Background: an optimization exercise with open tools, aiming at small area and a short achievable clock period. Do not read the settings as production practice. RTL that was checked went through simulation tests only; none was proved equivalent to the original. Not every run is shown, and edits may drop behaviour that the tests do not exercise. The RTL of runs 3 to 5 was laid out without a check of its function. Power is estimated from default activity; no workload was simulated.

<file path="flow/run.sh">
#!/bin/bash
# synth_recipe.tcl (not shown) runs the flow's synth.tcl, then flattens the netlist and writes it again
# the make line also repeats each setting of config.mk as NAME=value (left out here)
make -C /OpenROAD-flow-scripts/flow DESIGN_CONFIG=/design/flow/config.mk WORK_HOME=/design/flow/orfs CLKGATE_MAP_FILE= SYNTH_SCRIPT=/design/flow/synth_recipe.tcl finish
</file>
<file path="flow/config.mk">
export PLATFORM = sky130hd
export DESIGN_NAME = CIRCUIT7
export DESIGN_NICKNAME = CIRCUIT7
export VERILOG_FILES = /design/flow/design.v
export SDC_FILE = /design/flow/constraint.sdc
export NUM_CORES = 4
export LEC_CHECK = 0
export CAP_MARGIN = 20
export CORE_MARGIN = 2
export CORE_UTILIZATION = 50
export CTS_CLUSTER_DIAMETER = 25
export CTS_CLUSTER_SIZE = 4
export SLEW_MARGIN = 20
</file>
<file path="flow/constraint.sdc">
create_clock -name core_clock -period 260.0 [get_ports {Clk}]
set_input_delay 52.0000 -clock core_clock [delete_from_list [all_inputs] [get_ports {Clk}]]
set_output_delay 52.0000 -clock core_clock [all_outputs]
set_load 0.01 [all_outputs]
</file>
<file path="flow/design.v">
`timescale 1ns / 1ps
module DIV(a, b, quot);
    parameter DATAWIDTH = 2;
    input [DATAWIDTH - 1:0] a, b;
    output reg [DATAWIDTH - 1:0] quot;
    always @(*) begin
        quot <= (b == 0) ? {DATAWIDTH{1'b1}} : a / b;
    end
endmodule
`timescale 1ns / 1ps
module MOD(a, b, rem);
    parameter DATAWIDTH = 64;
    input [DATAWIDTH - 1:0] a, b;
    output reg [DATAWIDTH - 1:0] rem;
    always @(*) begin
        rem <= (b == 0) ? a : a % b;
    end
endmodule
`timescale 1ns / 1ps
module COMP(a, b, gt, lt, eq);
    parameter DATAWIDTH = 64;
    input [DATAWIDTH - 1:0] a, b;
    output reg gt, lt, eq;
    always @(*) begin
        gt <= 0; lt <= 0; eq <= 0;
        if($signed(a) > $signed(b))
            gt <= 1;
        else if($signed(a) < $signed(b))
            lt <= 1;
        else
            eq <= 1;
    end
endmodule
`timescale 1ns / 1ps
module MUX2x1(a, b, sel, d);
    parameter DATAWIDTH = 64;
    input [DATAWIDTH - 1:0] a, b;
    input sel;
    output reg [DATAWIDTH - 1:0] d;
    always @(*) begin
        if(sel == 0)
            d <= a;
        else
            d <= b;
    end
endmodule
`timescale 1ns / 1ps
module REG(d, Clk, Rst, q);
    parameter DATAWIDTH = 8;
    input Clk, Rst;
    input [DATAWIDTH - 1:0] d;
    output reg [DATAWIDTH - 1:0] q;
    always @(posedge Clk) begin
        if(Rst)
            q <= 0;
        else
            q <= d;
    end
endmodule
`timescale 1ns / 1ps
module CIRCUIT7(a, b, c, d, zero, Clk, Rst, z);
    input Clk, Rst;
    input [31:0] a, b, c, d, zero;
    output [31:0] z;
    wire [31:0] e, f, g, zwire;
    wire gEQz, gLTz, gGTz;  
    DIV #(32) div1(a, b, e);
    DIV #(32) div2(c, d, f);
    MOD #(32) mod1(a, b, g);
    COMP #(32) comp1(g, zero, gGTz, gLTz, gEQz);
    MUX2x1 #(32) mux1(f, e, gEQz, zwire);
    REG #(32) reg1(zwire, Clk, Rst, z);
endmodule
</file>
**Run 1: nets reached from selected ports**

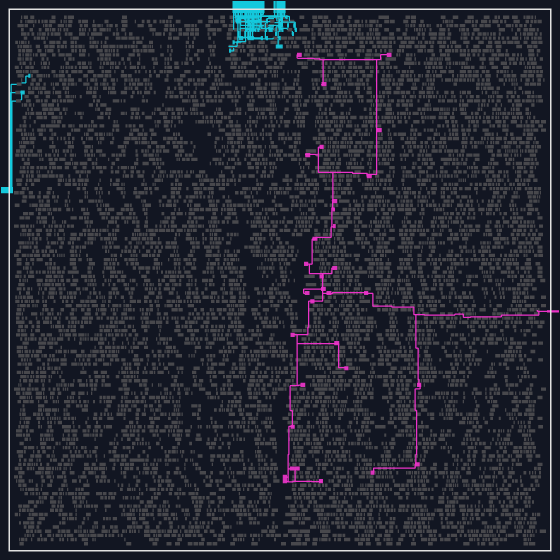
legend:
  magenta:
    port: Rst
    direction: input
    edge: right
    end_cells: 32
    buffers: 1
    wire: 908 microns
  cyan:
    port: zero
    direction: input
    edge: 29 top, 3 left
    end_cells: 32
    buffers: 32
    wire: 926 microns
Boundary Pins: 194
Port Buffers: 193

**Run 1: routed clock nets over the placement**

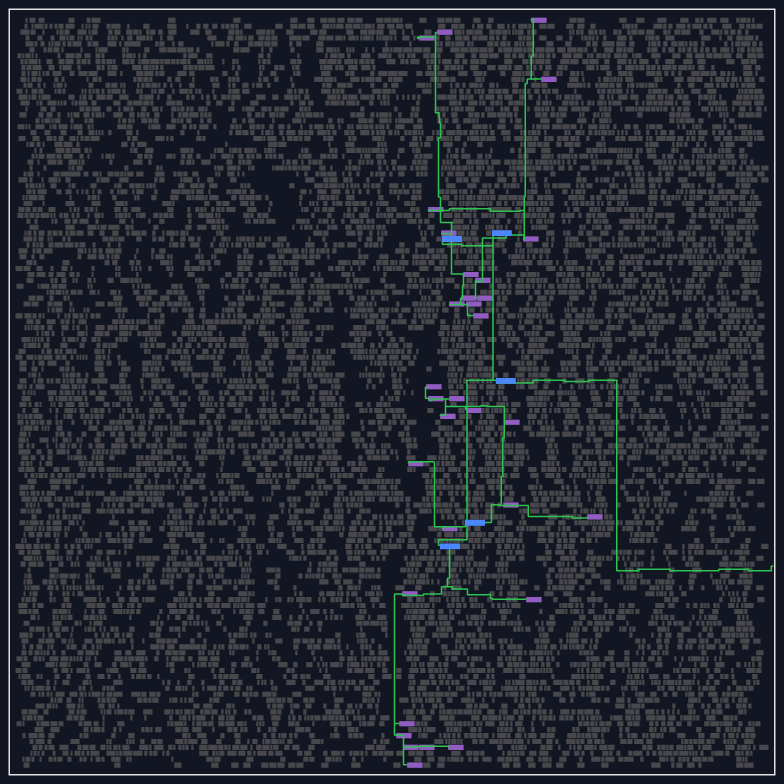
legend:
  green:
    item: clock wires
    length: 1,260 microns
  purple:
    item: flip-flops
    count: 32
  blue:
    item: clock-net drivers
    count: 5
flops lie: a vertical strip down the middle
routed clock nets: 6
fraction of power consumed by the clock network: 4.2%
clock network power: 8.60 uW

==> impl_metrics.csv, run 1 <==
group,metric,value,unit
synth,ys_seq_area_share,1.061,%
placed_design,globalplace.congestion,1.096,
synth,synth_compound_gate_area_share,33.73,%
placed_design,placement.cell_area,0.06440,sq mm
finish,layout.cell_area.non_filler,0.06461,sq mm
finish,area_delta_synth_final,6.995,%
finish,number_of_flip_flops_under_the_largest_register_name,32,
synth,synth_largest_area_cell,"sky130_fd_sc_hd__ha_1",
setup_path,critPathCaptureType,"flop",
synth,mean_instance_size_in_the_synthesized_netlist,6.711,sq um
setup_path,timing.critical_path.required,260.14,ns
setup_path,path_delay_family,"compound AO/OA/AOI/OAI gates",
power,p_leak,0.02965,uW
global_routing,maximum_number_of_pins_on_one_net_before_global_route_repair,58,
synth,syn-num-nets,10250,
synth,async_flop_share,0,%
sta,min_period,148.59,ns
clock_tree,cts_root_buffer,"sky130_fd_sc_hd__clkbuf_16",
clock_tree,clock_tree.htree_level_count,2,
clock_tree,clock_sinks,32,
routing,detail_route.vias_per_cell,6.765,
sta,setup-tns-final,0,ns
floorplan,die_x,351.5,microns
global_routing,grt_pass1_wl,402.3,mm
routing,num_vias,72120,
synth,ys.warnings.count,5,
floorplan,die_area,0.1236,sq mm
clock_tree,cts_buffers,5,
power,worst_ir_drop_vdd,0.000002440,V
setup_path,worst-setup-path-type,"input port to flop",
synth,synth_top_cells_by_count,"1,090 x sky130_fd_sc_hd__ha_1, 933 x sky130_fd_sc_hd__nor2_1, 928 x sky130_fd_sc_hd__nand2_1",
sta,grt_setup_unrepaired,"no",
routing,first_pass_iters,9,
routing,routedWlPerCell,25.50,microns
sta,timing.max_slew.rel_slack,23.18,%
outcome,result_of_the_run,"no timing/DRC/antenna violations",
sta,final_min_period_over_clock_period,57.15,%
hold_path,hold_path_class,"input port to flop",
synth,synth_top_family_by_area,"compound AO/OA/AOI/OAI gates",
finish,final_layout_size_suffix_gt1_share,5.053,%
setup_path,critPathMaxStageDelay,0.98,ns
clock_tree,tritoncts,"built",
power,power_per_cell_area,3.138,mW/mm^2
routing,drtAntennaViolNets,0,
setup_path,worst_path_buffer_plus_inverter_count,25,
synth,yosys.area_share.adder,22.62,%
finish,largest-register,"reg1.q",
sta,timing.final.hold_violations,0,
clock_tree,ctsHoldBuffers,0,
power,report.power.total,202.7,uW
sta,final_report_max_slew_violation_count,0,
global_routing,grt_antenna_before_repair,9,
sta,hold_slack,52.52,ns
finish,largestRegisters,"reg1.q (32)",
synth,synthDistinctLibCells,99,
setup_path,crit_path_start_kind,"input port",
placed_design,dp_hpwl,221.3,mm
routing,drt-total-wl,271.8,mm
placed_design,pre_cts_ws,114.66,ns
synth,synth.area.mux_share,3.220,%
synth,synth-main-ff-cell,"sky130_fd_sc_hd__dfxtp_1",
synth,synthTopCellsByArea,"sky130_fd_sc_hd__ha_1 23%, sky130_fd_sc_hd__a21oi_1 6.4%, sky130_fd_sc_hd__xnor2_1 5.9%, sky130_fd_sc_hd__nor2_1 5.8%, sky130_fd_sc_hd__nand2_1 5.8%",
clock_tree,clk_transition_reported_paths,0.08,ns
synth,synthesized_area_fraction_occupied_by_and_or_nand_nor_cells,25.40,%
routing,drt_drc_violations_left,0,
synth,syn_inst,8998,
flow_run,maxCapViolCount,0,
floorplan,die_height,351.5,microns
setup_path,crit_fanout,57,
floorplan,row_count,127,
setup_path,slowest_stage_cell_cp,"sky130_fd_sc_hd__a221oi_1",
sta,worstMarginPinSlew,1.152,ns
sta,achievable-frequency,0.006730,GHz
finish,finish.net_count,10300,
synth,synth_area,0.06039,sq mm
clock_tree,post-cts-setup-buffers,0,
sta,finalWorstSetupSlack,111.41,ns
setup_path,cp_data_arrival_time,148.73,ns
clock_tree,number_of_resized_instances_in_the_post_cts_repair_step,0,
synth,most_frequently_used_cell_type_in_the_post_synthesis_netlist,"sky130_fd_sc_hd__ha_1",
global_routing,globalRoute.totalOverflow,0,
global_routing,number_of_global_route_vias_before_repair,65930,
global_routing,grt_use_total,41.96,%
sta,final-setup-viol-count,0,
clock_tree,clock_tree.buffer_depth,2,
synth,synth_largest_type_area_fraction,22.58,%
synth,ys_seq_elements,32,
synth,post_synth_xor_area_fraction,9.587,%
routing,drt-initial-drc-count,8245,
synth,synth_edf_count,0,
**Run 1: cell density map**

The die is cut into 35 by 35 equal tiles; dark purple is low, yellow is high, 0 to 100% covered.
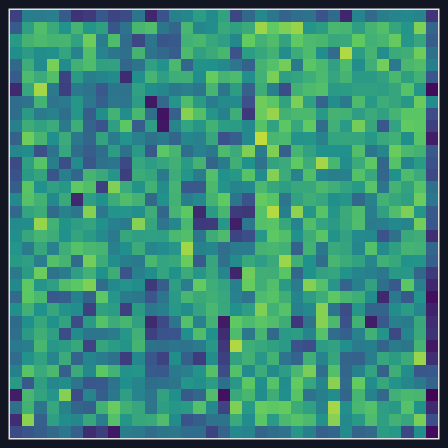
nearly empty tiles: 0.10%
fullest tile: 90%
mean over tiles: 51%
tiles over 75% full: 5.9%
Core Box Area: 0.1198 sq mm
Initial Utilization: 50.40%

**Run 1: selected gate families**

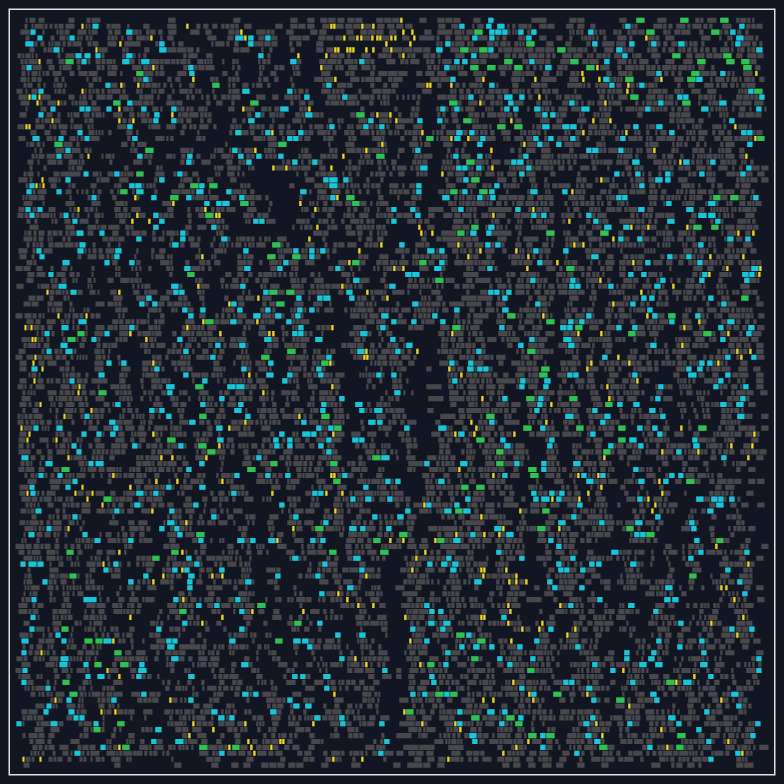
legend:
  cyan:
    family: non-inverting ao/oa cells
    cells: 896
    most_used: a21o_1
    where: all over the die
  green:
    family: mux cells
    cells: 180
    most_used: mux2_2
    where: all over the die
  yellow:
    family: inv cells
    cells: 405
    most_used: inv_1
    where: all over the die
number of standard cells in the layout, taps in and fillers out: 10,660
most common library cell in the layout ignoring fill and taps: sky130_fd_sc_hd__ha_1
share of cell area taken by multi-input logic gates: 88.62%

[run 1: through the flow]
stage	util, %	instances
after CTS	53.91	10660
after global routing	53.92	10660
after floorplan	-	8998
after global placement	53.75	10650
after detailed placement	53.75	10650
final	53.93	10660
[run 1: cell families (layout without fill, tap and decap cells)]
kind of cell / after synthesis / in the layout
AO/OA/AOI/OAI: 3075 / 3075
XOR/XNOR: 661 / 661
adder cells (fa/ha/maj): 1091 / 1091
buffers and inverters: 699 / 745
flip-flops: 32 / 32
multiplexers: 180 / 180
other: 0 / 5
AND/OR/NAND/NOR: 3260 / 3260
[run 1: layer usage]
| metal | track usage (%) | vias up | part of all wire (%) |
|---|---|---|---|
| met5 | 0 | - | 0.0077 |
| met4 | 22.66 | 4 | 6.4 |
| met3 | 6.519 | 812 | 11 |
| met2 | 64.15 | 3978 | 42 |
| met1 | 56.22 | 33660 | 41 |
| li1 | - | 33670 | - |
[run 1: worst paths after layout]
check | start | end | slack [ns] | depth (start not counted)
setup / recovery | b[12] | reg1.q[16] | 111.41 | 304
hold / removal | Rst | reg1.q[11] | 52.52 | 2
[run 1: cell usage in the layout, fill, tap and decap left out, types with 81 or more instances in the layout]
master,count
sky130_fd_sc_hd__nand2_1,928
sky130_fd_sc_hd__o211ai_1,101
sky130_fd_sc_hd__nor2_1,929
sky130_fd_sc_hd__or3_1,112
sky130_fd_sc_hd__nor3_1,325
sky130_fd_sc_hd__o21a_1,295
sky130_fd_sc_hd__clkdlybuf4s50_1,192
sky130_fd_sc_hd__o21ai_0,536
sky130_fd_sc_hd__nand4_1,100
sky130_fd_sc_hd__buf_4,138
sky130_fd_sc_hd__ha_1,1090
sky130_fd_sc_hd__a21oi_1,773
sky130_fd_sc_hd__nor2b_1,107
sky130_fd_sc_hd__nand2b_1,100
sky130_fd_sc_hd__o31ai_1,86
sky130_fd_sc_hd__a31oi_1,135
sky130_fd_sc_hd__xnor2_1,405
sky130_fd_sc_hd__inv_1,389
sky130_fd_sc_hd__and3_1,81
sky130_fd_sc_hd__a211oi_1,100
sky130_fd_sc_hd__xor2_1,256
sky130_fd_sc_hd__nand3_1,226
sky130_fd_sc_hd__a21o_1,362
sky130_fd_sc_hd__mux2_2,114
[run 1: report_power, final]
group          switching (uW)  total (uW)  internal (uW)
clock network            3.51        8.60           5.09
logic                     114         189           75.0
registers              0.0546        5.01           4.96
[run 1: final cells by class]
cell class	instances	area, sq um
Clock buffer	7	152.6
Inverter	405	1520
Sequential cell	32	640.6
Clock inverter	1	30.03
Timing Repair Buffer	332	2978
Tap cell	1612	2017
Multi-Input combinational cell	8267	57260
Antenna cell	5	12.51
Fill cell	12270	55200
==> run 2: changes to the inputs <==
--- a/flow/config.mk
+++ b/flow/config.mk
@@ -5,6 +5,7 @@
 export SDC_FILE = /design/flow/constraint.sdc
 export NUM_CORES = 4
 export LEC_CHECK = 0
+export ABC_AREA = 1
 export CAP_MARGIN = 20
 export CORE_MARGIN = 2
 export CORE_UTILIZATION = 50
**Run 2: congestion heat map**

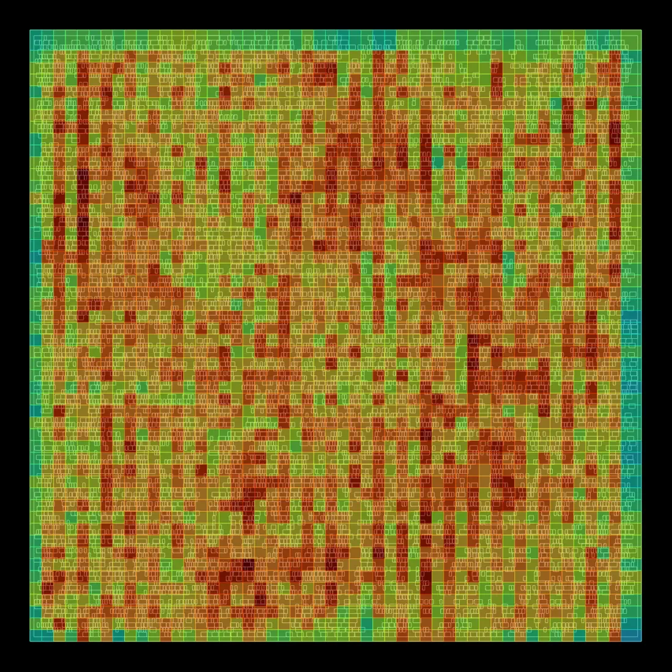
final core utilization: 52.78%
detailed-route wire length per cell: 18.78 microns

**Run 2: routed clock nets over the placement**

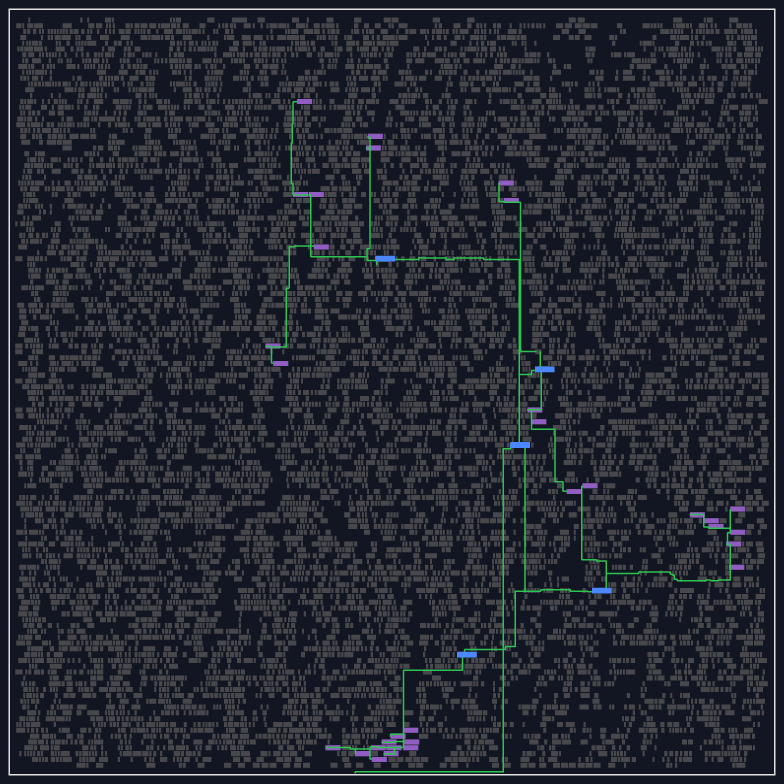
legend:
  purple:
    item: flip-flops
    count: 32
  green:
    item: clock wires
    length: 1,350 microns
  blue:
    item: clock-net drivers
    count: 5
routed clock nets: 6
clock network power: 7.27 uW
fraction of power consumed by the clock network: 3.7%

==> run 2 against run 1 <==
Effect of this change: synthesized area grew 3.1%; synthesized cell count up 17%; global-route usage fell by 7.0 points; final cell count rose by 15%; critical path type unchanged; count of clock-buffer cells in the layout shrank 2; non-clock buffer count decreased by 57; total power shrank 4.3%; highest routed layer unchanged; wire length is 15% lower; core utilization is 1.1 points lower; worst hold slack worse by 0.019 ns; design area up 1.0%; clock power down 15%.
==> impl_metrics.csv, run 2 <==
group,metric,value,unit
outcome,result_of_the_run,"no timing/DRC/antenna violations",
routing,num_vias,68850,
placed_design,pre_cts_ws,117.55,ns
synth,synth_largest_area_cell,"sky130_fd_sc_hd__ha_1",
setup_path,worst-setup-path-type,"input port to flop",
setup_path,crit_path_start_kind,"input port",
global_routing,grt_pass1_wl,354.5,mm
setup_path,critPathMaxStageDelay,1.25,ns
routing,drt-initial-drc-count,5832,
placed_design,placement.io_buffers,193,
clock_tree,cts_root_buffer,"sky130_fd_sc_hd__clkbuf_16",
synth,ys_seq_area_share,1.029,%
finish,area_delta_synth_final,4.819,%
routing,first_pass_iters,6,
sta,final_min_period_over_clock_period,55.32,%
power,seqPwrFrac,2.6,%
synth,ys.warnings.count,5,
global_routing,grt_antenna_before_repair,16,
synth,async_flop_share,0,%
placed_design,dp_hpwl,187.8,mm
sta,min_period,143.83,ns
synth,synthDistinctLibCells,103,
power,p_leak,0.03634,uW
clock_tree,post-cts-setup-buffers,0,
clock_tree,ctsHoldBuffers,0,
setup_path,crit_fanout,32,
clock_tree,clock_tree.htree_level_count,2,
routing,drtAntennaViolNets,0,
floorplan,core-area,0.1236,sq mm
setup_path,critPathCaptureType,"flop",
synth,mean_instance_size_in_the_synthesized_netlist,5.896,sq um
sta,final_report_max_slew_violation_count,0,
sta,finalWorstSetupSlack,116.17,ns
finish,final_layout_size_suffix_gt1_share,7.533,%
finish,largestRegisters,"reg1.q (32)",
floorplan,floorplan.initialDensity,50.36,%
setup_path,timing.critical_path.required,260.13,ns
synth,syn_inst,10560,
finish,number_of_flip_flops_under_the_largest_register_name,32,
clock_tree,number_of_resized_instances_in_the_post_cts_repair_step,0,
floorplan,die_height,356.9,microns
finish,final_cell_mix,"2,862 x sky130_fd_sc_hd__nand2_1, 1,596 x sky130_fd_sc_hd__inv_1, 1,090 x sky130_fd_sc_hd__ha_1, 840 x sky130_fd_sc_hd__a21oi_1, 646 x sky130_fd_sc_hd__nand3_1",
global_routing,globalRoute.totalOverflow,0,
setup_path,path_delay_family,"simple AND/OR/NAND/NOR gates",
setup_path,cp-startpoint,"b[31]",
hold_path,hp-start,"Rst",
flow_run,maxCapViolCount,0,
synth,ys_seq_elements,32,
synth,syn-num-nets,11810,
setup_path,slowest_stage_cell_cp,"sky130_fd_sc_hd__clkinv_1",
setup_path,worst_path_buffer_plus_inverter_count,81,
sta,achievable-frequency,0.006953,GHz
clock_tree,clk_transition_reported_paths,0.07,ns
sta,grt_setup_unrepaired,"no",
sta,final-setup-viol-count,0,
synth,synth_edf_count,0,
power,worst_ir_drop_vdd,0.000002793,V
finish,most_common_library_cell_in_the_layout_ignoring_fill_and_taps,"sky130_fd_sc_hd__nand2_1",
routing,detail_route.vias_per_cell,5.610,
floorplan,ios,194,
power,switching_share,60.23,%
global_routing,grt_use_total,34.94,%
clock_tree,clock_tree.buffer_depth,2,
floorplan,die_x,356.9,microns
clock_tree,tritoncts,"built",
sta,setup-tns-final,0,ns
clock_tree,cts_buffers,5,
routing,drt-total-wl,230.5,mm
power,power_per_cell_area,2.972,mW/mm^2
power,comb_power_share,93.6,%
synth,synth-main-ff-cell,"sky130_fd_sc_hd__dfxtp_1",
floorplan,die_area,0.1274,sq mm
synth,synth_area,0.06226,sq mm
global_routing,number_of_global_route_vias_before_repair,63450,
placed_design,globalplace.congestion,1.023,
sta,timing.max_slew.rel_slack,18.25,%
routing,drt_drc_violations_left,0,
hold_path,hold_path_class,"input port to flop",
sta,worstMarginPinSlew,1.226,ns
synth,synthTopCellsByArea,"sky130_fd_sc_hd__ha_1 22%, sky130_fd_sc_hd__nand2_1 17%, sky130_fd_sc_hd__inv_1 9.7%, sky130_fd_sc_hd__a21oi_1 6.8%, sky130_fd_sc_hd__xor2_1 6.6%",
global_routing,maximum_number_of_pins_on_one_net_before_global_route_repair,39,
synth,most_frequently_used_cell_type_in_the_post_synthesis_netlist,"sky130_fd_sc_hd__nand2_1",
floorplan,row_count,129,
sta,timing.final.hold_violations,0,
synth,synth_largest_type_area_fraction,21.91,%
power,netSwitchingPower,116.8,uW
finish,finish.net_count,11890,
power,power_report.internal_total,77.10,uW
setup_path,cp_data_arrival_time,143.96,ns
setup_path,crit_path_frequent_cell,"sky130_fd_sc_hd__nand2_1",
finish,largest-register,"reg1.q",
synth,synth_top_cells_by_count,"2,862 x sky130_fd_sc_hd__nand2_1, 1,606 x sky130_fd_sc_hd__inv_1, 1,090 x sky130_fd_sc_hd__ha_1",
clock_tree,clock_sinks,32,
==> run 2: worst paths after layout <==
| kind | end | slack [ns] | cells after the start |
|---|---|---|---|
| worst max-delay path | reg1.q[26] | 116.17 | 538 |
| worst min-delay path | reg1.q[3] | 52.51 | 3 |
==> run 2: per-layer routing <==
metal / GRT usage, % / vias up / wire length [microns]
met5: 0 / - / 49
met4: 11.99 / 8 / 8592
met3: 3.561 / 393 / 15780
met2: 57.30 / 2203 / 100900
met1: 47.44 / 31270 / 105100
li1: - / 34980 / -
==> run 2: stage by stage <==
| stage | hold WS, ns | std cells | cell area [sq um] | power (uW) |
|---|---|---|---|---|
| finish | 52.51 | 12270 | 65260 | 194.0 |
| global route | 52.50 | 12270 | 65260 | 215.8 |
| CTS | 52.47 | 12270 | 65240 | 191.7 |
| detailed placement | 52.74 | 12260 | 65100 | 183.3 |
| global placement | 52.74 | 12260 | 65050 | 181.8 |
| floorplan | 52.23 | 10560 | 62260 | 142.6 |
==> run 2: layout make-up <==
cell class	instances	area, sq um
antenna	4	10.01
tap	1637	2048
multi-input combinational	8619	53480
clock inverter	3	18.77
clock buffer	5	125.1
timing repair buffer	275	2546
inverter	1699	6392
fill	13170	58380
sequential	32	640.6
==> run 2: kinds of logic after synthesis <==
| logic type | count (synthesis) | share of synthesized area, % |
|---|---|---|
| AND/OR/NAND/NOR | 4846 | 34.50 |
| AO/OA/AOI/OAI | 1977 | 19.39 |
| buffers and inverters | 1908 | 13.15 |
| adder cells (fa/ha/maj) | 1091 | 21.94 |
| XOR/XNOR | 683 | 9.608 |
| flip-flops | 32 | 1.029 |
| multiplexers | 22 | 0.3859 |
==> run 2: tightest hold or removal path: stages <==
cell                       delay (ns)
sky130_fd_sc_hd__buf_2           0.10
sky130_fd_sc_hd__buf_4           0.32
sky130_fd_sc_hd__a221oi_1        0.31
==> run 2: power by group through the flow <==
| stage | Clock (uW) | Sequential (uW) | Combinational [uW] |
|---|---|---|---|
| floorplan | 0 | 5.12 | 137 |
| finish | 7.27 | 5.11 | 182 |
| global route | 7.31 | 5.12 | 203 |
| global placement | 0 | 5.24 | 177 |
| detailed placement | 0 | 5.22 | 178 |
| CTS | 7.43 | 5.11 | 179 |
==> run 3: changes to the inputs <==
==> flow/design.v (replaced) <==
module DIV #(parameter W = 32) (a, b, quot, rem);
    input  [W-1:0] a, b;
    output [W-1:0] quot;
    output [W-1:0] rem;
    wire [W-1:0] r [0:W];    
    wire [W:0]   hz;         
    assign hz[W] = 1'b1;
    assign r[W] = {W{1'b0}};
    genvar i;
    generate
        for (i = W-1; i >= 0; i = i - 1) begin : row
            localparam integer w = W - i;
            assign hz[i] = hz[i+1] & ~b[i];
            wire [w-1:0] t;
            if (w == 1) begin : t1
                assign t = a[i];
            end else begin : tn
                assign t = {r[i+1][w-2:0], a[i]};
            end
            wire [w:0] diff = {1'b0, t} - {1'b0, b[w-1:0]};
            assign quot[i] = hz[w] & ~diff[w];
            wire [w-1:0] nr = quot[i] ? diff[w-1:0] : t;
            if (w == W) begin : full
                assign r[i] = nr;
            end else begin : part
                assign r[i] = {{(W-w){1'b0}}, nr};
            end
        end
    endgenerate
    assign rem = r[0];
endmodule
module COMP(a, b, eq);
    parameter DATAWIDTH = 32;
    input [DATAWIDTH - 1:0] a, b;
    output eq;
    assign eq = (a == b);
endmodule
`timescale 1ns / 1ps
module MUX2x1(a, b, sel, d);
    parameter DATAWIDTH = 64;
    input [DATAWIDTH - 1:0] a, b;
    input sel;
    output reg [DATAWIDTH - 1:0] d;
    always @(*) begin
        if(sel == 0)
            d <= a;
        else
            d <= b;
    end
endmodule
`timescale 1ns / 1ps
module REG(d, Clk, Rst, q);
    parameter DATAWIDTH = 8;
    input Clk, Rst;
    input [DATAWIDTH - 1:0] d;
    output reg [DATAWIDTH - 1:0] q;
    always @(posedge Clk) begin
        if(Rst)
            q <= 0;
        else
            q <= d;
    end
endmodule
module CIRCUIT7(a, b, c, d, zero, Clk, Rst, z);
    input Clk, Rst;
    input [31:0] a, b, c, d, zero;
    output [31:0] z;
    wire [31:0] e, f, g, fr, zwire;
    wire gEQz;
    DIV #(32) div1(a, b, e, g);      
    DIV #(32) div2(c, d, f, fr);     
    COMP #(32) comp1(g, zero, gEQz);
    MUX2x1 #(32) mux1(f, e, gEQz, zwire);
    REG #(32) reg1(zwire, Clk, Rst, z);
endmodule
**Run 3: nets reached from selected ports**

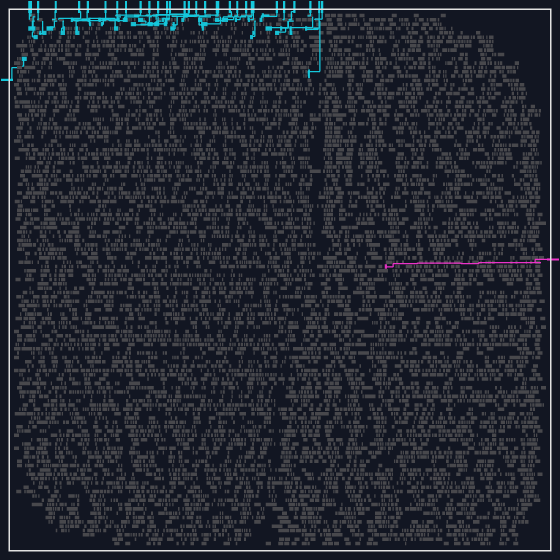
legend:
  magenta:
    port: Rst
    direction: input
    edge: right
    end_cells: 1
    buffers: 1
    wire: 111 microns
  cyan:
    port: zero
    direction: input
    edge: 31 top, 1 left
    end_cells: 53
    buffers: 32
    wire: 794 microns

**Run 3: routed clock nets over the placement**

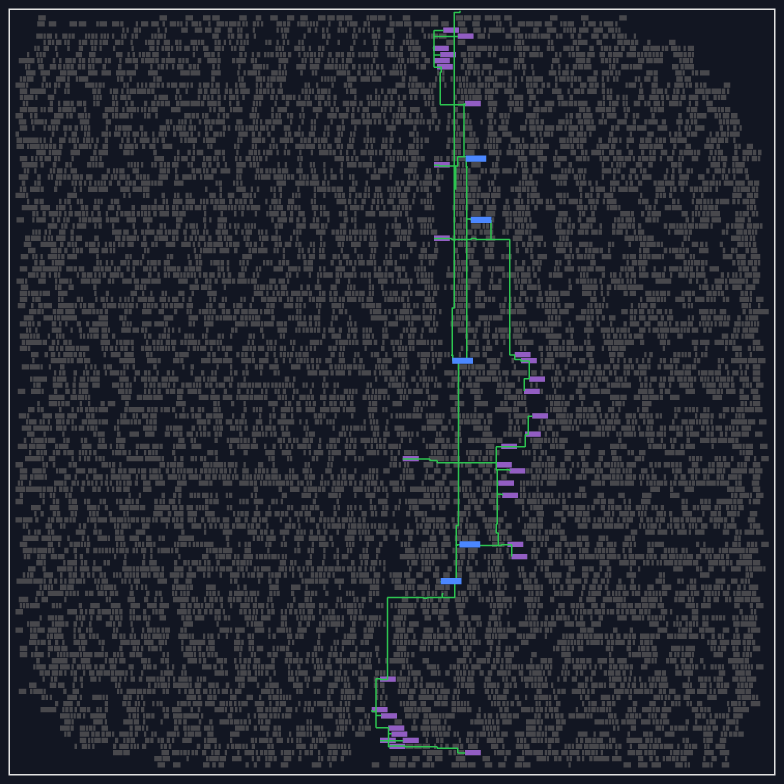
legend:
  blue:
    item: clock-net drivers
    count: 5
  green:
    item: clock wires
    length: 931 microns
  purple:
    item: flip-flops
    count: 32
flops lie: a vertical strip down the middle
clock network power: 6.62 uW
fraction of power consumed by the clock network: 4.0%

==> run 3 against run 2 <==
Effect of this change: still clean on timing, DRC and antenna; synthesized area is 9.7% lower; non-clock buffer count is 1 lower; wire length is 32% lower; combinational power is 16% lower; final cell count is 12% lower; setup slack worse by 2.1 ns; total power is 15% lower; maximum frequency is 1.4% lower; sequential share of layout area is 0.097 points higher; first-iteration DRC count is 57% lower; sequential power is 2% lower; critical endpoint is now reg1.q[0]; largest cell class unchanged.
==> impl_metrics.csv, run 3 <==
group,metric,value,unit
synth,ys.warnings.count,3,
clock_tree,cts_root_buffer,"sky130_fd_sc_hd__clkbuf_16",
clock_tree,ctsHoldBuffers,0,
global_routing,globalRoute.totalOverflow,0,
clock_tree,clock_sinks,32,
finish,final_cell_count_no_fill,10750,
routing,num_vias,57300,
synth,synth_area,0.05624,sq mm
sta,finalWorstSetupSlack,114.08,ns
floorplan,ios,194,
setup_path,critPathMaxStageDelay,0.68,ns
sta,final-setup-viol-count,0,
global_routing,grt_antenna_before_repair,1,
finish,most_common_library_cell_in_the_layout_ignoring_fill_and_taps,"sky130_fd_sc_hd__nand2_1",
power,power_top_consumer,"combinational cells",
clock_tree,tritoncts,"built",
setup_path,path_delay_family,"compound AO/OA/AOI/OAI gates",
power,comb_power_share,92.9,%
routing,drtAntennaViolNets,0,
global_routing,grt_use_total,26.83,%
finish,largest-register,"reg1.q",
finish,largestRegisters,"reg1.q (32)",
floorplan,core-area,0.1120,sq mm
setup_path,worst_path_buffer_plus_inverter_count,50,
hold_path,worst_hold_path.num_cells,7,
synth,synth-main-ff-cell,"sky130_fd_sc_hd__dfxtp_1",
setup_path,cp_data_arrival_time,146.11,ns
finish,final_layout_size_suffix_gt1_share,6.295,%
floorplan,die_height,339.4,microns
setup_path,crit_path_start_kind,"input port",
synth,ys_seq_elements,32,
setup_path,timing.critical_path.required,260.20,ns
global_routing,maximum_number_of_pins_on_one_net_before_global_route_repair,61,
power,switching_share,56.97,%
power,p_leak,0.03252,uW
clock_tree,cts_buffers,5,
routing,routedWlPerCell,14.56,microns
sta,timing.final.hold_violations,0,
power,power_report.internal_total,70.81,uW
power,comb_power,153,uW
setup_path,crit_fanout,56,
floorplan,die_x,339.4,microns
sta,worstMarginPinSlew,1.027,ns
hold_path,hp-start,"b[0]",
synth,ys_seq_area_share,1.139,%
setup_path,cp-startpoint,"d[31]",
clock_tree,number_of_resized_instances_in_the_post_cts_repair_step,0,
placed_design,globalplace.congestion,0.8935,
synth,syn_inst,9143,
hold_path,hold_path_class,"input port to flop",
setup_path,critPathCaptureType,"flop",
synth,synth_largest_area_cell,"sky130_fd_sc_hd__ha_1",
finish,register_area,640.6,sq um
synth,synthTopCellsByArea,"sky130_fd_sc_hd__ha_1 23%, sky130_fd_sc_hd__nand2_1 14%, sky130_fd_sc_hd__a21oi_1 8.3%, sky130_fd_sc_hd__inv_1 8.2%, sky130_fd_sc_hd__xor2_1 7.4%",
synth,most_frequently_used_cell_type_in_the_post_synthesis_netlist,"sky130_fd_sc_hd__nand2_1",
power,netSwitchingPower,93.80,uW
placed_design,placement.io_buffers,193,
finish,area_of_the_multi_input_gates,0.04953,sq mm
floorplan,die_area,0.1152,sq mm
setup_path,slowest_stage_cell_cp,"sky130_fd_sc_hd__o21ai_0",
power,power_per_cell_area,2.773,mW/mm^2
finish,final_cell_mix,"2,136 x sky130_fd_sc_hd__nand2_1, 1,224 x sky130_fd_sc_hd__inv_1, 1,053 x sky130_fd_sc_hd__ha_1, 933 x sky130_fd_sc_hd__a21oi_1, 530 x sky130_fd_sc_hd__o21ai_0",
sta,timing.max_slew.rel_slack,31.44,%
sta,final_report_max_slew_violation_count,0,
synth,synth_top_cells_by_count,"2,140 x sky130_fd_sc_hd__nand2_1, 1,227 x sky130_fd_sc_hd__inv_1, 1,053 x sky130_fd_sc_hd__ha_1",
synth,synthDistinctLibCells,63,
placed_design,pre_cts_ws,114.39,ns
floorplan,row_count,123,
setup_path,timing.critical_path.to,"reg1.q[0]",
floorplan,floorplan.initialDensity,50.20,%
setup_path,count_of_cell_instances_traversed_by_the_critical_path,618,
routing,first_pass_iters,5,
clock_tree,clock_tree.htree_level_count,2,
synth,synth_edf_count,0,
finish,finish.net_count,10520,
routing,drt-initial-drc-count,2518,
clock_tree,clk_transition_reported_paths,0.06,ns
global_routing,number_of_global_route_vias_before_repair,54240,
synth,syn-num-nets,10420,
placed_design,dp.cells,10740,
finish,fillerInstances,11880,
power,pwr.group.sequential,5.00,uW
clock_tree,post-cts-setup-buffers,0,
routing,detail_route.vias_per_cell,5.333,
power,seqPwrFrac,3.0,%
sta,setup-tns-final,0,ns
synth,synth_largest_type_area_fraction,23.43,%
routing,drt_drc_violations_left,0,
sta,achievable-frequency,0.006853,GHz
hold_path,whs_endpoint,"reg1.q[31]",
global_routing,grt_pass1_wl,263.0,mm
power,worst_ir_drop_vdd,0.000002442,V
flow_run,maxCapViolCount,0,
finish,antennaDiodeCount,0,
clock_tree,clock_tree.buffer_depth,2,
setup_path,crit_path_frequent_cell,"sky130_fd_sc_hd__nand2_1",
outcome,result_of_the_run,"no timing/DRC/antenna violations",
finish,number_of_flip_flops_under_the_largest_register_name,32,
routing,drt-total-wl,156.4,mm
placed_design,dp_hpwl,130.1,mm
synth,mean_instance_size_in_the_synthesized_netlist,6.151,sq um
sta,final_min_period_over_clock_period,56.12,%
setup_path,worst-setup-path-type,"input port to flop",
sta,grt_setup_unrepaired,"no",
synth,async_flop_share,0,%
sta,min_period,145.92,ns
finish,area_delta_synth_final,5.584,%
==> run 3: stage by stage <==
stage	hold WS [ns]	utilization, %	total power (uW)	area, sq um
4_1_cts	52.68	53.00	165.0	59380
3_5_place_dp	52.74	52.87	157.3	59230
3_3_place_gp	52.74	52.87	155.5	59230
6_report	52.68	53.00	164.6	59380
5_1_grt	52.74	53.00	188.1	59380
2_1_floorplan	52.18	-	128.0	56240
==> run 3: layer usage <==
metal	routed length [microns]	track usage, %	part of all wire [%]	vias up
met5	13	0	0.0083	-
met1	75490	35.50	48	25690
met2	74420	48.91	48	736
li1	-	-	-	30750
met4	2304	4.591	1.5	2
met3	4186	0.6720	2.7	123
==> run 3: cell families after synthesis <==
family / after synthesis / share of synthesized area (%)
AND/OR/NAND/NOR: 3648 / 28.44
XOR/XNOR: 767 / 11.94
buffers and inverters: 1423 / 10.82
flip-flops: 32 / 1.139
AO/OA/AOI/OAI: 2159 / 22.05
adder cells (fa/ha/maj): 1114 / 25.60
==> run 3: cell type report <==
| cell class | count | share of cell area (%) |
|---|---|---|
| multi-input combinational | 7688 | 83.41 |
| inverter | 1243 | 7.857 |
| timing repair buffer | 274 | 4.244 |
| tap | 1500 | 3.161 |
| sequential | 32 | 1.079 |
| clock buffer | 7 | 0.2402 |
| clock inverter | 1 | 0.01264 |
==> run 4: changes to the inputs <==
--- a/flow/config.mk
+++ b/flow/config.mk
@@ -8,7 +8,8 @@
 export ABC_AREA = 1
 export CAP_MARGIN = 20
 export CORE_MARGIN = 2
-export CORE_UTILIZATION = 50
+export CORE_UTILIZATION = 70
 export CTS_CLUSTER_DIAMETER = 25
 export CTS_CLUSTER_SIZE = 4
+export PLACE_DENSITY = 0.8
 export SLEW_MARGIN = 20
**Run 4: nets reached from selected ports**

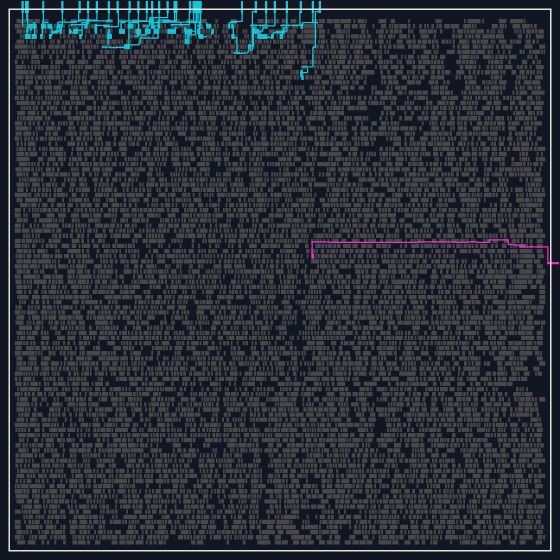
legend:
  magenta:
    port: Rst
    direction: input
    edge: right
    end_cells: 1
    buffers: 1
    wire: 152 microns
  cyan:
    port: zero
    direction: input
    edge: top
    end_cells: 53
    buffers: 32
    wire: 834 microns

**Run 4: selected gate families**

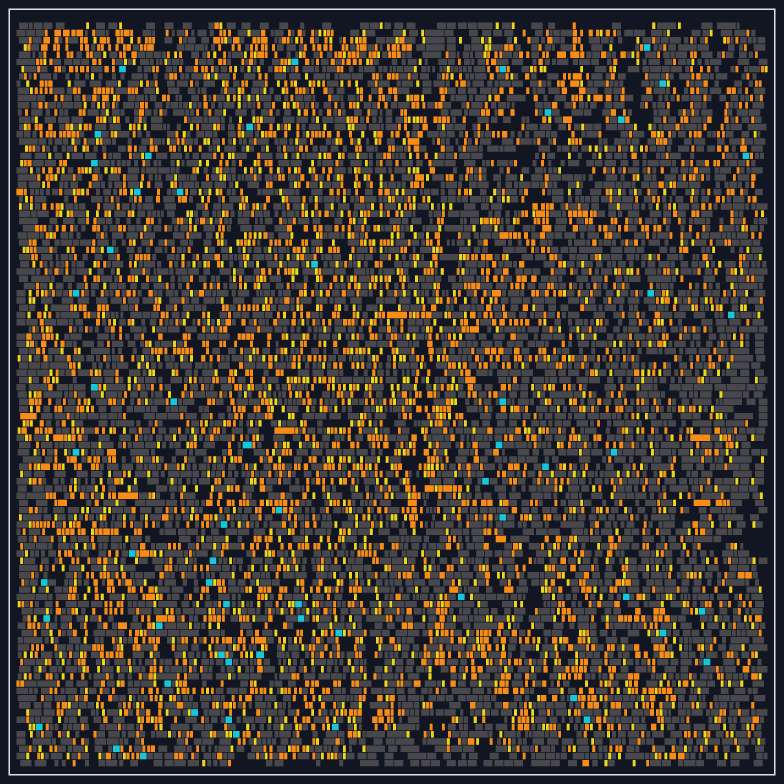
legend:
  yellow:
    family: inv cells
    cells: 1,243
    most_used: inv_1
    where: all over the die
  orange:
    family: nand cells
    cells: 2,935
    most_used: nand2_1
    where: all over the die
  cyan:
    family: non-inverting ao/oa cells
    cells: 59
    most_used: a21o_1
    where: all over the die
share of cell area taken by multi-input logic gates: 84.28%
most common library cell in the layout ignoring fill and taps: sky130_fd_sc_hd__nand2_1

==> run 4 against run 3 <==
Effect of this change: die area fell by 28%; worst hold slack got worse by 0.14 ns; sequential share of layout area barely moved; still clean on timing, DRC and antenna; core utilization rose by 21 points; sequential power barely moved; highest routed layer unchanged; total power rose by 0.69%; global-route usage rose by 8.6 points; final cell count fell by 4.2%; critical path type unchanged; via count rose by 2.8%; maximum frequency fell by 1.4%.
==> impl_metrics.csv, run 4 <==
group,metric,value,unit
global_routing,grt_pass1_wl,251.4,mm
sta,hold_slack,52.54,ns
power,power_top_consumer,"combinational cells",
finish,final_core_util,74.14,%
clock_tree,ctsHoldBuffers,0,
power,worst_ir_drop_vdd,0.000002577,V
synth,synth_area,0.05624,sq mm
power,power_report.internal_total,70.52,uW
sta,final-setup-viol-count,0,
global_routing,grt_use_total,35.39,%
synth,synth_top_family_by_area,"simple AND/OR/NAND/NOR gates",
synth,mean_instance_size_in_the_synthesized_netlist,6.151,sq um
setup_path,count_of_cell_instances_traversed_by_the_critical_path,618,
setup_path,crit_path_start_kind,"input port",
setup_path,worst_path_buffer_plus_inverter_count,52,
clock_tree,number_of_resized_instances_in_the_post_cts_repair_step,0,
synth,synth_largest_area_cell,"sky130_fd_sc_hd__ha_1",
power,switching_share,57.44,%
sta,timing.final.hold_violations,0,
synth,post_synth_xor_area_fraction,11.94,%
global_routing,maximum_number_of_pins_on_one_net_before_global_route_repair,61,
placed_design,placement.io_buffers,193,
floorplan,floorplan.initialDensity,70.96,%
clock_tree,cts_root_buffer,"sky130_fd_sc_hd__clkbuf_16",
power,pwr.group.sequential,5.00,uW
synth,synthDistinctLibCells,63,
synth,synthTopCellsByArea,"sky130_fd_sc_hd__ha_1 23%, sky130_fd_sc_hd__nand2_1 14%, sky130_fd_sc_hd__a21oi_1 8.3%, sky130_fd_sc_hd__inv_1 8.2%, sky130_fd_sc_hd__xor2_1 7.4%",
finish,largestRegisters,"reg1.q (32)",
power,seqPwrFrac,3.0,%
finish,layout.cell_area.non_filler,0.05877,sq mm
routing,routedWlPerCell,14.42,microns
synth,synth_top_cells_by_count,"2,140 x sky130_fd_sc_hd__nand2_1, 1,227 x sky130_fd_sc_hd__inv_1, 1,053 x sky130_fd_sc_hd__ha_1",
power,power.share.clock,4.2,%
sta,final_min_period_over_clock_period,56.95,%
synth,synth-main-ff-cell,"sky130_fd_sc_hd__dfxtp_1",
clock_tree,clock_sinks,32,
synth,ys.warnings.count,3,
floorplan,row_count,103,
sta,finalWorstSetupSlack,111.94,ns
synth,async_flop_share,0,%
global_routing,grt_antenna_before_repair,4,
synth,yosys.area_share.adder,25.60,%
setup_path,timing.critical_path.required,260.23,ns
finish,number_of_flip_flops_under_the_largest_register_name,32,
hold_path,hp-start,"d[1]",
sta,setup-tns-final,0,ns
routing,drtAntennaViolNets,0,
floorplan,core-area,0.07926,sq mm
synth,synth.area.mux_share,0,%
setup_path,crit_fanout,60,
floorplan,die_x,287.5,microns
sta,timing.max_slew.rel_slack,31.26,%
global_routing,number_of_global_route_vias_before_repair,55410,
clock_tree,clk_transition_reported_paths,0.08,ns
clock_tree,clock_tree.buffer_depth,2,
floorplan,die_area,0.08263,sq mm
placed_design,globalplace.congestion,0.9692,
synth,most_frequently_used_cell_type_in_the_post_synthesis_netlist,"sky130_fd_sc_hd__nand2_1",
placed_design,dp_hpwl,122.0,mm
sta,min_period,148.06,ns
synth,synth_compound_gate_area_share,22.05,%
routing,detail_route.vias_per_cell,5.725,
setup_path,crit_path_frequent_cell,"sky130_fd_sc_hd__nand2_1",
power,p_leak,0.03249,uW
routing,num_vias,58910,
clock_tree,tritoncts,"built",
placed_design,placement.cell_area,0.05862,sq mm
floorplan,ios,194,
sta,achievable-frequency,0.006754,GHz
finish,final_layout_size_suffix_gt1_share,6.224,%
synth,synth_edf_count,0,
routing,drt-total-wl,148.4,mm
hold_path,hold_path_class,"input port to flop",
setup_path,critPathCaptureType,"flop",
finish,finish.net_count,10510,
sta,worstMarginPinSlew,1.030,ns
power,netSwitchingPower,95.23,uW
outcome,result_of_the_run,"no timing/DRC/antenna violations",
clock_tree,cts_buffers,5,
sta,grt_setup_unrepaired,"no",
finish,area_delta_synth_final,4.487,%
routing,first_pass_iters,6,
setup_path,critPathMaxStageDelay,0.64,ns
clock_tree,clock_tree.htree_level_count,2,
hold_path,whs_endpoint,"reg1.q[31]",
setup_path,timing.critical_path.to,"reg1.q[0]",
setup_path,path_delay_family,"compound AO/OA/AOI/OAI gates",
routing,drt_drc_violations_left,0,
==> run 4: final cells by class <==
class | count | area (sq um)
antenna | 2 | 5.005
clock buffer | 5 | 125.1
clock inverter | 3 | 18.77
fill | 7128 | 20490
inverter | 1243 | 4666
multi-input combinational | 7688 | 49530
sequential | 32 | 640.6
tap | 1050 | 1314
timing repair buffer | 267 | 2467
==> run 4: logic make-up (layout without fill, tap and decap cells) <==
family | Yosys count | count (layout)
xor gates and xnor gates | 767 | 767
DFF | 32 | 32
buffers and inverters | 1423 | 1518
other | 0 | 2
adders and majority gates | 1114 | 1114
AOI/OAI and AO/OA | 2159 | 2159
and+or+nand+nor | 3648 | 3648
==> run 4: metal layers <==
layer  up-vias  share of wire (%)  wire, microns  track usage, %
met2      1382                 47          69210           63.06
met5         -             0.0088             13               0
met4         2                3.0           4505           11.67
li1      30720                  -              -               -
met1     26520                 45          66650           44.60
met3       291                5.4           8026           2.987
==> run 4: through the flow <==
step	total power (uW)	std cells
floorplan	128.0	9143
global placement	152.2	10280
detailed placement	156.3	10280
CTS	164.0	10290
global route	187.1	10290
finish	165.8	10290
## Run 5: large edit since run 4, in outline
flow/design.v: 75 -> 2229 lines; modules unchanged: 3
  DIV: edited, 31 -> 2185 lines
  CIRCUIT7: edited, 12 -> 12 lines
==> module CIRCUIT7 as of run 5 <==
module CIRCUIT7(a, b, c, d, zero, Clk, Rst, z);
    input Clk, Rst;
    input [31:0] a, b, c, d, zero;
    output [31:0] z;
    wire [31:0] e, f, g, fr, zwire;
    wire gEQz;
    DIV div1(a, b, e, g);      
    DIV div2(c, d, f, fr);     
    COMP #(32) comp1(g, zero, gEQz);
    MUX2x1 #(32) mux1(f, e, gEQz, zwire);
    REG #(32) reg1(zwire, Clk, Rst, z);
endmodule
==> flow/flow/run.sh (new file) <==
#!/bin/bash
# Standard layout, with timing repair aiming for extra setup slack so that
# the resizer works on the critical paths although the clock is met.
set -e
cd "$(dirname "$0")/.."
echo "export SETUP_SLACK_MARGIN = 110" >> config.mk
bash standard.sh > standard.log 2>&1
==> flow/standard.sh (new file) <==
#!/bin/bash
# synth_recipe.tcl (not shown) runs the flow's synth.tcl, then flattens the netlist and writes it again
# the make line also repeats each setting of config.mk as NAME=value (left out here)
make -C /OpenROAD-flow-scripts/flow DESIGN_CONFIG=/design/flow/config.mk WORK_HOME=/design/flow/orfs CLKGATE_MAP_FILE= SYNTH_SCRIPT=/design/flow/synth_recipe.tcl "${@:-finish}"
--- a/flow/config.mk
+++ b/flow/config.mk
@@ -9,7 +9,7 @@
 export CAP_MARGIN = 20
 export CORE_MARGIN = 2
-export CORE_UTILIZATION = 70
+export CORE_UTILIZATION = 50
 export CTS_CLUSTER_DIAMETER = 25
 export CTS_CLUSTER_SIZE = 4
-export PLACE_DENSITY = 0.8
 export SLEW_MARGIN = 20
+export SETUP_SLACK_MARGIN = 110
removed: flow/run.sh
**Run 5: nets reached from selected ports**

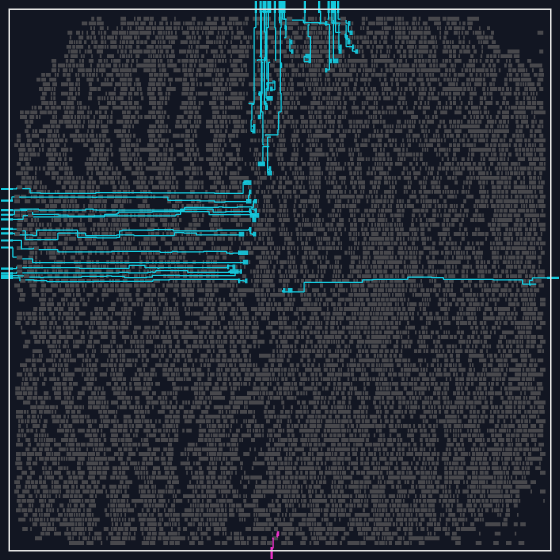
legend:
  cyan:
    port: zero
    direction: input
    edge: 18 top, 13 left, 1 right
    end_cells: 57
    buffers: 32
    wire: 2,880 microns
  magenta:
    port: Rst
    direction: input
    edge: bottom
    end_cells: 1
    buffers: 1
    wire: 10.3 microns

**Run 5: cell density map**

The die is cut into 31 by 31 equal tiles; dark purple is low, yellow is high, 0 to 100% covered.
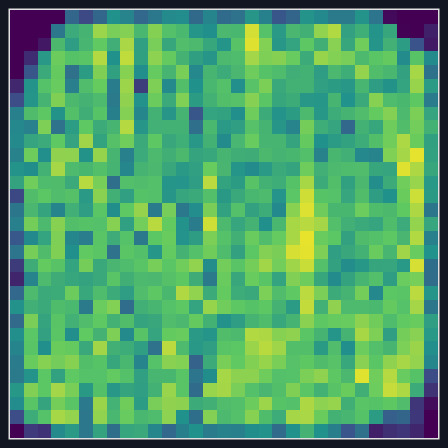
nearly empty tiles: 2.0%
mean over tiles: 63%
tiles over 75% full: 27%
fullest tile: 97%
final core utilization: 67.00%
Core Box Area: 0.09501 sq mm

==> run 5 against run 4 <==
Effect of this change: wire length up 7.8%; clock power up 25%; sequential share of layout area down 0.084 points; sequential power about the same; core utilization down 7.1 points; total power up 4.4%; final cell count down 2.8%; die area up 19%; non-clock buffer count up 758; critical path depth up 542; worst hold slack worse by 0.12 ns; synthesized area down 15%.
==> impl_metrics.csv, run 5 <==
group,metric,value,unit
synth,ys.warnings.count,2,
sta,worstMarginPinSlew,1.069,ns
sta,final-setup-viol-count,0,
setup_path,count_of_cell_instances_traversed_by_the_critical_path,1160,
setup_path,crit_path_frequent_cell,"sky130_fd_sc_hd__a21o_1",
routing,num_vias,52240,
clock_tree,clock_tree.buffer_depth,2,
setup_path,crit_path_start_kind,"input port",
finish,area_delta_synth_final,32.66,%
setup_path,worst_path_buffer_plus_inverter_count,194,
floorplan,die_area,0.09847,sq mm
synth,synth_area,0.04799,sq mm
routing,drt_drc_violations_left,0,
power,seqPwrFrac,2.9,%
setup_path,critPathCaptureType,"flop",
global_routing,met2_usage,52.08,%
power,switching_share,50.92,%
global_routing,grt_antenna_before_repair,2,
finish,most_common_library_cell_in_the_layout_ignoring_fill_and_taps,"sky130_fd_sc_hd__nand2_1",
setup_path,path_delay_family,"compound AO/OA/AOI/OAI gates",
power,worst_ir_drop_vdd,0.000002557,V
floorplan,floorplan.initialDensity,50.51,%
global_routing,number_of_global_route_vias_before_repair,46940,
setup_path,cp_data_arrival_time,160.35,ns
routing,detail_route.vias_per_cell,5.222,
finish,number_of_flip_flops_under_the_largest_register_name,32,
synth,async_flop_share,0,%
hold_path,hp-start,"d[31]",
sta,min_period,160.13,ns
clock_tree,tritoncts,"built",
power,power.share.clock,5.1,%
synth,synthTopCellsByArea,"sky130_fd_sc_hd__ha_1 28%, sky130_fd_sc_hd__nand2_1 20%, sky130_fd_sc_hd__inv_1 8.7%, sky130_fd_sc_hd__xnor2_1 8.5%, sky130_fd_sc_hd__or2_2 5.3%",
setup_path,crit_fanout,14,
routing,first_pass_iters,5,
setup_path,timing.critical_path.required,260.22,ns
setup_path,timing.critical_path.to,"reg1.q[0]",
synth,synthDistinctLibCells,53,
routing,drtAntennaViolNets,0,
clock_tree,clk_transition_reported_paths,0.07,ns
sta,grt_setup_unrepaired,"yes",
synth,synth-main-ff-cell,"sky130_fd_sc_hd__dfxtp_1",
finish,finish.net_count,9952,
outcome,result_of_the_run,"no timing/DRC/antenna violations",
floorplan,row_count,113,
power,netSwitchingPower,88.12,uW
placed_design,placement.io_buffers,193,
finish,final_layout_size_suffix_gt1_share,35.58,%
floorplan,ios,194,
routing,drt-total-wl,160.0,mm
synth,synth_largest_area_cell,"sky130_fd_sc_hd__ha_1",
placed_design,dp_hpwl,106.9,mm
global_routing,grt_util_met3,0.9236,%
power,power_report.internal_total,84.90,uW
sta,final_min_period_over_clock_period,61.59,%
synth,mean_instance_size_in_the_synthesized_netlist,6.128,sq um
routing,routedWlPerCell,16.00,microns
sta,hold_slack,52.42,ns
clock_tree,cts_root_buffer,"sky130_fd_sc_hd__clkbuf_16",
power,power_top_consumer,"combinational cells",
sta,timing.final.hold_violations,0,
sta,timing.max_slew.rel_slack,28.72,%
global_routing,grt_busiest_layer,"met2",
setup_path,critPathMaxStageDelay,0.29,ns
hold_path,hold_path_class,"input port to flop",
hold_path,worst_hold_path.num_cells,6,
global_routing,met1_usage,40.16,%
sta,setup-tns-final,0,ns
clock_tree,clock_sinks,32,
synth,most_frequently_used_cell_type_in_the_post_synthesis_netlist,"sky130_fd_sc_hd__nand2_1",
global_routing,grt_use_total,29.73,%
clock_tree,cts_buffers,5,
placed_design,globalplace.congestion,0.8836,
finish,largestRegisters,"reg1.q (32)",
power,p_leak,0.03551,uW
synth,synth_edf_count,0,
-- run 5: cell count changes in the layout (fill, tap and decap cells not counted), sizes merged, moves of 61 or more --
cell    previous run  this run
inv             1235      1113
xor2             472        32
o21bai           178        41
nand2           2271      2772
o21ai            841       579
and2              80         5
a21oi            934       154
xnor2            295       468
nor2             471       140
or2              116       407
fa                61         0
nand3            553       432
a21o              44       314
buf               78       816
-- run 5: timing repair --
action	in CTS	in global routing
resized for setup	438	1354
setup endpoints to repair	32	32
gates cloned	58	7
buffers inserted	357	393
hold buffers	0	0
pin swaps	220	841
-- run 5: logic make-up (layout without fill, tap and decap cells) --
logic type               count (synthesis)  in the layout  synth area share, %
buffers and inverters                 1299           2201                11.88
multiplexers                             1              1              0.02086
XOR/XNOR                               500            500                9.126
AND/OR/NAND/NOR                       3789           3792                35.16
AO/OA/AOI/OAI                         1155           1155                14.97
flip-flops                              32             32                1.335
other                                    0              3                    0
adder cells (fa/ha/maj)               1055           1055                27.51
-- run 5: area by class of cell --
type / count / area [sq um]
Clock buffer: 5 / 125.1
Timing Repair inverter: 38 / 301.5
Timing Repair Buffer: 1025 / 9210
Tap cell: 1265 / 1583
Inverter: 1130 / 4579
Sequential cell: 32 / 640.6
Clock inverter: 3 / 46.29
Antenna cell: 3 / 7.507
Multi-Input combinational cell: 6503 / 47170
Fill cell: 8634 / 31350
-- run 5: routing by layer --
metal  vias to the layer above  share of wire (%)  wire length (microns)
li1                      27020                  -                      -
met1                     23970                 46                  73400
met2                      1004                 47                  75660
met3                       246                3.6                   5838
met4                         0                3.2                   5146
met5                         -                  0                      0
-- run 5: metrics by stage --
stage | cells | util (%) | cell area (sq um) | worst slack [ns] | total power (uW)
2_1_floorplan | 7831 | - | 48590 | 102.82 | 102.6
3_3_place_gp | 9177 | 53.58 | 50900 | 93.30 | 122.4
3_5_place_dp | 9177 | 53.58 | 50900 | 90.69 | 125.1
4_1_cts | 9600 | 59.10 | 56150 | 101.76 | 145.9
5_1_grt | 10000 | 67.00 | 63650 | 92.82 | 191.2
6_report | 10000 | 67.00 | 63660 | 99.87 | 173.1
==> run 6: too many edits to list; what changed since run 5 <==
flow/design.v: 2229 -> 3877 lines; modules unchanged: 4
  DIV: edited, 2185 -> 3833 lines
--- a/flow/flow/run.sh
+++ b/flow/flow/run.sh
@@ -4,4 +4,4 @@
 set -e
 cd "$(dirname "$0")/.."
-echo "export SETUP_SLACK_MARGIN = 110" >> config.mk
+echo "export SETUP_SLACK_MARGIN = 130" >> config.mk
 bash standard.sh > standard.log 2>&1
--- a/flow/config.mk
+++ b/flow/config.mk
@@ -13,3 +13,3 @@
 export CTS_CLUSTER_SIZE = 4
 export SLEW_MARGIN = 20
-export SETUP_SLACK_MARGIN = 110
+export SETUP_SLACK_MARGIN = 130
**Run 6: cell density map**

The die is cut into 32 by 32 equal tiles; dark purple is low, yellow is high, 0 to 100% covered.
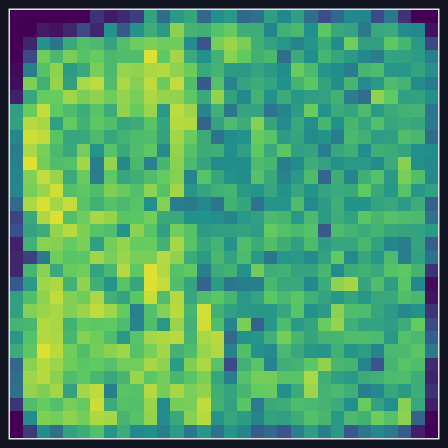
mean over tiles: 61%
nearly empty tiles: 1.6%
fullest tile: 95%
tiles over 75% full: 24%
final core utilization: 64.82%
Initial Utilization: 50.23%
Core Box Area: 0.1013 sq mm

**Run 6: congestion heat map**

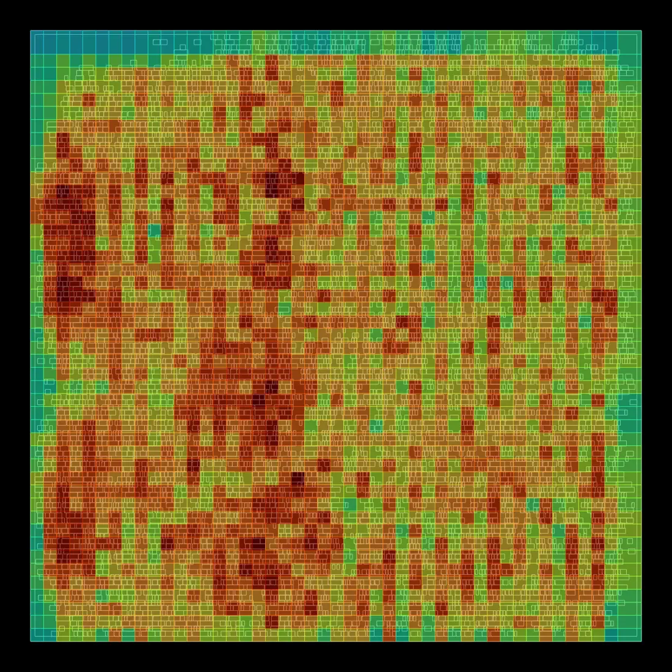
grt peak-use layer: met2
aggregate global-route resource usage: 30.84%
met2 usage: 53.43%

==> run 6 against run 5 <==
Effect of this change: sequential share of layout area about the same; synthesized area up 6.0%; core utilization fell by 2.2 points; total power rose by 0.78%; synthesized cell count down 2.6%; combinational power is essentially flat; clock power shrank 15%; largest cell class unchanged.
==> impl_metrics.csv, run 6 <==
group,metric,value,unit
sta,timing.max_slew.rel_slack,26.51,%
setup_path,worst-setup-path-type,"input port to flop",
sta,timing.final.hold_violations,0,
routing,detail_route.vias_per_cell,5.517,
finish,fillerInstances,9273,
routing,num_vias,54720,
power,worst_ir_drop_vdd,0.000002920,V
clock_tree,ctsHoldBuffers,0,
synth,synth_top_cells_by_count,"2,021 x sky130_fd_sc_hd__nand2_1, 964 x sky130_fd_sc_hd__ha_1, 810 x sky130_fd_sc_hd__inv_1",
finish,largestRegisters,"reg1.q (32)",
synth,synth_largest_type_area_fraction,23.70,%
synth,mean_instance_size_in_the_synthesized_netlist,6.671,sq um
sta,achievable-frequency,0.007254,GHz
placed_design,globalplace.congestion,0.9121,
setup_path,crit_path_start_kind,"input port",
finish,final_layout_size_suffix_gt1_share,26.60,%
power,comb_power_share,92.9,%
setup_path,crit_path_frequent_cell,"sky130_fd_sc_hd__a21o_1",
finish,final_cell_mix,"1,816 x sky130_fd_sc_hd__nand2_1, 917 x sky130_fd_sc_hd__ha_1, 769 x sky130_fd_sc_hd__buf_4, 755 x sky130_fd_sc_hd__inv_1, 660 x sky130_fd_sc_hd__nand3_1",
routing,first_pass_iters,8,
clock_tree,cts_root_buffer,"sky130_fd_sc_hd__clkbuf_16",
sta,final_min_period_over_clock_period,53.02,%
setup_path,worst_path_buffer_plus_inverter_count,48,
routing,drt-total-wl,175.2,mm
clock_tree,tritoncts,"built",
power,seqPwrFrac,2.9,%
global_routing,maximum_number_of_pins_on_one_net_before_global_route_repair,47,
hold_path,whs_endpoint,"reg1.q[1]",
global_routing,globalRoute.totalOverflow,0,
finish,number_of_flip_flops_under_the_largest_register_name,32,
placed_design,placement.io_buffers,193,
clock_tree,clock_tree.htree_level_count,2,
finish,finish.net_count,9926,
routing,drtAntennaViolNets,0,
synth,async_flop_share,0,%
sta,worstMarginPinSlew,1.094,ns
outcome,result_of_the_run,"no timing/DRC/antenna violations",
routing,routedWlPerCell,17.66,microns
sta,final-setup-viol-count,0,
power,p_leak,0.03512,uW
sta,grt_setup_unrepaired,"yes",
clock_tree,cts_buffers,5,
floorplan,die_area,0.1043,sq mm
setup_path,cp_data_arrival_time,138.04,ns
sta,hold_slack,52.26,ns
setup_path,timing.critical_path.required,260.19,ns
synth,synth_edf_count,0,
setup_path,cp-startpoint,"d[31]",
finish,area_delta_synth_final,29.05,%
synth,synth_largest_area_cell,"sky130_fd_sc_hd__ha_1",
synth,syn-num-nets,9007,
hold_path,hold_path_class,"input port to flop",
sta,final_report_max_slew_violation_count,0,
synth,synth-main-ff-cell,"sky130_fd_sc_hd__dfxtp_1",
hold_path,hp-start,"b[31]",
placed_design,dp_hpwl,122.4,mm
power,clk-power,7.47,uW
power,power.share.clock,4.3,%
hold_path,worst_hold_path.num_cells,4,
sta,min_period,137.85,ns
global_routing,number_of_global_route_vias_before_repair,50410,
synth,syn_inst,7628,
synth,synthDistinctLibCells,73,
floorplan,die_x,323.0,microns
setup_path,crit_fanout,13,
global_routing,grt_antenna_before_repair,2,
global_routing,grt_pass1_wl,262.2,mm
synth,ys.warnings.count,2,
floorplan,die_height,323.0,microns
clock_tree,clock_tree.buffer_depth,2,
power,switching_share,52.74,%
clock_tree,clk_transition_reported_paths,0.05,ns
power,power_report.internal_total,82.39,uW
power,netSwitchingPower,91.98,uW
setup_path,critPathCaptureType,"flop",
floorplan,ios,194,
synth,synth_area,0.05089,sq mm
setup_path,timing.critical_path.to,"reg1.q[0]",
routing,drt-initial-drc-count,3465,
power,pwr.group.sequential,4.99,uW
routing,drt_drc_violations_left,0,
flow_run,maxCapViolCount,0,
setup_path,path_delay_family,"compound AO/OA/AOI/OAI gates",
synth,most_frequently_used_cell_type_in_the_post_synthesis_netlist,"sky130_fd_sc_hd__nand2_1",
setup_path,critPathMaxStageDelay,0.43,ns
setup_path,slowest_stage_cell_cp,"sky130_fd_sc_hd__fa_1",
finish,most_common_library_cell_in_the_layout_ignoring_fill_and_taps,"sky130_fd_sc_hd__nand2_1",
power,power_per_cell_area,2.656,mW/mm^2
finish,largest-register,"reg1.q",
synth,ys_seq_area_share,1.259,%
synth,synthTopCellsByArea,"sky130_fd_sc_hd__ha_1 24%, sky130_fd_sc_hd__nand2_1 15%, sky130_fd_sc_hd__fa_1 10%, sky130_fd_sc_hd__nand3_1 6.9%, sky130_fd_sc_hd__inv_1 6.0%",
clock_tree,clock_sinks,32,
floorplan,row_count,117,
setup_path,count_of_cell_instances_traversed_by_the_critical_path,603,
power,comb_power,162,uW
synth,ys_seq_elements,32,
sta,setup-tns-final,0,ns
power,power_top_consumer,"combinational cells",
run 6: cell count changes in the layout (fill, tap and decap cells not counted), moves of 136 or more:
cell / change
sky130_fd_sc_hd__nor2_1: +136
sky130_fd_sc_hd__or2_2: -175
sky130_fd_sc_hd__nand2_1: +227
sky130_fd_sc_hd__a21oi_1: +191
sky130_fd_sc_hd__nand3_1: +278
sky130_fd_sc_hd__xor2_1: +165
sky130_fd_sc_hd__inv_1: -236
sky130_fd_sc_hd__nand2_2: -826
sky130_fd_sc_hd__fa_1: +175
run 6: final cells by class:
type                            count  area [sq um]  area share [%]
Antenna cell                        2         5.005        0.007622
Clock buffer                        5         125.1          0.1905
Clock inverter                      3         42.54         0.06478
Inverter                          851          3492           5.318
Multi-Input combinational cell   6616         50560           77.00
Sequential cell                    32         640.6          0.9756
Tap cell                         1368          1712           2.607
Timing Repair Buffer             1039          9076           13.82
Timing Repair inverter              2         10.01         0.01524
run 6: logic make-up after synthesis:
kind of cell | count (synthesis) | share of synthesized area (%)
muxes | 4 | 0.1033
buffers and inverters | 1031 | 8.741
adders and majority gates | 1217 | 33.66
xor gates and xnor gates | 532 | 9.157
DFF | 32 | 1.259
and+or+nand+nor | 3575 | 32.05
AOI/OAI and AO/OA | 1237 | 15.04
run 6: routing by layer:
layer | global-route usage [%] | up-vias | share of wire (%)
li1 | - | 27290 | -
met1 | 40.98 | 25630 | 45
met2 | 53.43 | 1433 | 47
met3 | 1.797 | 360 | 4.8
met4 | 9.468 | 0 | 3.8
met5 | 0 | - | 0
run 6: per-stage QoR:
stage | instance area, sq um | worst slack (ns) | util (%) | power, uW | instances
6_report | 65670 | 122.15 | 64.82 | 174.4 | 9918
5_1_grt | 65670 | 117.69 | 64.82 | 192.7 | 9918
4_1_cts | 59220 | 123.56 | 58.46 | 154.3 | 9458
3_5_place_dp | 54220 | 107.00 | 53.52 | 133.5 | 9076
3_3_place_gp | 54220 | 109.54 | 53.52 | 131.5 | 9076
2_1_floorplan | 51420 | 125.70 | - | 105.5 | 7628
run 6: timing repair:
action                                  4_1_cts  5_1_grt
cloned                                       44       30
setup buffers                               330      427
pin swaps                                   231      588
endpoints found under the setup margin       32       32
resized for setup                           439      653
==> run 7: changes to the inputs <==
==> flow/flow/run.sh (replaced) <==
#!/bin/bash
# Standard layout, with timing repair aiming for extra setup slack so that
# the resizer works on the critical paths although the clock is met.
set -e
cd "$(dirname "$0")/.."
echo "export SETUP_SLACK_MARGIN = 100" >> config.mk
bash standard.sh > standard.log 2>&1
--- a/flow/config.mk
+++ b/flow/config.mk
@@ -12,4 +12,4 @@
 export CTS_CLUSTER_DIAMETER = 25
 export CTS_CLUSTER_SIZE = 4
 export SLEW_MARGIN = 20
-export SETUP_SLACK_MARGIN = 130
+export SETUP_SLACK_MARGIN = 100
**Run 7: routed clock nets over the placement**

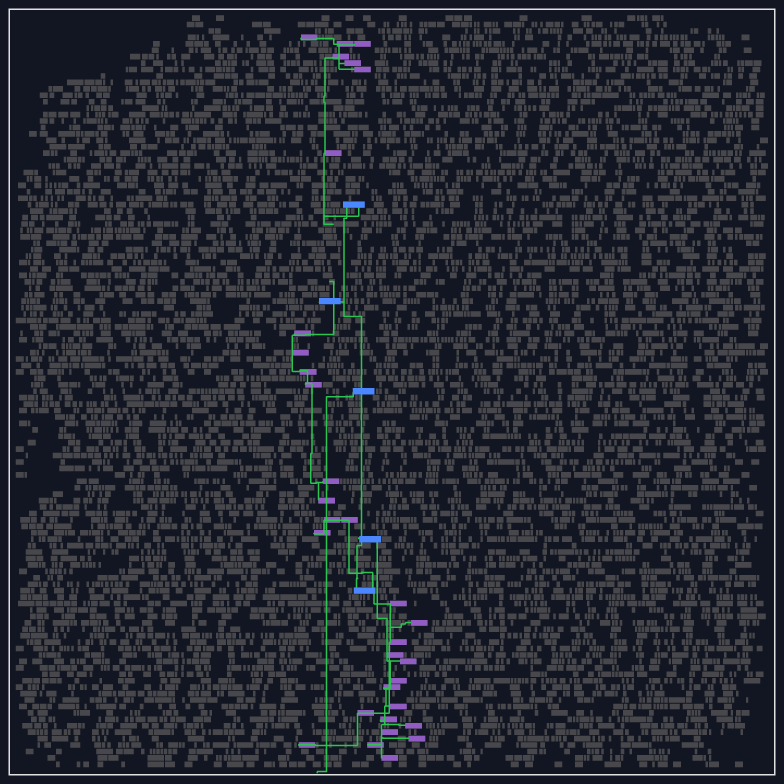
legend:
  green:
    item: clock wires
    length: 966 microns
  blue:
    item: clock-net drivers
    count: 5
  purple:
    item: flip-flops
    count: 32
flops lie: a vertical strip down the middle
routed clock nets: 6
fraction of power consumed by the clock network: 5.3%
clock network power: 7.40 uW

**Run 7: congestion heat map**

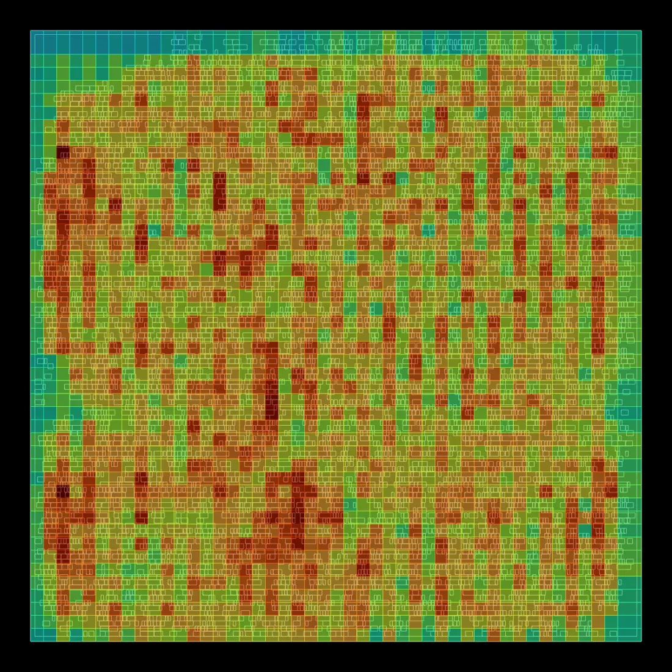
final core utilization: 53.64%
fraction of met3 tracks used by global routing: 0.6449%
aggregate global-route resource usage: 28.06%
detailed-route wire length per cell: 16.05 microns
met1 Usage GRT: 38.78%

==> run 7 against run 6 <==
Effect of this change: still clean on timing, DRC and antenna; synthesized cell count unchanged; first-iteration DRC count decreased by 21%; sequential share of layout area increased by 0.20 points; non-clock buffer count decreased by 760; global-route usage decreased by 2.8 points; die area unchanged; critical path type unchanged; highest routed layer unchanged.
==> impl_metrics.csv, run 7 <==
group,metric,value,unit
clock_tree,clk_transition_reported_paths,0.06,ns
setup_path,timing.critical_path.required,260.19,ns
finish,number_of_flip_flops_under_the_largest_register_name,32,
global_routing,grt_pass1_wl,241.0,mm
synth,post_synth_xor_area_fraction,9.157,%
power,pwr.group.sequential,5.00,uW
synth,synth_top_family_by_area,"adder cells",
synth,syn-num-nets,9007,
power,power_per_cell_area,2.585,mW/mm^2
synth,synth_area,0.05089,sq mm
routing,drt-initial-drc-count,2745,
sta,min_period,151.05,ns
floorplan,die_area,0.1043,sq mm
sta,setup-tns-final,0,ns
setup_path,cp-startpoint,"d[30]",
setup_path,worst_path_buffer_plus_inverter_count,46,
synth,synth_compound_gate_area_share,15.04,%
routing,first_pass_iters,5,
synth,synth_edf_count,0,
setup_path,critPathCaptureType,"flop",
routing,drt-total-wl,146.2,mm
global_routing,grt_antenna_before_repair,1,
sta,worstMarginPinSlew,1.057,ns
synth,synth.area.mux_share,0.1033,%
sta,achievable-frequency,0.006621,GHz
placed_design,globalplace.congestion,0.8891,
synth,ys_seq_elements,32,
synth,synthTopCellsByArea,"sky130_fd_sc_hd__ha_1 24%, sky130_fd_sc_hd__nand2_1 15%, sky130_fd_sc_hd__fa_1 10%, sky130_fd_sc_hd__nand3_1 6.9%, sky130_fd_sc_hd__inv_1 6.0%",
routing,num_vias,48860,
finish,layout.cell_area.non_filler,0.05433,sq mm
finish,final_cell_mix,"2,014 x sky130_fd_sc_hd__nand2_1, 964 x sky130_fd_sc_hd__ha_1, 799 x sky130_fd_sc_hd__inv_1, 704 x sky130_fd_sc_hd__nand3_1, 335 x sky130_fd_sc_hd__xnor2_1",
placed_design,placement.io_buffers,193,
setup_path,crit_path_frequent_cell,"sky130_fd_sc_hd__a21o_1",
power,power_top_consumer,"combinational cells",
synth,synthDistinctLibCells,73,
synth,synth_top_cells_by_count,"2,021 x sky130_fd_sc_hd__nand2_1, 964 x sky130_fd_sc_hd__ha_1, 810 x sky130_fd_sc_hd__inv_1",
sta,timing.final.hold_violations,0,
placed_design,dp_hpwl,120.2,mm
clock_tree,cts_root_buffer,"sky130_fd_sc_hd__clkbuf_16",
power,netSwitchingPower,77.19,uW
finish,finish.net_count,9117,
power,switching_share,54.97,%
power,comb_power,128,uW
clock_tree,clock_tree.buffer_depth,2,
global_routing,globalRoute.totalOverflow,0,
power,seqPwrFrac,3.6,%
hold_path,hold_path_class,"input port to flop",
floorplan,row_count,117,
floorplan,core-area,0.1013,sq mm
routing,drt_drc_violations_left,0,
synth,synth_largest_area_cell,"sky130_fd_sc_hd__ha_1",
routing,drtAntennaViolNets,0,
power,p_leak,0.03017,uW
hold_path,whs_endpoint,"reg1.q[31]",
synth,synth_largest_type_area_fraction,23.70,%
flow_run,maxCapViolCount,0,
power,power_report.internal_total,63.21,uW
setup_path,slowest_stage_cell_cp,"sky130_fd_sc_hd__clkdlybuf4s50_1",
synth,synth-main-ff-cell,"sky130_fd_sc_hd__dfxtp_1",
synth,ys_seq_area_share,1.259,%
sta,grt_setup_unrepaired,"no",
setup_path,worst-setup-path-type,"input port to flop",
setup_path,path_delay_family,"compound AO/OA/AOI/OAI gates",
finish,final_layout_size_suffix_gt1_share,9.472,%
hold_path,worst_hold_path.num_cells,6,
synth,yosys.area_share.adder,33.66,%
power,worst_ir_drop_vdd,0.000002167,V
setup_path,crit_fanout,56,
outcome,result_of_the_run,"no timing/DRC/antenna violations",
finish,largest-register,"reg1.q",
sta,final_min_period_over_clock_period,58.09,%
synth,syn_inst,7628,
synth,ys.warnings.count,2,
floorplan,floorplan.initialDensity,50.23,%
setup_path,timing.critical_path.to,"reg1.q[0]",
placed_design,placement.cell_area,0.05380,sq mm
hold_path,hp-start,"d[1]",
setup_path,critPathMaxStageDelay,0.48,ns
sta,final_report_max_slew_violation_count,0,
floorplan,ios,194,
setup_path,crit_path_start_kind,"input port",
synth,synthesized_area_fraction_occupied_by_and_or_nand_nor_cells,32.05,%
setup_path,count_of_cell_instances_traversed_by_the_critical_path,619,
global_routing,maximum_number_of_pins_on_one_net_before_global_route_repair,57,
clock_tree,tritoncts,"built",
clock_tree,clock_tree.htree_level_count,2,
sta,timing.max_slew.rel_slack,29.54,%
floorplan,die_height,323.0,microns
finish,largestRegisters,"reg1.q (32)",
global_routing,number_of_global_route_vias_before_repair,46880,
clock_tree,cts_buffers,5,
clock_tree,clock_sinks,32,
sta,final-setup-viol-count,0,
synth,mean_instance_size_in_the_synthesized_netlist,6.671,sq um
routing,detail_route.vias_per_cell,5.364,
finish,area_delta_synth_final,6.776,%
setup_path,cp_data_arrival_time,151.24,ns
power,comb_power_share,91.2,%
floorplan,die_x,323.0,microns
synth,async_flop_share,0,%
synth,most_frequently_used_cell_type_in_the_post_synthesis_netlist,"sky130_fd_sc_hd__nand2_1",
sta,hold_slack,52.22,ns
finish,most_common_library_cell_in_the_layout_ignoring_fill_and_taps,"sky130_fd_sc_hd__nand2_1",
-- run 7: cell count changes in the layout (fill, tap and decap cells not counted), moves of 52 or more --
| cell | delta |
|---|---|
| sky130_fd_sc_hd__fa_2 | -78 |
| sky130_fd_sc_hd__o21ai_1 | +69 |
| sky130_fd_sc_hd__a21oi_2 | -57 |
| sky130_fd_sc_hd__nand2_4 | -63 |
| sky130_fd_sc_hd__buf_4 | -687 |
| sky130_fd_sc_hd__nand2_1 | +198 |
| sky130_fd_sc_hd__o21ai_4 | -52 |
| sky130_fd_sc_hd__fa_1 | +78 |
| sky130_fd_sc_hd__a21oi_1 | +69 |
| sky130_fd_sc_hd__nand2_2 | -155 |
| sky130_fd_sc_hd__o21ai_0 | +76 |
| sky130_fd_sc_hd__o21ai_2 | -93 |
-- run 7: through the flow --
stage	setup WS, ns	total power (uW)	utilization (%)	std cells
2_1_floorplan	121.46	104.1	-	7628
3_3_place_gp	105.29	129.8	53.11	9079
3_5_place_dp	102.52	131.8	53.11	9079
4_1_cts	102.51	140.2	53.27	9087
5_1_grt	99.93	159.6	53.64	9108
6_report	108.95	140.4	53.64	9108
-- run 7: cell type report --
| type | instances | area (sq um) |
|---|---|---|
| fillers | 10320 | 46970 |
| multi-input cells | 6569 | 46000 |
| inverters | 851 | 3239 |
| repair buffers | 279 | 2574 |
| well taps | 1368 | 1712 |
| flip-flops and latches | 32 | 640.6 |
| clock buffers | 5 | 125.1 |
| clock inverters | 3 | 42.54 |
| diodes | 1 | 2.502 |
-- run 7: cells by family after synthesis --
logic type / count (synthesis)
and+or+nand+nor: 3575
buffers and inverters: 1031
xor gates and xnor gates: 532
AOI/OAI and AO/OA: 1237
muxes: 4
adders and majority gates: 1217
DFF: 32
-- run 7: repair_timing --
action,in CTS,in global routing
hold buffers,0,0
setup buffers,0,16
gates resized for setup,0,64
endpoints found under the setup margin,0,3
-- run 7: layer usage --
layer	track usage, %	vias up	wire length [microns]
li1	-	25600	-
met1	38.78	22420	71770
met2	48.84	706	67480
met3	0.6449	135	4066
met4	5.695	0	2894
met5	0	-	0
==> run 8: changes to the inputs <==
==> flow/flow/run.sh (replaced) <==
#!/bin/bash
# Standard layout, with timing repair aiming for extra setup slack so that
# the resizer works on the critical paths although the clock is met.
set -e
cd "$(dirname "$0")/.."
echo "export SETUP_SLACK_MARGIN = 120" >> config.mk
bash standard.sh > standard.log 2>&1
--- a/flow/config.mk
+++ b/flow/config.mk
@@ -12,4 +12,4 @@
 export CTS_CLUSTER_DIAMETER = 25
 export CTS_CLUSTER_SIZE = 4
 export SLEW_MARGIN = 20
-export SETUP_SLACK_MARGIN = 100
+export SETUP_SLACK_MARGIN = 120
**Run 8: selected gate families**

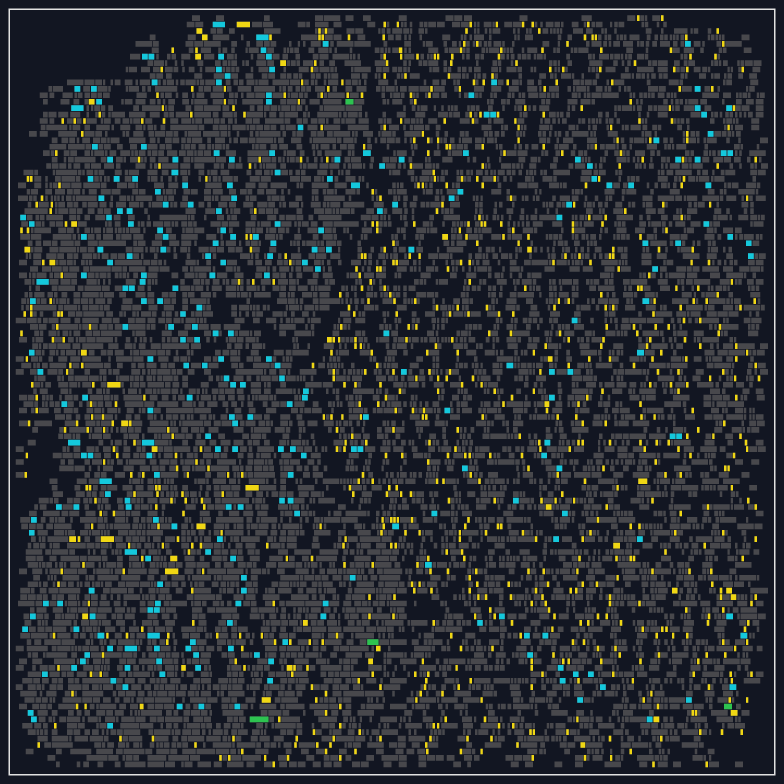
legend:
  cyan:
    family: non-inverting ao/oa cells
    cells: 274
    most_used: a21o_1
    where: all over the die
  green:
    family: mux cells
    cells: 4
    most_used: mux2i_1
  yellow:
    family: inv cells
    cells: 852
    most_used: inv_1
    where: all over the die
number of standard cells in the layout, taps in and fillers out: 9,551
share of cell area taken by multi-input logic gates: 79.91%

**Run 8: cell density map**

The die is cut into 32 by 32 equal tiles; dark purple is low, yellow is high, 0 to 100% covered.
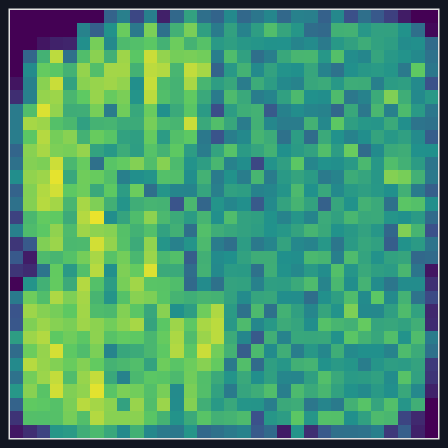
mean over tiles: 57%
fullest tile: 97%
tiles over 75% full: 19%
nearly empty tiles: 2.1%
final core utilization: 60.76%

==> run 8 against run 7 <==
Effect of this change: maximum frequency grew 8.7%; final cell count grew 4.9%; largest cell class unchanged; via count increased by 6.6%; combinational power up 15%; clock power increased by 1%; first-iteration DRC count rose by 1.4%; largest power group unchanged; setup slack improved by 12 ns.
==> impl_metrics.csv, run 8 <==
group,metric,value,unit
clock_tree,clock_sinks,32,
global_routing,maximum_number_of_pins_on_one_net_before_global_route_repair,49,
setup_path,crit_path_frequent_cell,"sky130_fd_sc_hd__a21o_1",
global_routing,globalRoute.totalOverflow,0,
setup_path,crit_path_start_kind,"input port",
power,seqPwrFrac,3.1,%
setup_path,count_of_cell_instances_traversed_by_the_critical_path,623,
finish,finish.net_count,9560,
finish,largest-register,"reg1.q",
routing,drtAntennaViolNets,0,
placed_design,dp_hpwl,120.2,mm
routing,routedLengthMet1,75.06,mm
routing,drt-total-wl,160.1,mm
synth,ys_seq_area_share,1.259,%
global_routing,number_of_global_route_vias_before_repair,48660,
synth,synthTopCellsByArea,"sky130_fd_sc_hd__ha_1 24%, sky130_fd_sc_hd__nand2_1 15%, sky130_fd_sc_hd__fa_1 10%, sky130_fd_sc_hd__nand3_1 6.9%, sky130_fd_sc_hd__inv_1 6.0%",
synth,synth_area,0.05089,sq mm
setup_path,worst_path_buffer_plus_inverter_count,55,
routing,drt-initial-drc-count,2783,
routing,top_signal_layer_used,"met4",
clock_tree,clock_tree.htree_level_count,2,
sta,final-setup-viol-count,0,
synth,synthDistinctLibCells,73,
placed_design,placement.io_buffers,193,
synth,synth-main-ff-cell,"sky130_fd_sc_hd__dfxtp_1",
floorplan,ios,194,
sta,timing.final.hold_violations,0,
setup_path,cp-startpoint,"d[26]",
synth,synth_largest_type_area_fraction,23.70,%
power,worst_ir_drop_vdd,0.000002202,V
setup_path,timing.critical_path.to,"reg1.q[0]",
clock_tree,clock_tree.buffer_depth,2,
floorplan,die_area,0.1043,sq mm
setup_path,cp_data_arrival_time,139.18,ns
sta,setup-tns-final,0,ns
power,power_top_consumer,"combinational cells",
hold_path,worst_hold_path.num_cells,6,
clock_tree,tritoncts,"built",
synth,async_flop_share,0,%
setup_path,timing.critical_path.required,260.19,ns
sta,worstMarginPinSlew,1.138,ns
hold_path,hp-start,"d[1]",
sta,timing.max_slew.rel_slack,24.10,%
floorplan,core-area,0.1013,sq mm
power,comb_power,147,uW
synth,syn-num-nets,9007,
power,netSwitchingPower,85.27,uW
power,power_per_cell_area,2.585,mW/mm^2
setup_path,crit_fanout,12,
outcome,result_of_the_run,"no timing/DRC/antenna violations",
global_routing,grt_antenna_before_repair,1,
finish,final_cell_mix,"1,856 x sky130_fd_sc_hd__nand2_1, 923 x sky130_fd_sc_hd__ha_1, 769 x sky130_fd_sc_hd__inv_1, 663 x sky130_fd_sc_hd__nand3_1, 443 x sky130_fd_sc_hd__buf_4",
global_routing,grt_use_total,29.21,%
setup_path,worst-setup-path-type,"input port to flop",
sta,final_report_max_slew_violation_count,0,
hold_path,hold_path_class,"input port to flop",
synth,synth_edf_count,0,
clock_tree,clk_transition_reported_paths,0.06,ns
sta,min_period,138.99,ns
power,report.power.total,159.1,uW
power,comb_power_share,92.2,%
synth,synth_largest_area_cell,"sky130_fd_sc_hd__ha_1",
routing,first_pass_iters,8,
setup_path,critPathMaxStageDelay,0.44,ns
synth,ys.warnings.count,2,
sta,grt_setup_unrepaired,"yes",
hold_path,whs_endpoint,"reg1.q[31]",
power,power_report.internal_total,73.82,uW
clock_tree,cts_buffers,5,
floorplan,floorplan.initialDensity,50.23,%
finish,area_delta_synth_final,20.95,%
synth,syn_inst,7628,
finish,most_common_library_cell_in_the_layout_ignoring_fill_and_taps,"sky130_fd_sc_hd__nand2_1",
power,pwr.group.sequential,5.00,uW
power,switching_share,53.59,%
placed_design,globalplace.congestion,0.8891,
routing,routedWlPerCell,16.76,microns
routing,drt_drc_violations_left,0,
power,clk-power,7.48,uW
clock_tree,ctsHoldBuffers,0,
floorplan,row_count,117,
setup_path,slowest_stage_cell_cp,"sky130_fd_sc_hd__clkdlybuf4s50_1",
power,p_leak,0.03325,uW
synth,ys_seq_elements,32,
synth,mean_instance_size_in_the_synthesized_netlist,6.671,sq um
sta,final_min_period_over_clock_period,53.46,%
sta,achievable-frequency,0.007195,GHz
routing,num_vias,52060,
routing,detail_route.vias_per_cell,5.451,
finish,largestRegisters,"reg1.q (32)",
routing,routed-wl-met3,5.440,mm
setup_path,path_delay_family,"compound AO/OA/AOI/OAI gates",
setup_path,critPathCaptureType,"flop",
flow_run,maxCapViolCount,0,
global_routing,grt_pass1_wl,250.4,mm
routing,detailroute.wirelength.met2,75.15,mm
floorplan,die_x,323.0,microns
floorplan,die_height,323.0,microns
clock_tree,cts_root_buffer,"sky130_fd_sc_hd__clkbuf_16",
power,power.share.clock,4.7,%
synth,most_frequently_used_cell_type_in_the_post_synthesis_netlist,"sky130_fd_sc_hd__nand2_1",
finish,number_of_flip_flops_under_the_largest_register_name,32,
synth,synth_top_cells_by_count,"2,021 x sky130_fd_sc_hd__nand2_1, 964 x sky130_fd_sc_hd__ha_1, 810 x sky130_fd_sc_hd__inv_1",
finish,final_layout_size_suffix_gt1_share,20.78,%
## run 8: changes by cell type in the layout (fill, tap and decap cells not counted), moves of 49 or more
cell,previous run,this run
sky130_fd_sc_hd__nand2_1,2014,1856
sky130_fd_sc_hd__o21ai_0,186,122
sky130_fd_sc_hd__a21oi_2,4,53
sky130_fd_sc_hd__nand2_2,87,211
sky130_fd_sc_hd__o21ai_4,0,53
sky130_fd_sc_hd__a21oi_1,308,252
sky130_fd_sc_hd__buf_4,82,443
## run 8: per-stage QoR
| step | area (sq um) | hold WS (ns) | setup WS [ns] | instances |
|---|---|---|---|---|
| detailed placement | 53800 | 52.52 | 102.52 | 9079 |
| CTS | 56530 | 52.19 | 119.90 | 9224 |
| global route | 61550 | 52.26 | 116.63 | 9551 |
| global placement | 53800 | 52.52 | 105.29 | 9079 |
| floorplan | 50890 | 52.18 | 121.46 | 7628 |
| finish | 61550 | 52.23 | 121.01 | 9551 |
## run 8: cell families after synthesis
logic type / count (synthesis) / synth area share [%]
multiplexers: 4 / 0.1033
XOR/XNOR: 532 / 9.157
flip-flops: 32 / 1.259
AND/OR/NAND/NOR: 3575 / 32.05
adder cells (fa/ha/maj): 1217 / 33.66
buffers and inverters: 1031 / 8.741
AO/OA/AOI/OAI: 1237 / 15.04
## run 8: layout make-up
cell class	count	area, sq um
inverter	851	3392
sequential	32	640.6
timing repair buffer	700	6444
clock inverter	3	42.54
antenna	1	2.502
clock buffer	5	125.1
multi-input combinational	6590	49180
fill	9531	39750
tap	1368	1712
timing repair inverter	1	8.758
## run 8: layer usage
metal	up-vias	global-route usage, %
met1	24280	39.72
met4	0	6.718
met5	-	0
met2	1016	51.06
met3	233	0.9830
li1	26530	-
## run 8: repair_timing
action | 4_1_cts | 5_1_grt
setup buffers | 108 | 314
setup endpoints to repair | 32 | 32
cloned | 29 | 12
pin swaps | 103 | 479
gates resized for setup | 324 | 608
==> run 9: changes to the inputs <==
==> flow/flow/run.sh (replaced) <==
#!/bin/bash
# Standard layout, with timing repair aiming for extra setup slack so that
# the resizer works on the critical paths although the clock is met.
set -e
cd "$(dirname "$0")/.."
echo "export SETUP_SLACK_MARGIN = 110" >> config.mk
bash standard.sh > standard.log 2>&1
--- a/flow/config.mk
+++ b/flow/config.mk
@@ -12,4 +12,4 @@
 export CTS_CLUSTER_DIAMETER = 25
 export CTS_CLUSTER_SIZE = 4
 export SLEW_MARGIN = 20
-export SETUP_SLACK_MARGIN = 120
+export SETUP_SLACK_MARGIN = 110
**Run 9: cell density map**

The die is cut into 32 by 32 equal tiles; dark purple is low, yellow is high, 0 to 100% covered.
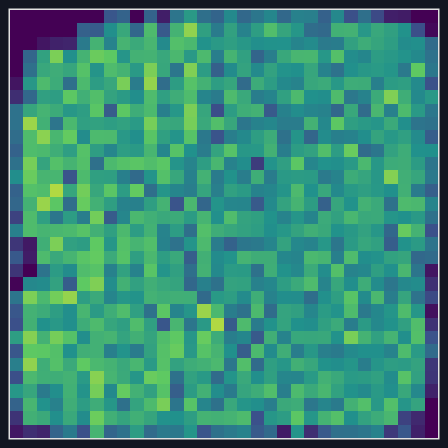
tiles over 75% full: 4.6%
nearly empty tiles: 2.3%
fullest tile: 88%
mean over tiles: 52%
final core utilization: 54.98%

**Run 9: nets reached from selected ports**

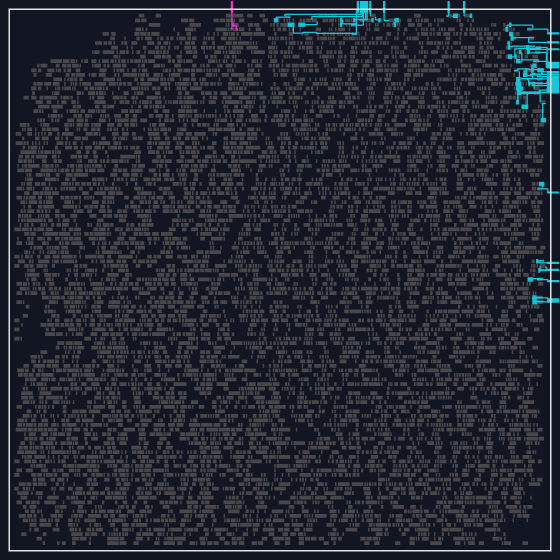
legend:
  magenta:
    port: Rst
    direction: input
    edge: top
    end_cells: 1
    buffers: 1
    wire: 17.6 microns
  cyan:
    port: zero
    direction: input
    edge: 22 right, 10 top
    end_cells: 54
    buffers: 32
    wire: 790 microns

==> run 9 against run 8 <==
Effect of this change: still clean on timing, DRC and antenna; wire length down 6.8%; final cell count shrank 3.8%; critical path depth is 1 lower; maximum frequency fell by 3.0%; first-iteration DRC count decreased by 1.5%; core utilization fell by 5.8 points; global-route usage decreased by 0.91 points; largest cell class unchanged.
==> impl_metrics.csv, run 9 <==
group,metric,value,unit
outcome,result_of_the_run,"no timing/DRC/antenna violations",
synth,ys_seq_elements,32,
synth,synth-main-ff-cell,"sky130_fd_sc_hd__dfxtp_1",
synth,async_flop_share,0,%
finish,number_of_flip_flops_under_the_largest_register_name,32,
setup_path,critPathMaxStageDelay,0.48,ns
setup_path,path_delay_family,"compound AO/OA/AOI/OAI gates",
synth,syn-num-nets,9007,
setup_path,crit_path_frequent_cell,"sky130_fd_sc_hd__a21o_1",
setup_path,crit_path_start_kind,"input port",
placed_design,placement.io_buffers,193,
global_routing,maximum_number_of_pins_on_one_net_before_global_route_repair,57,
setup_path,cp_data_arrival_time,143.47,ns
finish,fillerInstances,10180,
clock_tree,tritoncts,"built",
routing,drt_drc_violations_left,0,
global_routing,grt_use_total,28.30,%
routing,num_vias,49500,
sta,final_report_max_slew_violation_count,0,
finish,final_cell_count_no_fill,9185,
synth,synth_edf_count,0,
synth,synth_largest_type_area_fraction,23.70,%
global_routing,grt_antenna_before_repair,1,
global_routing,globalRoute.totalOverflow,0,
power,netSwitchingPower,78.84,uW
finish,register_area,640.6,sq um
placed_design,dp_hpwl,120.2,mm
setup_path,crit_fanout,39,
setup_path,cp-startpoint,"d[30]",
finish,finish.net_count,9194,
finish,largestRegisters,"reg1.q (32)",
flow_run,maxCapViolCount,0,
hold_path,whs_endpoint,"reg1.q[31]",
synth,synth.area.mux_share,0.1033,%
synth,synthDistinctLibCells,73,
clock_tree,ctsHoldBuffers,0,
synth,synth_largest_area_cell,"sky130_fd_sc_hd__ha_1",
floorplan,ios,194,
hold_path,hp-start,"d[1]",
finish,area_of_the_multi_input_gates,0.04663,sq mm
power,power_report.internal_total,64.54,uW
finish,layout.cell_area.non_filler,0.05570,sq mm
power,pwr.group.sequential,5.00,uW
floorplan,core-area,0.1013,sq mm
clock_tree,clock_sinks,32,
sta,timing.max_slew.rel_slack,29.00,%
synth,post_synth_xor_area_fraction,9.157,%
synth,syn_inst,7628,
sta,setup-tns-final,0,ns
setup_path,timing.critical_path.required,260.19,ns
clock_tree,clock_tree.htree_level_count,2,
sta,final_min_period_over_clock_period,55.11,%
power,clk-power,7.43,uW
routing,drt-total-wl,149.2,mm
power,seqPwrFrac,3.5,%
placed_design,placement.cell_area,0.05380,sq mm
hold_path,worst_hold_path.num_cells,6,
power,power.share.clock,5.2,%
clock_tree,cts_buffers,5,
sta,worstMarginPinSlew,1.065,ns
finish,final_layout_size_suffix_gt1_share,11.57,%
sta,timing.final.hold_violations,0,
synth,most_frequently_used_cell_type_in_the_post_synthesis_netlist,"sky130_fd_sc_hd__nand2_1",
synth,yosys.area_share.adder,33.66,%
synth,synth_top_family_by_area,"adder cells",
power,comb_power_share,91.3,%
sta,finalWorstSetupSlack,116.73,ns
placed_design,globalplace.congestion,0.8891,
sta,min_period,143.28,ns
hold_path,hold_path_class,"input port to flop",
setup_path,slowest_stage_cell_cp,"sky130_fd_sc_hd__clkdlybuf4s50_1",
routing,detail_route.vias_per_cell,5.390,
routing,drt-initial-drc-count,2741,
floorplan,die_height,323.0,microns
floorplan,die_area,0.1043,sq mm
global_routing,grt_pass1_wl,242.8,mm
global_routing,number_of_global_route_vias_before_repair,47150,
synth,synth_compound_gate_area_share,15.04,%
setup_path,worst_path_buffer_plus_inverter_count,44,
power,worst_ir_drop_vdd,0.000002194,V
setup_path,worst-setup-path-type,"input port to flop",
power,power_top_consumer,"combinational cells",
finish,largest-register,"reg1.q",
sta,achievable-frequency,0.006980,GHz
finish,final_cell_mix,"2,007 x sky130_fd_sc_hd__nand2_1, 964 x sky130_fd_sc_hd__ha_1, 796 x sky130_fd_sc_hd__inv_1, 703 x sky130_fd_sc_hd__nand3_1, 335 x sky130_fd_sc_hd__xnor2_1",
routing,routedWlPerCell,16.24,microns
finish,area_delta_synth_final,9.454,%
routing,first_pass_iters,5,
power,switching_share,54.97,%
synth,synthesized_area_fraction_occupied_by_and_or_nand_nor_cells,32.05,%
finish,most_common_library_cell_in_the_layout_ignoring_fill_and_taps,"sky130_fd_sc_hd__nand2_1",
clock_tree,cts_root_buffer,"sky130_fd_sc_hd__clkbuf_16",
power,power_per_cell_area,2.575,mW/mm^2
sta,final-setup-viol-count,0,
placed_design,dp.cells,9079,
routing,drtAntennaViolNets,0,
sta,grt_setup_unrepaired,"yes",
synth,mean_instance_size_in_the_synthesized_netlist,6.671,sq um
setup_path,timing.critical_path.to,"reg1.q[0]",
placed_design,pre_cts_ws,102.52,ns
setup_path,critPathCaptureType,"flop",
setup_path,count_of_cell_instances_traversed_by_the_critical_path,622,
synth,ys_seq_area_share,1.259,%
synth,synthTopCellsByArea,"sky130_fd_sc_hd__ha_1 24%, sky130_fd_sc_hd__nand2_1 15%, sky130_fd_sc_hd__fa_1 10%, sky130_fd_sc_hd__nand3_1 6.9%, sky130_fd_sc_hd__inv_1 6.0%",
power,comb_power,131,uW
floorplan,die_x,323.0,microns
floorplan,floorplan.initialDensity,50.23,%
synth,synth_top_cells_by_count,"2,021 x sky130_fd_sc_hd__nand2_1, 964 x sky130_fd_sc_hd__ha_1, 810 x sky130_fd_sc_hd__inv_1",
synth,synth_area,0.05089,sq mm
clock_tree,clock_tree.buffer_depth,2,
power,p_leak,0.03077,uW
floorplan,row_count,117,
synth,ys.warnings.count,2,
clock_tree,clk_transition_reported_paths,0.06,ns
-- run 9: area by class of cell --
cell class                 instances  area share [%]
tap                             1368           3.073
clock inverter                     3         0.07638
inverter                         851           5.870
multi-input combinational       6580           83.72
antenna                            1        0.004493
timing repair buffer             345           5.877
sequential                        32           1.150
clock buffer                       5          0.2246
-- run 9: logic make-up after synthesis --
logic type / after synthesis
buffers and inverters: 1031
DFF: 32
AOI/OAI and AO/OA: 1237
and+or+nand+nor: 3575
adders and majority gates: 1217
xor gates and xnor gates: 532
muxes: 4
-- run 9: through the flow --
| stage | utilization (%) | hold WS (ns) | power (uW) |
|---|---|---|---|
| after CTS | 53.67 | 52.19 | 140.9 |
| after floorplan | - | 52.18 | 104.1 |
| after global placement | 53.11 | 52.52 | 129.8 |
| final | 54.98 | 52.20 | 143.4 |
| after global routing | 54.98 | 52.26 | 162.5 |
| after detailed placement | 53.11 | 52.52 | 131.8 |
-- run 9: repair_timing --
item                                    4_1_cts  5_1_grt
pin swaps                                     4       41
gates cloned                                  5       17
setup buffers                                16       59
endpoints found under the setup margin        3       32
hold endpoints to repair                      0        0
resized for setup                            64      191
-- run 9: per-layer routing --
metal	global-route usage, %	share of wire, %	routed length, microns
met1	38.92	49	72610
met5	0	0	0
met4	5.757	2.0	3019
met2	49.44	46	69160
met3	0.7263	2.9	4364
==> run 10: changes to the inputs <==
==> flow/flow/run.sh (replaced) <==
#!/bin/bash
# Standard layout (standard.sh), with timing repair aiming for extra
# setup slack so that the resizer works on the critical paths although the
# clock is met. Pin swapping is left out of the repair moves.
set -e
cd "$(dirname "$0")/.."
cat >> config.mk <<'EOC'
export SETUP_SLACK_MARGIN = 105
export SKIP_PIN_SWAP = 1
EOC
bash standard.sh > standard.log 2>&1
--- a/flow/config.mk
+++ b/flow/config.mk
@@ -12,4 +12,5 @@
 export CTS_CLUSTER_DIAMETER = 25
 export CTS_CLUSTER_SIZE = 4
 export SLEW_MARGIN = 20
-export SETUP_SLACK_MARGIN = 110
+export SETUP_SLACK_MARGIN = 105
+export SKIP_PIN_SWAP = 1
**Run 10: congestion heat map**

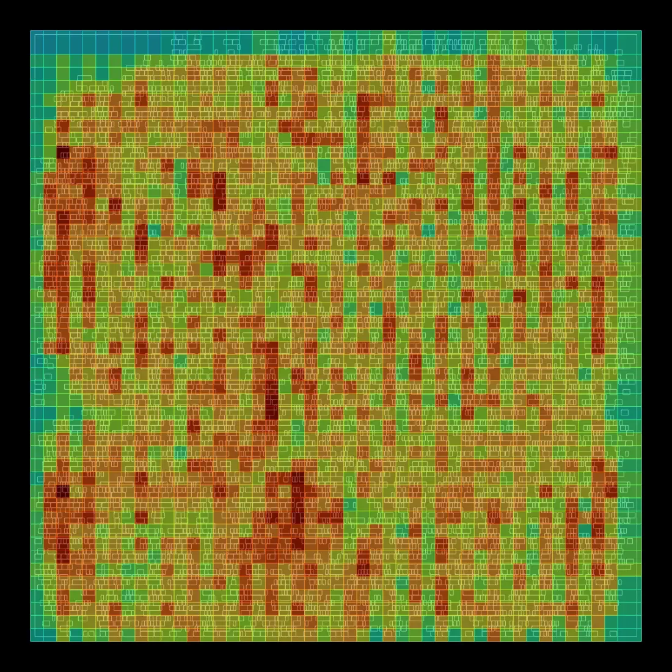
final core utilization: 54.16%
fraction of met3 tracks used by global routing: 0.6511%
met2 usage: 48.87%
met1 Usage GRT: 38.79%
detailed-route wire length per cell: 16.12 microns

**Run 10: selected gate families**

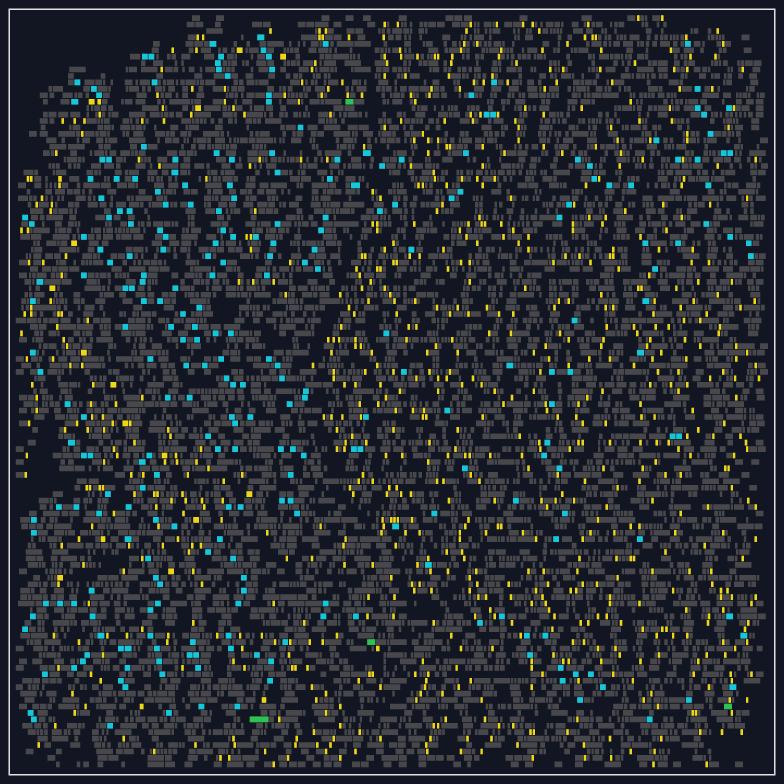
legend:
  yellow:
    family: inv cells
    cells: 853
    most_used: inv_1
    where: all over the die
  green:
    family: mux cells
    cells: 4
    most_used: mux2i_1
  cyan:
    family: non-inverting ao/oa cells
    cells: 274
    most_used: a21o_1
    where: all over the die
number of standard cells in the layout, taps in and fillers out: 9,144
share of cell area taken by multi-input logic gates: 84.23%

==> run 10 against run 9 <==
Effect of this change: die area unchanged; highest routed layer unchanged; critical path type unchanged; still clean; setup slack got worse by 3.7 ns; sequential power about the same; final cell count shrank 0.45%.
==> impl_metrics.csv, run 10 <==
group,metric,value,unit
hold_path,whs_endpoint,"reg1.q[31]",
floorplan,die_area,0.1043,sq mm
finish,final_cell_mix,"2,014 x sky130_fd_sc_hd__nand2_1, 964 x sky130_fd_sc_hd__ha_1, 798 x sky130_fd_sc_hd__inv_1, 704 x sky130_fd_sc_hd__nand3_1, 335 x sky130_fd_sc_hd__xnor2_1",
power,comb_power,129,uW
power,switching_share,55.02,%
power,power_top_consumer,"combinational cells",
synth,synth_largest_type_area_fraction,23.70,%
power,report.power.total,141.2,uW
synth,syn-num-nets,9007,
synth,ys_seq_elements,32,
sta,final_report_max_slew_violation_count,0,
sta,worstMarginPinSlew,1.054,ns
finish,largest-register,"reg1.q",
synth,ys_seq_area_share,1.259,%
sta,final_min_period_over_clock_period,56.53,%
sta,min_period,146.99,ns
power,power.share.clock,5.2,%
synth,synthDistinctLibCells,73,
floorplan,die_x,323.0,microns
global_routing,number_of_global_route_vias_before_repair,46890,
routing,drtAntennaViolNets,0,
hold_path,worst_hold_path.num_cells,6,
synth,mean_instance_size_in_the_synthesized_netlist,6.671,sq um
outcome,result_of_the_run,"no timing/DRC/antenna violations",
global_routing,grt_antenna_before_repair,1,
power,clk-power,7.40,uW
synth,ys.warnings.count,2,
power,comb_power_share,91.2,%
power,power_per_cell_area,2.574,mW/mm^2
routing,top_signal_layer_used,"met4",
synth,most_frequently_used_cell_type_in_the_post_synthesis_netlist,"sky130_fd_sc_hd__nand2_1",
power,p_leak,0.03039,uW
placed_design,placement.io_buffers,193,
finish,fillerInstances,10240,
routing,drt-initial-drc-count,2770,
finish,number_of_flip_flops_under_the_largest_register_name,32,
clock_tree,cts_buffers,5,
synth,syn_inst,7628,
routing,detailroute.wirelength.met2,68.25,mm
floorplan,core-area,0.1013,sq mm
setup_path,crit_path_start_kind,"input port",
clock_tree,clock_sinks,32,
routing,num_vias,49130,
sta,achievable-frequency,0.006803,GHz
global_routing,grt_pass1_wl,241.0,mm
floorplan,die_height,323.0,microns
sta,timing.final.hold_violations,0,
hold_path,hold_path_class,"input port to flop",
finish,final_layout_size_suffix_gt1_share,10.24,%
global_routing,globalRoute.totalOverflow,0,
routing,drt_drc_violations_left,0,
setup_path,cp-startpoint,"d[31]",
setup_path,path_delay_family,"compound AO/OA/AOI/OAI gates",
synth,synthTopCellsByArea,"sky130_fd_sc_hd__ha_1 24%, sky130_fd_sc_hd__nand2_1 15%, sky130_fd_sc_hd__fa_1 10%, sky130_fd_sc_hd__nand3_1 6.9%, sky130_fd_sc_hd__inv_1 6.0%",
setup_path,cp_data_arrival_time,147.18,ns
clock_tree,clock_tree.htree_level_count,2,
sta,setup-tns-final,0,ns
routing,routed-wl-met3,4.617,mm
routing,routedLengthMet1,71.73,mm
setup_path,crit_path_frequent_cell,"sky130_fd_sc_hd__a21o_1",
floorplan,row_count,117,
setup_path,slowest_stage_cell_cp,"sky130_fd_sc_hd__fa_1",
synth,synth_top_cells_by_count,"2,021 x sky130_fd_sc_hd__nand2_1, 964 x sky130_fd_sc_hd__ha_1, 810 x sky130_fd_sc_hd__inv_1",
placed_design,dp_hpwl,120.2,mm
finish,largestRegisters,"reg1.q (32)",
power,seqPwrFrac,3.5,%
setup_path,critPathCaptureType,"flop",
setup_path,timing.critical_path.to,"reg1.q[0]",
global_routing,grt_use_total,28.06,%
setup_path,worst-setup-path-type,"input port to flop",
synth,synth-main-ff-cell,"sky130_fd_sc_hd__dfxtp_1",
sta,final-setup-viol-count,0,
floorplan,ios,194,
clock_tree,cts_root_buffer,"sky130_fd_sc_hd__clkbuf_16",
[run 10: stage by stage]
stage	setup slack, ns	utilization, %	area, sq um	hold WS, ns	cells
floorplan	121.46	-	50890	52.18	7628
global placement	105.29	53.11	53800	52.52	9079
detailed placement	102.52	53.11	53800	52.52	9079
CTS	105.01	53.32	54020	52.19	9087
global route	104.91	54.16	54860	52.26	9144
finish	113.01	54.16	54860	52.22	9144
[run 10: cell families after synthesis]
family | Yosys count | share of synthesized area [%]
buffers and inverters | 1031 | 8.741
AO/OA/AOI/OAI | 1237 | 15.04
adder cells (fa/ha/maj) | 1217 | 33.66
XOR/XNOR | 532 | 9.157
multiplexers | 4 | 0.1033
flip-flops | 32 | 1.259
AND/OR/NAND/NOR | 3575 | 32.05
[run 10: what timing repair did]
item | in CTS | in global routing
buffers inserted | 0 | 44
setup endpoints to repair | 2 | 3
pin swaps | 0 | 0
endpoints found under the hold margin | 0 | 0
gates resized for setup | 9 | 124
cloned | 0 | 12
[run 10: final cells by class]
class	count	share of cell area (%)
clock buffer	5	0.2281
timing repair buffer	308	5.218
inverter	851	5.932
clock inverter	3	0.07754
timing repair inverter	2	0.01824
antenna	1	0.004561
sequential	32	1.168
tap	1368	3.120
multi-input combinational	6574	84.23
[run 10: metal layers]
metal / vias to the layer above / track usage [%]
li1: 25670 / -
met5: - / 0
met1: 22560 / 38.79
met3: 139 / 0.6511
met2: 766 / 48.87
met4: 0 / 5.643
==> run 11: changes to the inputs <==
--- a/flow/flow/run.sh
+++ b/flow/flow/run.sh
@@ -5,7 +5,7 @@
 set -e
 cd "$(dirname "$0")/.."
 cat >> config.mk <<'EOC'
-export SETUP_SLACK_MARGIN = 105
+export SETUP_SLACK_MARGIN = 110
 export SKIP_PIN_SWAP = 1
 EOC
 bash standard.sh > standard.log 2>&1
--- a/flow/config.mk
+++ b/flow/config.mk
@@ -5,12 +5,11 @@
 export SDC_FILE = /design/flow/constraint.sdc
 export NUM_CORES = 4
 export LEC_CHECK = 0
-export ABC_AREA = 1
 export CAP_MARGIN = 20
 export CORE_MARGIN = 2
 export CORE_UTILIZATION = 50
 export CTS_CLUSTER_DIAMETER = 25
 export CTS_CLUSTER_SIZE = 4
 export SLEW_MARGIN = 20
-export SETUP_SLACK_MARGIN = 105
+export SETUP_SLACK_MARGIN = 110
 export SKIP_PIN_SWAP = 1
**Run 11: congestion heat map**

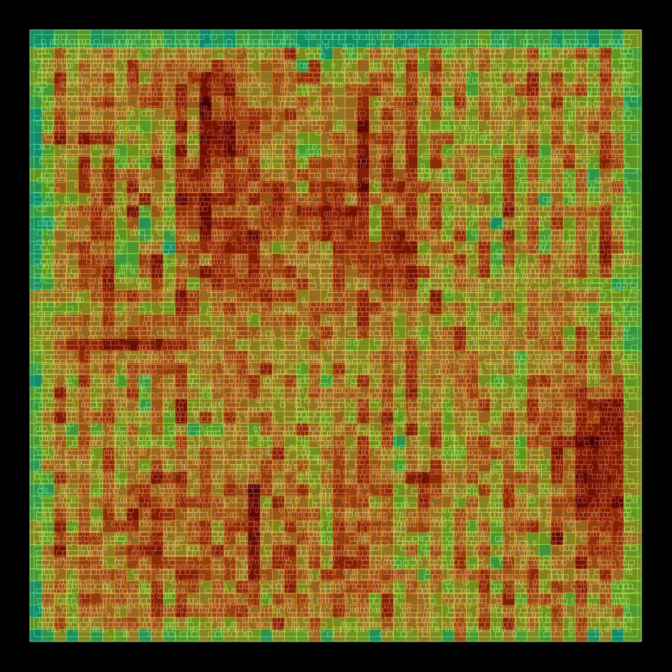
final core utilization: 53.95%
fraction of met3 tracks used by global routing: 5.489%
detailed-route wire length per cell: 23.41 microns
met1 Usage GRT: 50.21%

**Run 11: selected gate families**

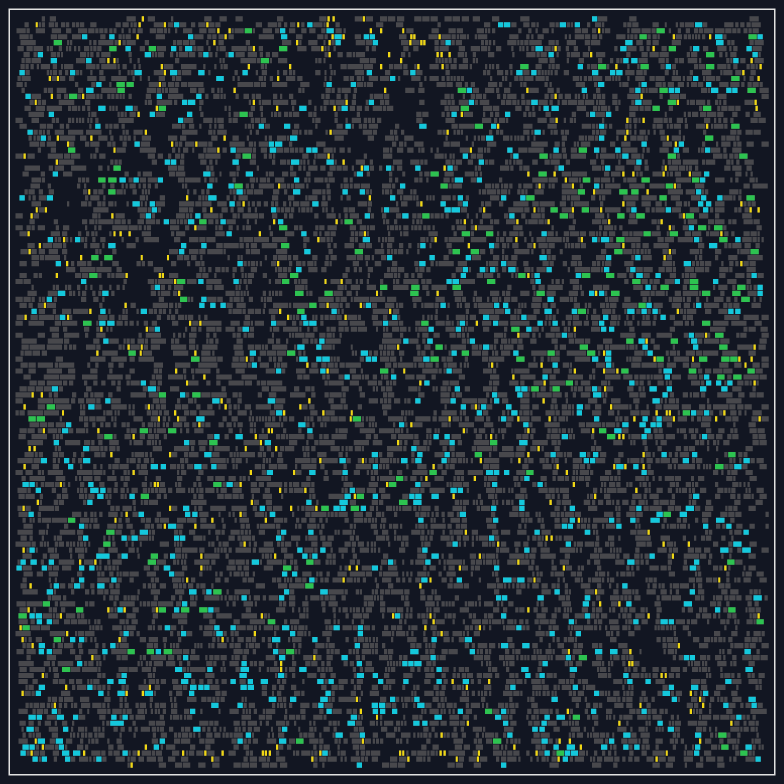
legend:
  cyan:
    family: non-inverting ao/oa cells
    cells: 798
    most_used: a21o_1
    where: all over the die
  yellow:
    family: inv cells
    cells: 458
    most_used: inv_1
    where: all over the die
  green:
    family: mux cells
    cells: 205
    most_used: mux2_2
    where: all over the die
share of cell area taken by multi-input logic gates: 88.32%
most common library cell in the layout ignoring fill and taps: sky130_fd_sc_hd__ha_1
number of standard cells in the layout, taps in and fillers out: 9,913

==> run 11 against run 10 <==
Effect of this change: critical endpoint unchanged; die area is 16% higher; largest power group unchanged; global-route usage up 9.1 points; synthesized area grew 16%; final cell count increased by 8.4%; still clean; largest cell class unchanged; non-clock buffer count up 31; total power increased by 33%.
==> impl_metrics.csv, run 11 <==
group,metric,value,unit
setup_path,crit_path_frequent_cell,"sky130_fd_sc_hd__o21ai_0",
sta,min_period,143.00,ns
power,power_per_cell_area,2.954,mW/mm^2
global_routing,maximum_number_of_pins_on_one_net_before_global_route_repair,48,
routing,detail_route.vias_per_cell,6.438,
power,switching_share,58.05,%
synth,synth_area,0.05920,sq mm
synth,syn_inst,8265,
power,seqPwrFrac,2.7,%
finish,largestRegisters,"reg1.q (32)",
floorplan,die_height,348.1,microns
finish,area_delta_synth_final,7.313,%
global_routing,grt_antenna_before_repair,4,
synth,synth_top_cells_by_count,"964 x sky130_fd_sc_hd__ha_1, 909 x sky130_fd_sc_hd__nand2_1, 791 x sky130_fd_sc_hd__nor2_1",
setup_path,timing.critical_path.required,260.17,ns
sta,setup-tns-final,0,ns
clock_tree,clock_tree.buffer_depth,2,
clock_tree,ctsHoldBuffers,0,
floorplan,floorplan.initialDensity,50.27,%
hold_path,hold_path_class,"input port to flop",
setup_path,critPathCaptureType,"flop",
synth,syn-num-nets,9644,
sta,timing.final.hold_violations,0,
placed_design,globalplace.congestion,1.008,
outcome,result_of_the_run,"no timing/DRC/antenna violations",
finish,finish.net_count,9752,
synth,ys_seq_elements,32,
floorplan,core-area,0.1178,sq mm
power,p_leak,0.02929,uW
setup_path,crit_path_start_kind,"input port",
clock_tree,clock_tree.htree_level_count,2,
global_routing,grt_pass1_wl,357.9,mm
synth,synthDistinctLibCells,100,
finish,number_of_flip_flops_under_the_largest_register_name,32,
floorplan,ios,194,
global_routing,globalRoute.totalOverflow,0,
synth,async_flop_share,0,%
finish,layout.cell_area.non_filler,0.06353,sq mm
routing,drt_drc_violations_left,0,
finish,register_area,640.6,sq um
synth,synth-main-ff-cell,"sky130_fd_sc_hd__dfxtp_1",
sta,grt_setup_unrepaired,"no",
routing,drtAntennaViolNets,0,
hold_path,hp-start,"d[1]",
flow_run,maxCapViolCount,0,
setup_path,cp_data_arrival_time,143.17,ns
hold_path,worst_hold_path.num_cells,3,
setup_path,worst-setup-path-type,"input port to flop",
hold_path,whs_endpoint,"reg1.q[31]",
routing,drt-total-wl,232.0,mm
setup_path,crit_fanout,38,
synth,ys.warnings.count,2,
synth,synth_largest_type_area_fraction,20.37,%
setup_path,slowest_stage_cell_cp,"sky130_fd_sc_hd__a2111oi_1",
finish,final_layout_size_suffix_gt1_share,5.625,%
power,power_report.internal_total,78.70,uW
placed_design,placement.cell_area,0.06335,sq mm
synth,ys_seq_area_share,1.082,%
floorplan,die_area,0.1212,sq mm
power,netSwitchingPower,109.0,uW
sta,finalWorstSetupSlack,117.00,ns
placed_design,pre_cts_ws,116.57,ns
synth,synth_edf_count,0,
setup_path,critPathMaxStageDelay,0.76,ns
routing,num_vias,63820,
finish,area_of_the_multi_input_gates,0.05611,sq mm
sta,final_min_period_over_clock_period,55.00,%
placed_design,placement.io_buffers,193,
power,worst_ir_drop_vdd,0.000005445,V
power,power.share.clock,3.7,%
clock_tree,cts_buffers,5,
floorplan,row_count,126,
sta,worstMarginPinSlew,1.203,ns
floorplan,die_x,348.1,microns
synth,most_frequently_used_cell_type_in_the_post_synthesis_netlist,"sky130_fd_sc_hd__ha_1",
global_routing,grt_use_total,37.16,%
clock_tree,tritoncts,"built",
sta,achievable-frequency,0.006993,GHz
synth,mean_instance_size_in_the_synthesized_netlist,7.163,sq um
finish,fillerInstances,11820,
clock_tree,clock_sinks,32,
sta,hold_slack,52.24,ns
finish,final_cell_mix,"964 x sky130_fd_sc_hd__ha_1, 909 x sky130_fd_sc_hd__nand2_1, 785 x sky130_fd_sc_hd__nor2_1, 572 x sky130_fd_sc_hd__a21oi_1, 486 x sky130_fd_sc_hd__o21ai_0",
finish,largest-register,"reg1.q",
sta,timing.max_slew.rel_slack,19.12,%
sta,final_report_max_slew_violation_count,0,
routing,drt-initial-drc-count,5306,
clock_tree,post-cts-setup-buffers,0,
synth,synthTopCellsByArea,"sky130_fd_sc_hd__ha_1 20%, sky130_fd_sc_hd__fa_1 8.6%, sky130_fd_sc_hd__nand2_1 5.8%, sky130_fd_sc_hd__xnor2_1 5.2%, sky130_fd_sc_hd__nor2_1 5.0%",
power,comb_power_share,93.7,%
clock_tree,cts_root_buffer,"sky130_fd_sc_hd__clkbuf_16",
routing,first_pass_iters,6,
clock_tree,clk_transition_reported_paths,0.07,ns
sta,final-setup-viol-count,0,
global_routing,number_of_global_route_vias_before_repair,61060,
placed_design,dp_hpwl,191.4,mm
synth,synth_largest_area_cell,"sky130_fd_sc_hd__ha_1",
==> run 11: cell count changes in the layout (fill, tap and decap cells not counted), sizes merged, moves of 259 or more <==
cell | previous run | this run
a21oi | 312 | 579
inv | 830 | 455
nand2 | 2118 | 909
nand3 | 792 | 173
nor2 | 248 | 792
o21a | 6 | 265
==> run 11: worst max-delay path: cells and delay by family <==
| kind | cells | cell delay, ns |
|---|---|---|
| multiplexers | 11 | 4.29 |
| buffers and inverters | 17 | 3.53 |
| AND/OR/NAND/NOR | 77 | 17.54 |
| adder cells (fa/ha/maj) | 41 | 15.05 |
| AO/OA/AOI/OAI | 201 | 50.55 |
==> run 11: cell type report <==
type | instances | area share (%)
Antenna cell | 3 | 0.01182
Clock buffer | 5 | 0.1969
Clock inverter | 3 | 0.03742
Inverter | 458 | 2.706
Multi-Input combinational cell | 7537 | 88.32
Sequential cell | 32 | 1.008
Tap cell | 1536 | 3.025
Timing Repair Buffer | 339 | 4.695
==> run 11: per-layer routing <==
layer	global-route usage [%]	wire (microns)	part of all wire, %
met5	0	13	0.0056
met4	12.10	9019	3.9
met3	5.489	17300	7.5
met2	60.44	103200	44
met1	50.21	102500	44
==> run 11: what timing repair did <==
action	CTS	global route
setup endpoints to repair	0	1
endpoints found under the hold margin	0	0
resized for setup	0	7
==> run 11: how the worst max path moves through the flow <==
stage                     startpoint   endpoint  slack [ns]  depth (start not counted)
after floorplan                d[20]  reg1.q[0]      128.93                        367
after global placement         d[20]  reg1.q[0]      118.37                        347
after detailed placement       d[20]  reg1.q[0]      116.57                        347
after CTS                      d[20]  reg1.q[0]      116.61                        350
after global routing           d[20]  reg1.q[0]      110.24                        350
final                          d[20]  reg1.q[0]      117.00                        347
==> run 11: logic make-up after synthesis <==
family	after synthesis	share of synthesized area [%]
AOI/OAI and AO/OA	2659	30.16
xor gates and xnor gates	618	9.166
adders and majority gates	1217	28.93
buffers and inverters	696	4.443
DFF	32	1.082
muxes	205	3.716
and+or+nand+nor	2838	22.50
==> run 11: metrics by stage <==
step	instances	total power [uW]
2_1_floorplan	8265	130.0
3_3_place_gp	9901	175.3
3_5_place_dp	9902	176.8
4_1_cts	9910	184.7
5_1_grt	9910	205.7
6_report	9913	187.7
==> run 11: power by group through the flow <==
stage	Clock [uW]	Sequential [uW]	Combinational (uW)
floorplan	0	5.12	125
finish	6.88	4.98	176
detailed placement	0	5.10	172
global placement	0	5.10	170
global route	7.09	4.99	194
CTS	6.87	4.99	173

## Gallery

Nets reached from selected ports.
(a)
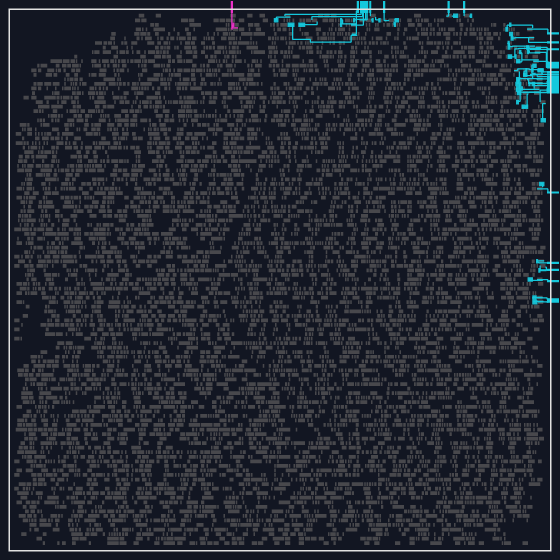
(b)
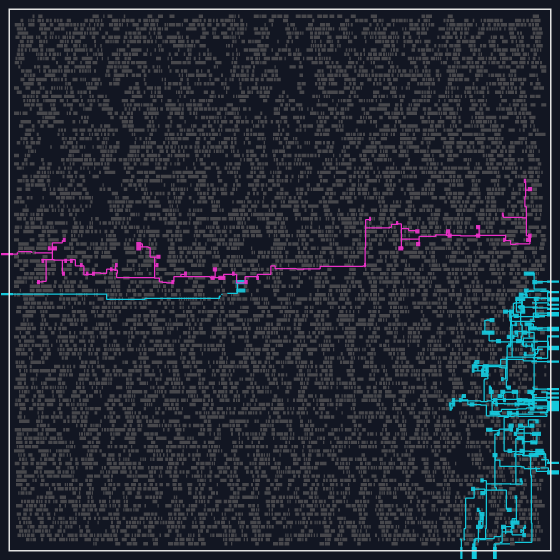
(a): run 7
(b): run 11

Key to (b):
legend:
  magenta:
    port: Rst
    direction: input
    edge: left
    end_cells: 43
    buffers: 2
    wire: 647 microns
  cyan:
    port: zero
    direction: input
    edge: 25 right, 6 bottom, 1 left
    end_cells: 120
    buffers: 32
    wire: 2,100 microns


==> layout pictures side by side <==
Selected gate families.
image #1
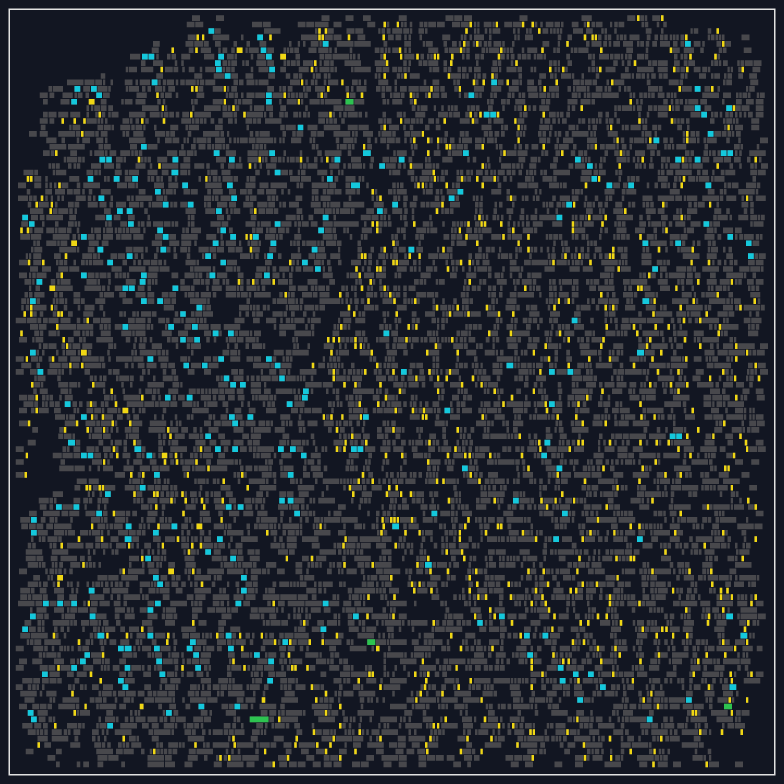
image #2
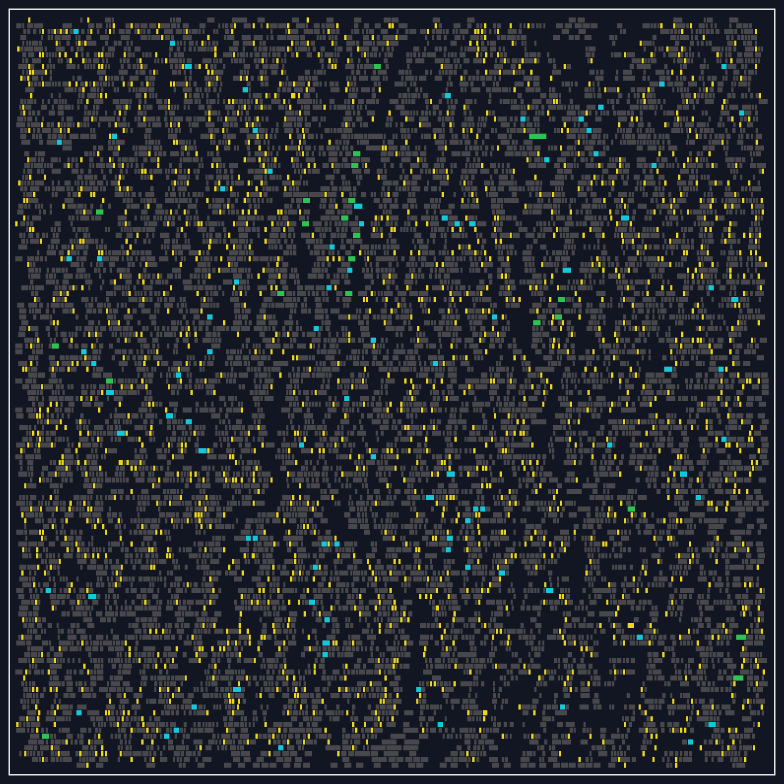
image #3
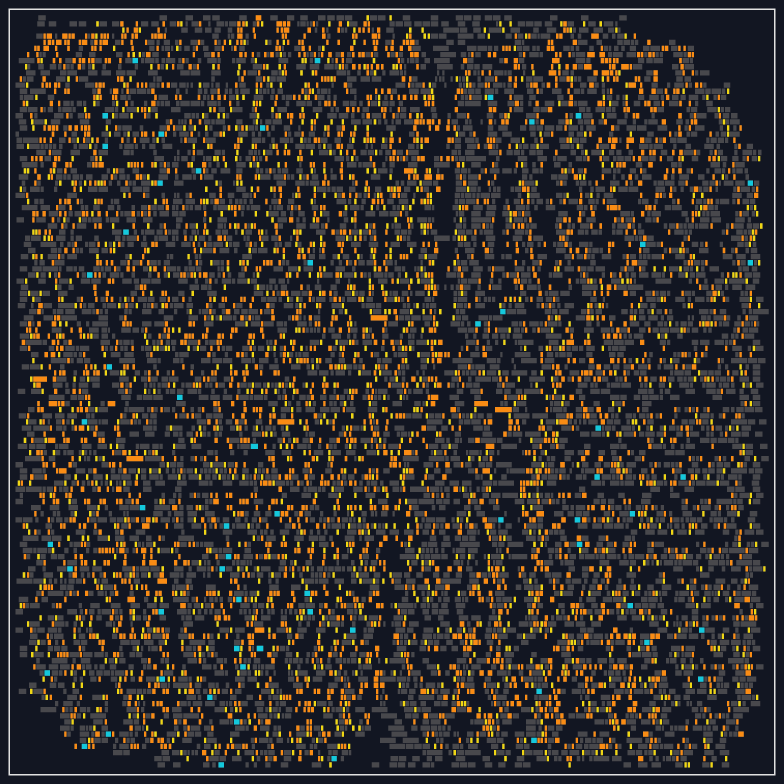
image #4
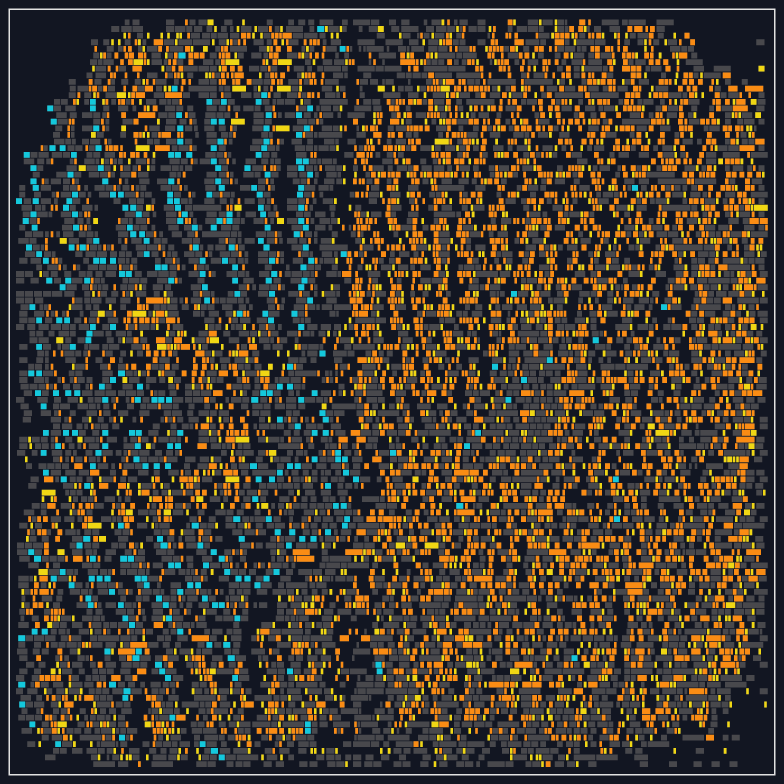
| picture | from |
|---|---|
| image #2 | run 2 |
| image #3 | run 3 |
| image #1 | run 7 |
| image #4 | run 5 |

Key to image #1:
legend:
  cyan:
    family: non-inverting ao/oa cells
    cells: 274
    most_used: a21o_1
    where: all over the die
  yellow:
    family: inv cells
    cells: 851
    most_used: inv_1
    where: all over the die
  green:
    family: mux cells
    cells: 4
    most_used: mux2i_1

what the ideal ports hide:
How much do the figures lean on ideal ports? The routed layouts below were timed once more, with nothing changed but the port constraints.
Step 1: set_driving_cell puts a clkbuf_16 on Clk and a buf_2 on each other input, an assumption about the parent block.
Step 2 moves the port delays by t, midway between the first and last clock arrival at a register: inputs arrive t later, outputs are due t later. That takes back most of the time a late clock gives input paths.
Slacks: ideal / step 1 / step 2; pairs: ideal / step 1.
run	shift t [ns]	slack for setup (ns)	worst hold slack (ns)	cell pins on the clock port's net
run 1	0.386	111.410 / 111.447 / 111.061	52.524 / 52.479 / 52.760	1
run 2	0.399	116.169 / 116.053 / 115.654	52.505 / 52.467 / 52.755	1
run 3	0.353	114.083 / 114.109 / 113.756	52.681 / 52.667 / 52.757	1
run 4	0.372	111.938 / 111.953 / 111.581	52.540 / 52.509 / 52.746	1
run 5	0.390	99.871 / 99.906 / 99.516	52.419 / 52.389 / 52.747	1
run 6	0.360	122.147 / 122.167 / 121.807	52.259 / 52.228 / 52.588	1
run 7	0.352	108.954 / 108.983 / 108.631	52.217 / 52.207 / 52.559	1
run 8	0.356	121.010 / 121.034 / 120.677	52.226 / 52.225 / 52.582	1
run 9	0.354	116.725 / 116.754 / 116.399	52.202 / 52.192 / 52.546	1
run 10	0.353	113.010 / 113.030 / 112.677	52.218 / 52.208 / 52.561	1
run 11	0.375	117.000 / 117.037 / 116.662	52.238 / 52.210 / 52.585	1
After both steps setup and hold are still met in every run listed. For run 2, which loses most, drivers alone change the setup slack by -0.116 ns; drivers and shift together by -0.515 ns.
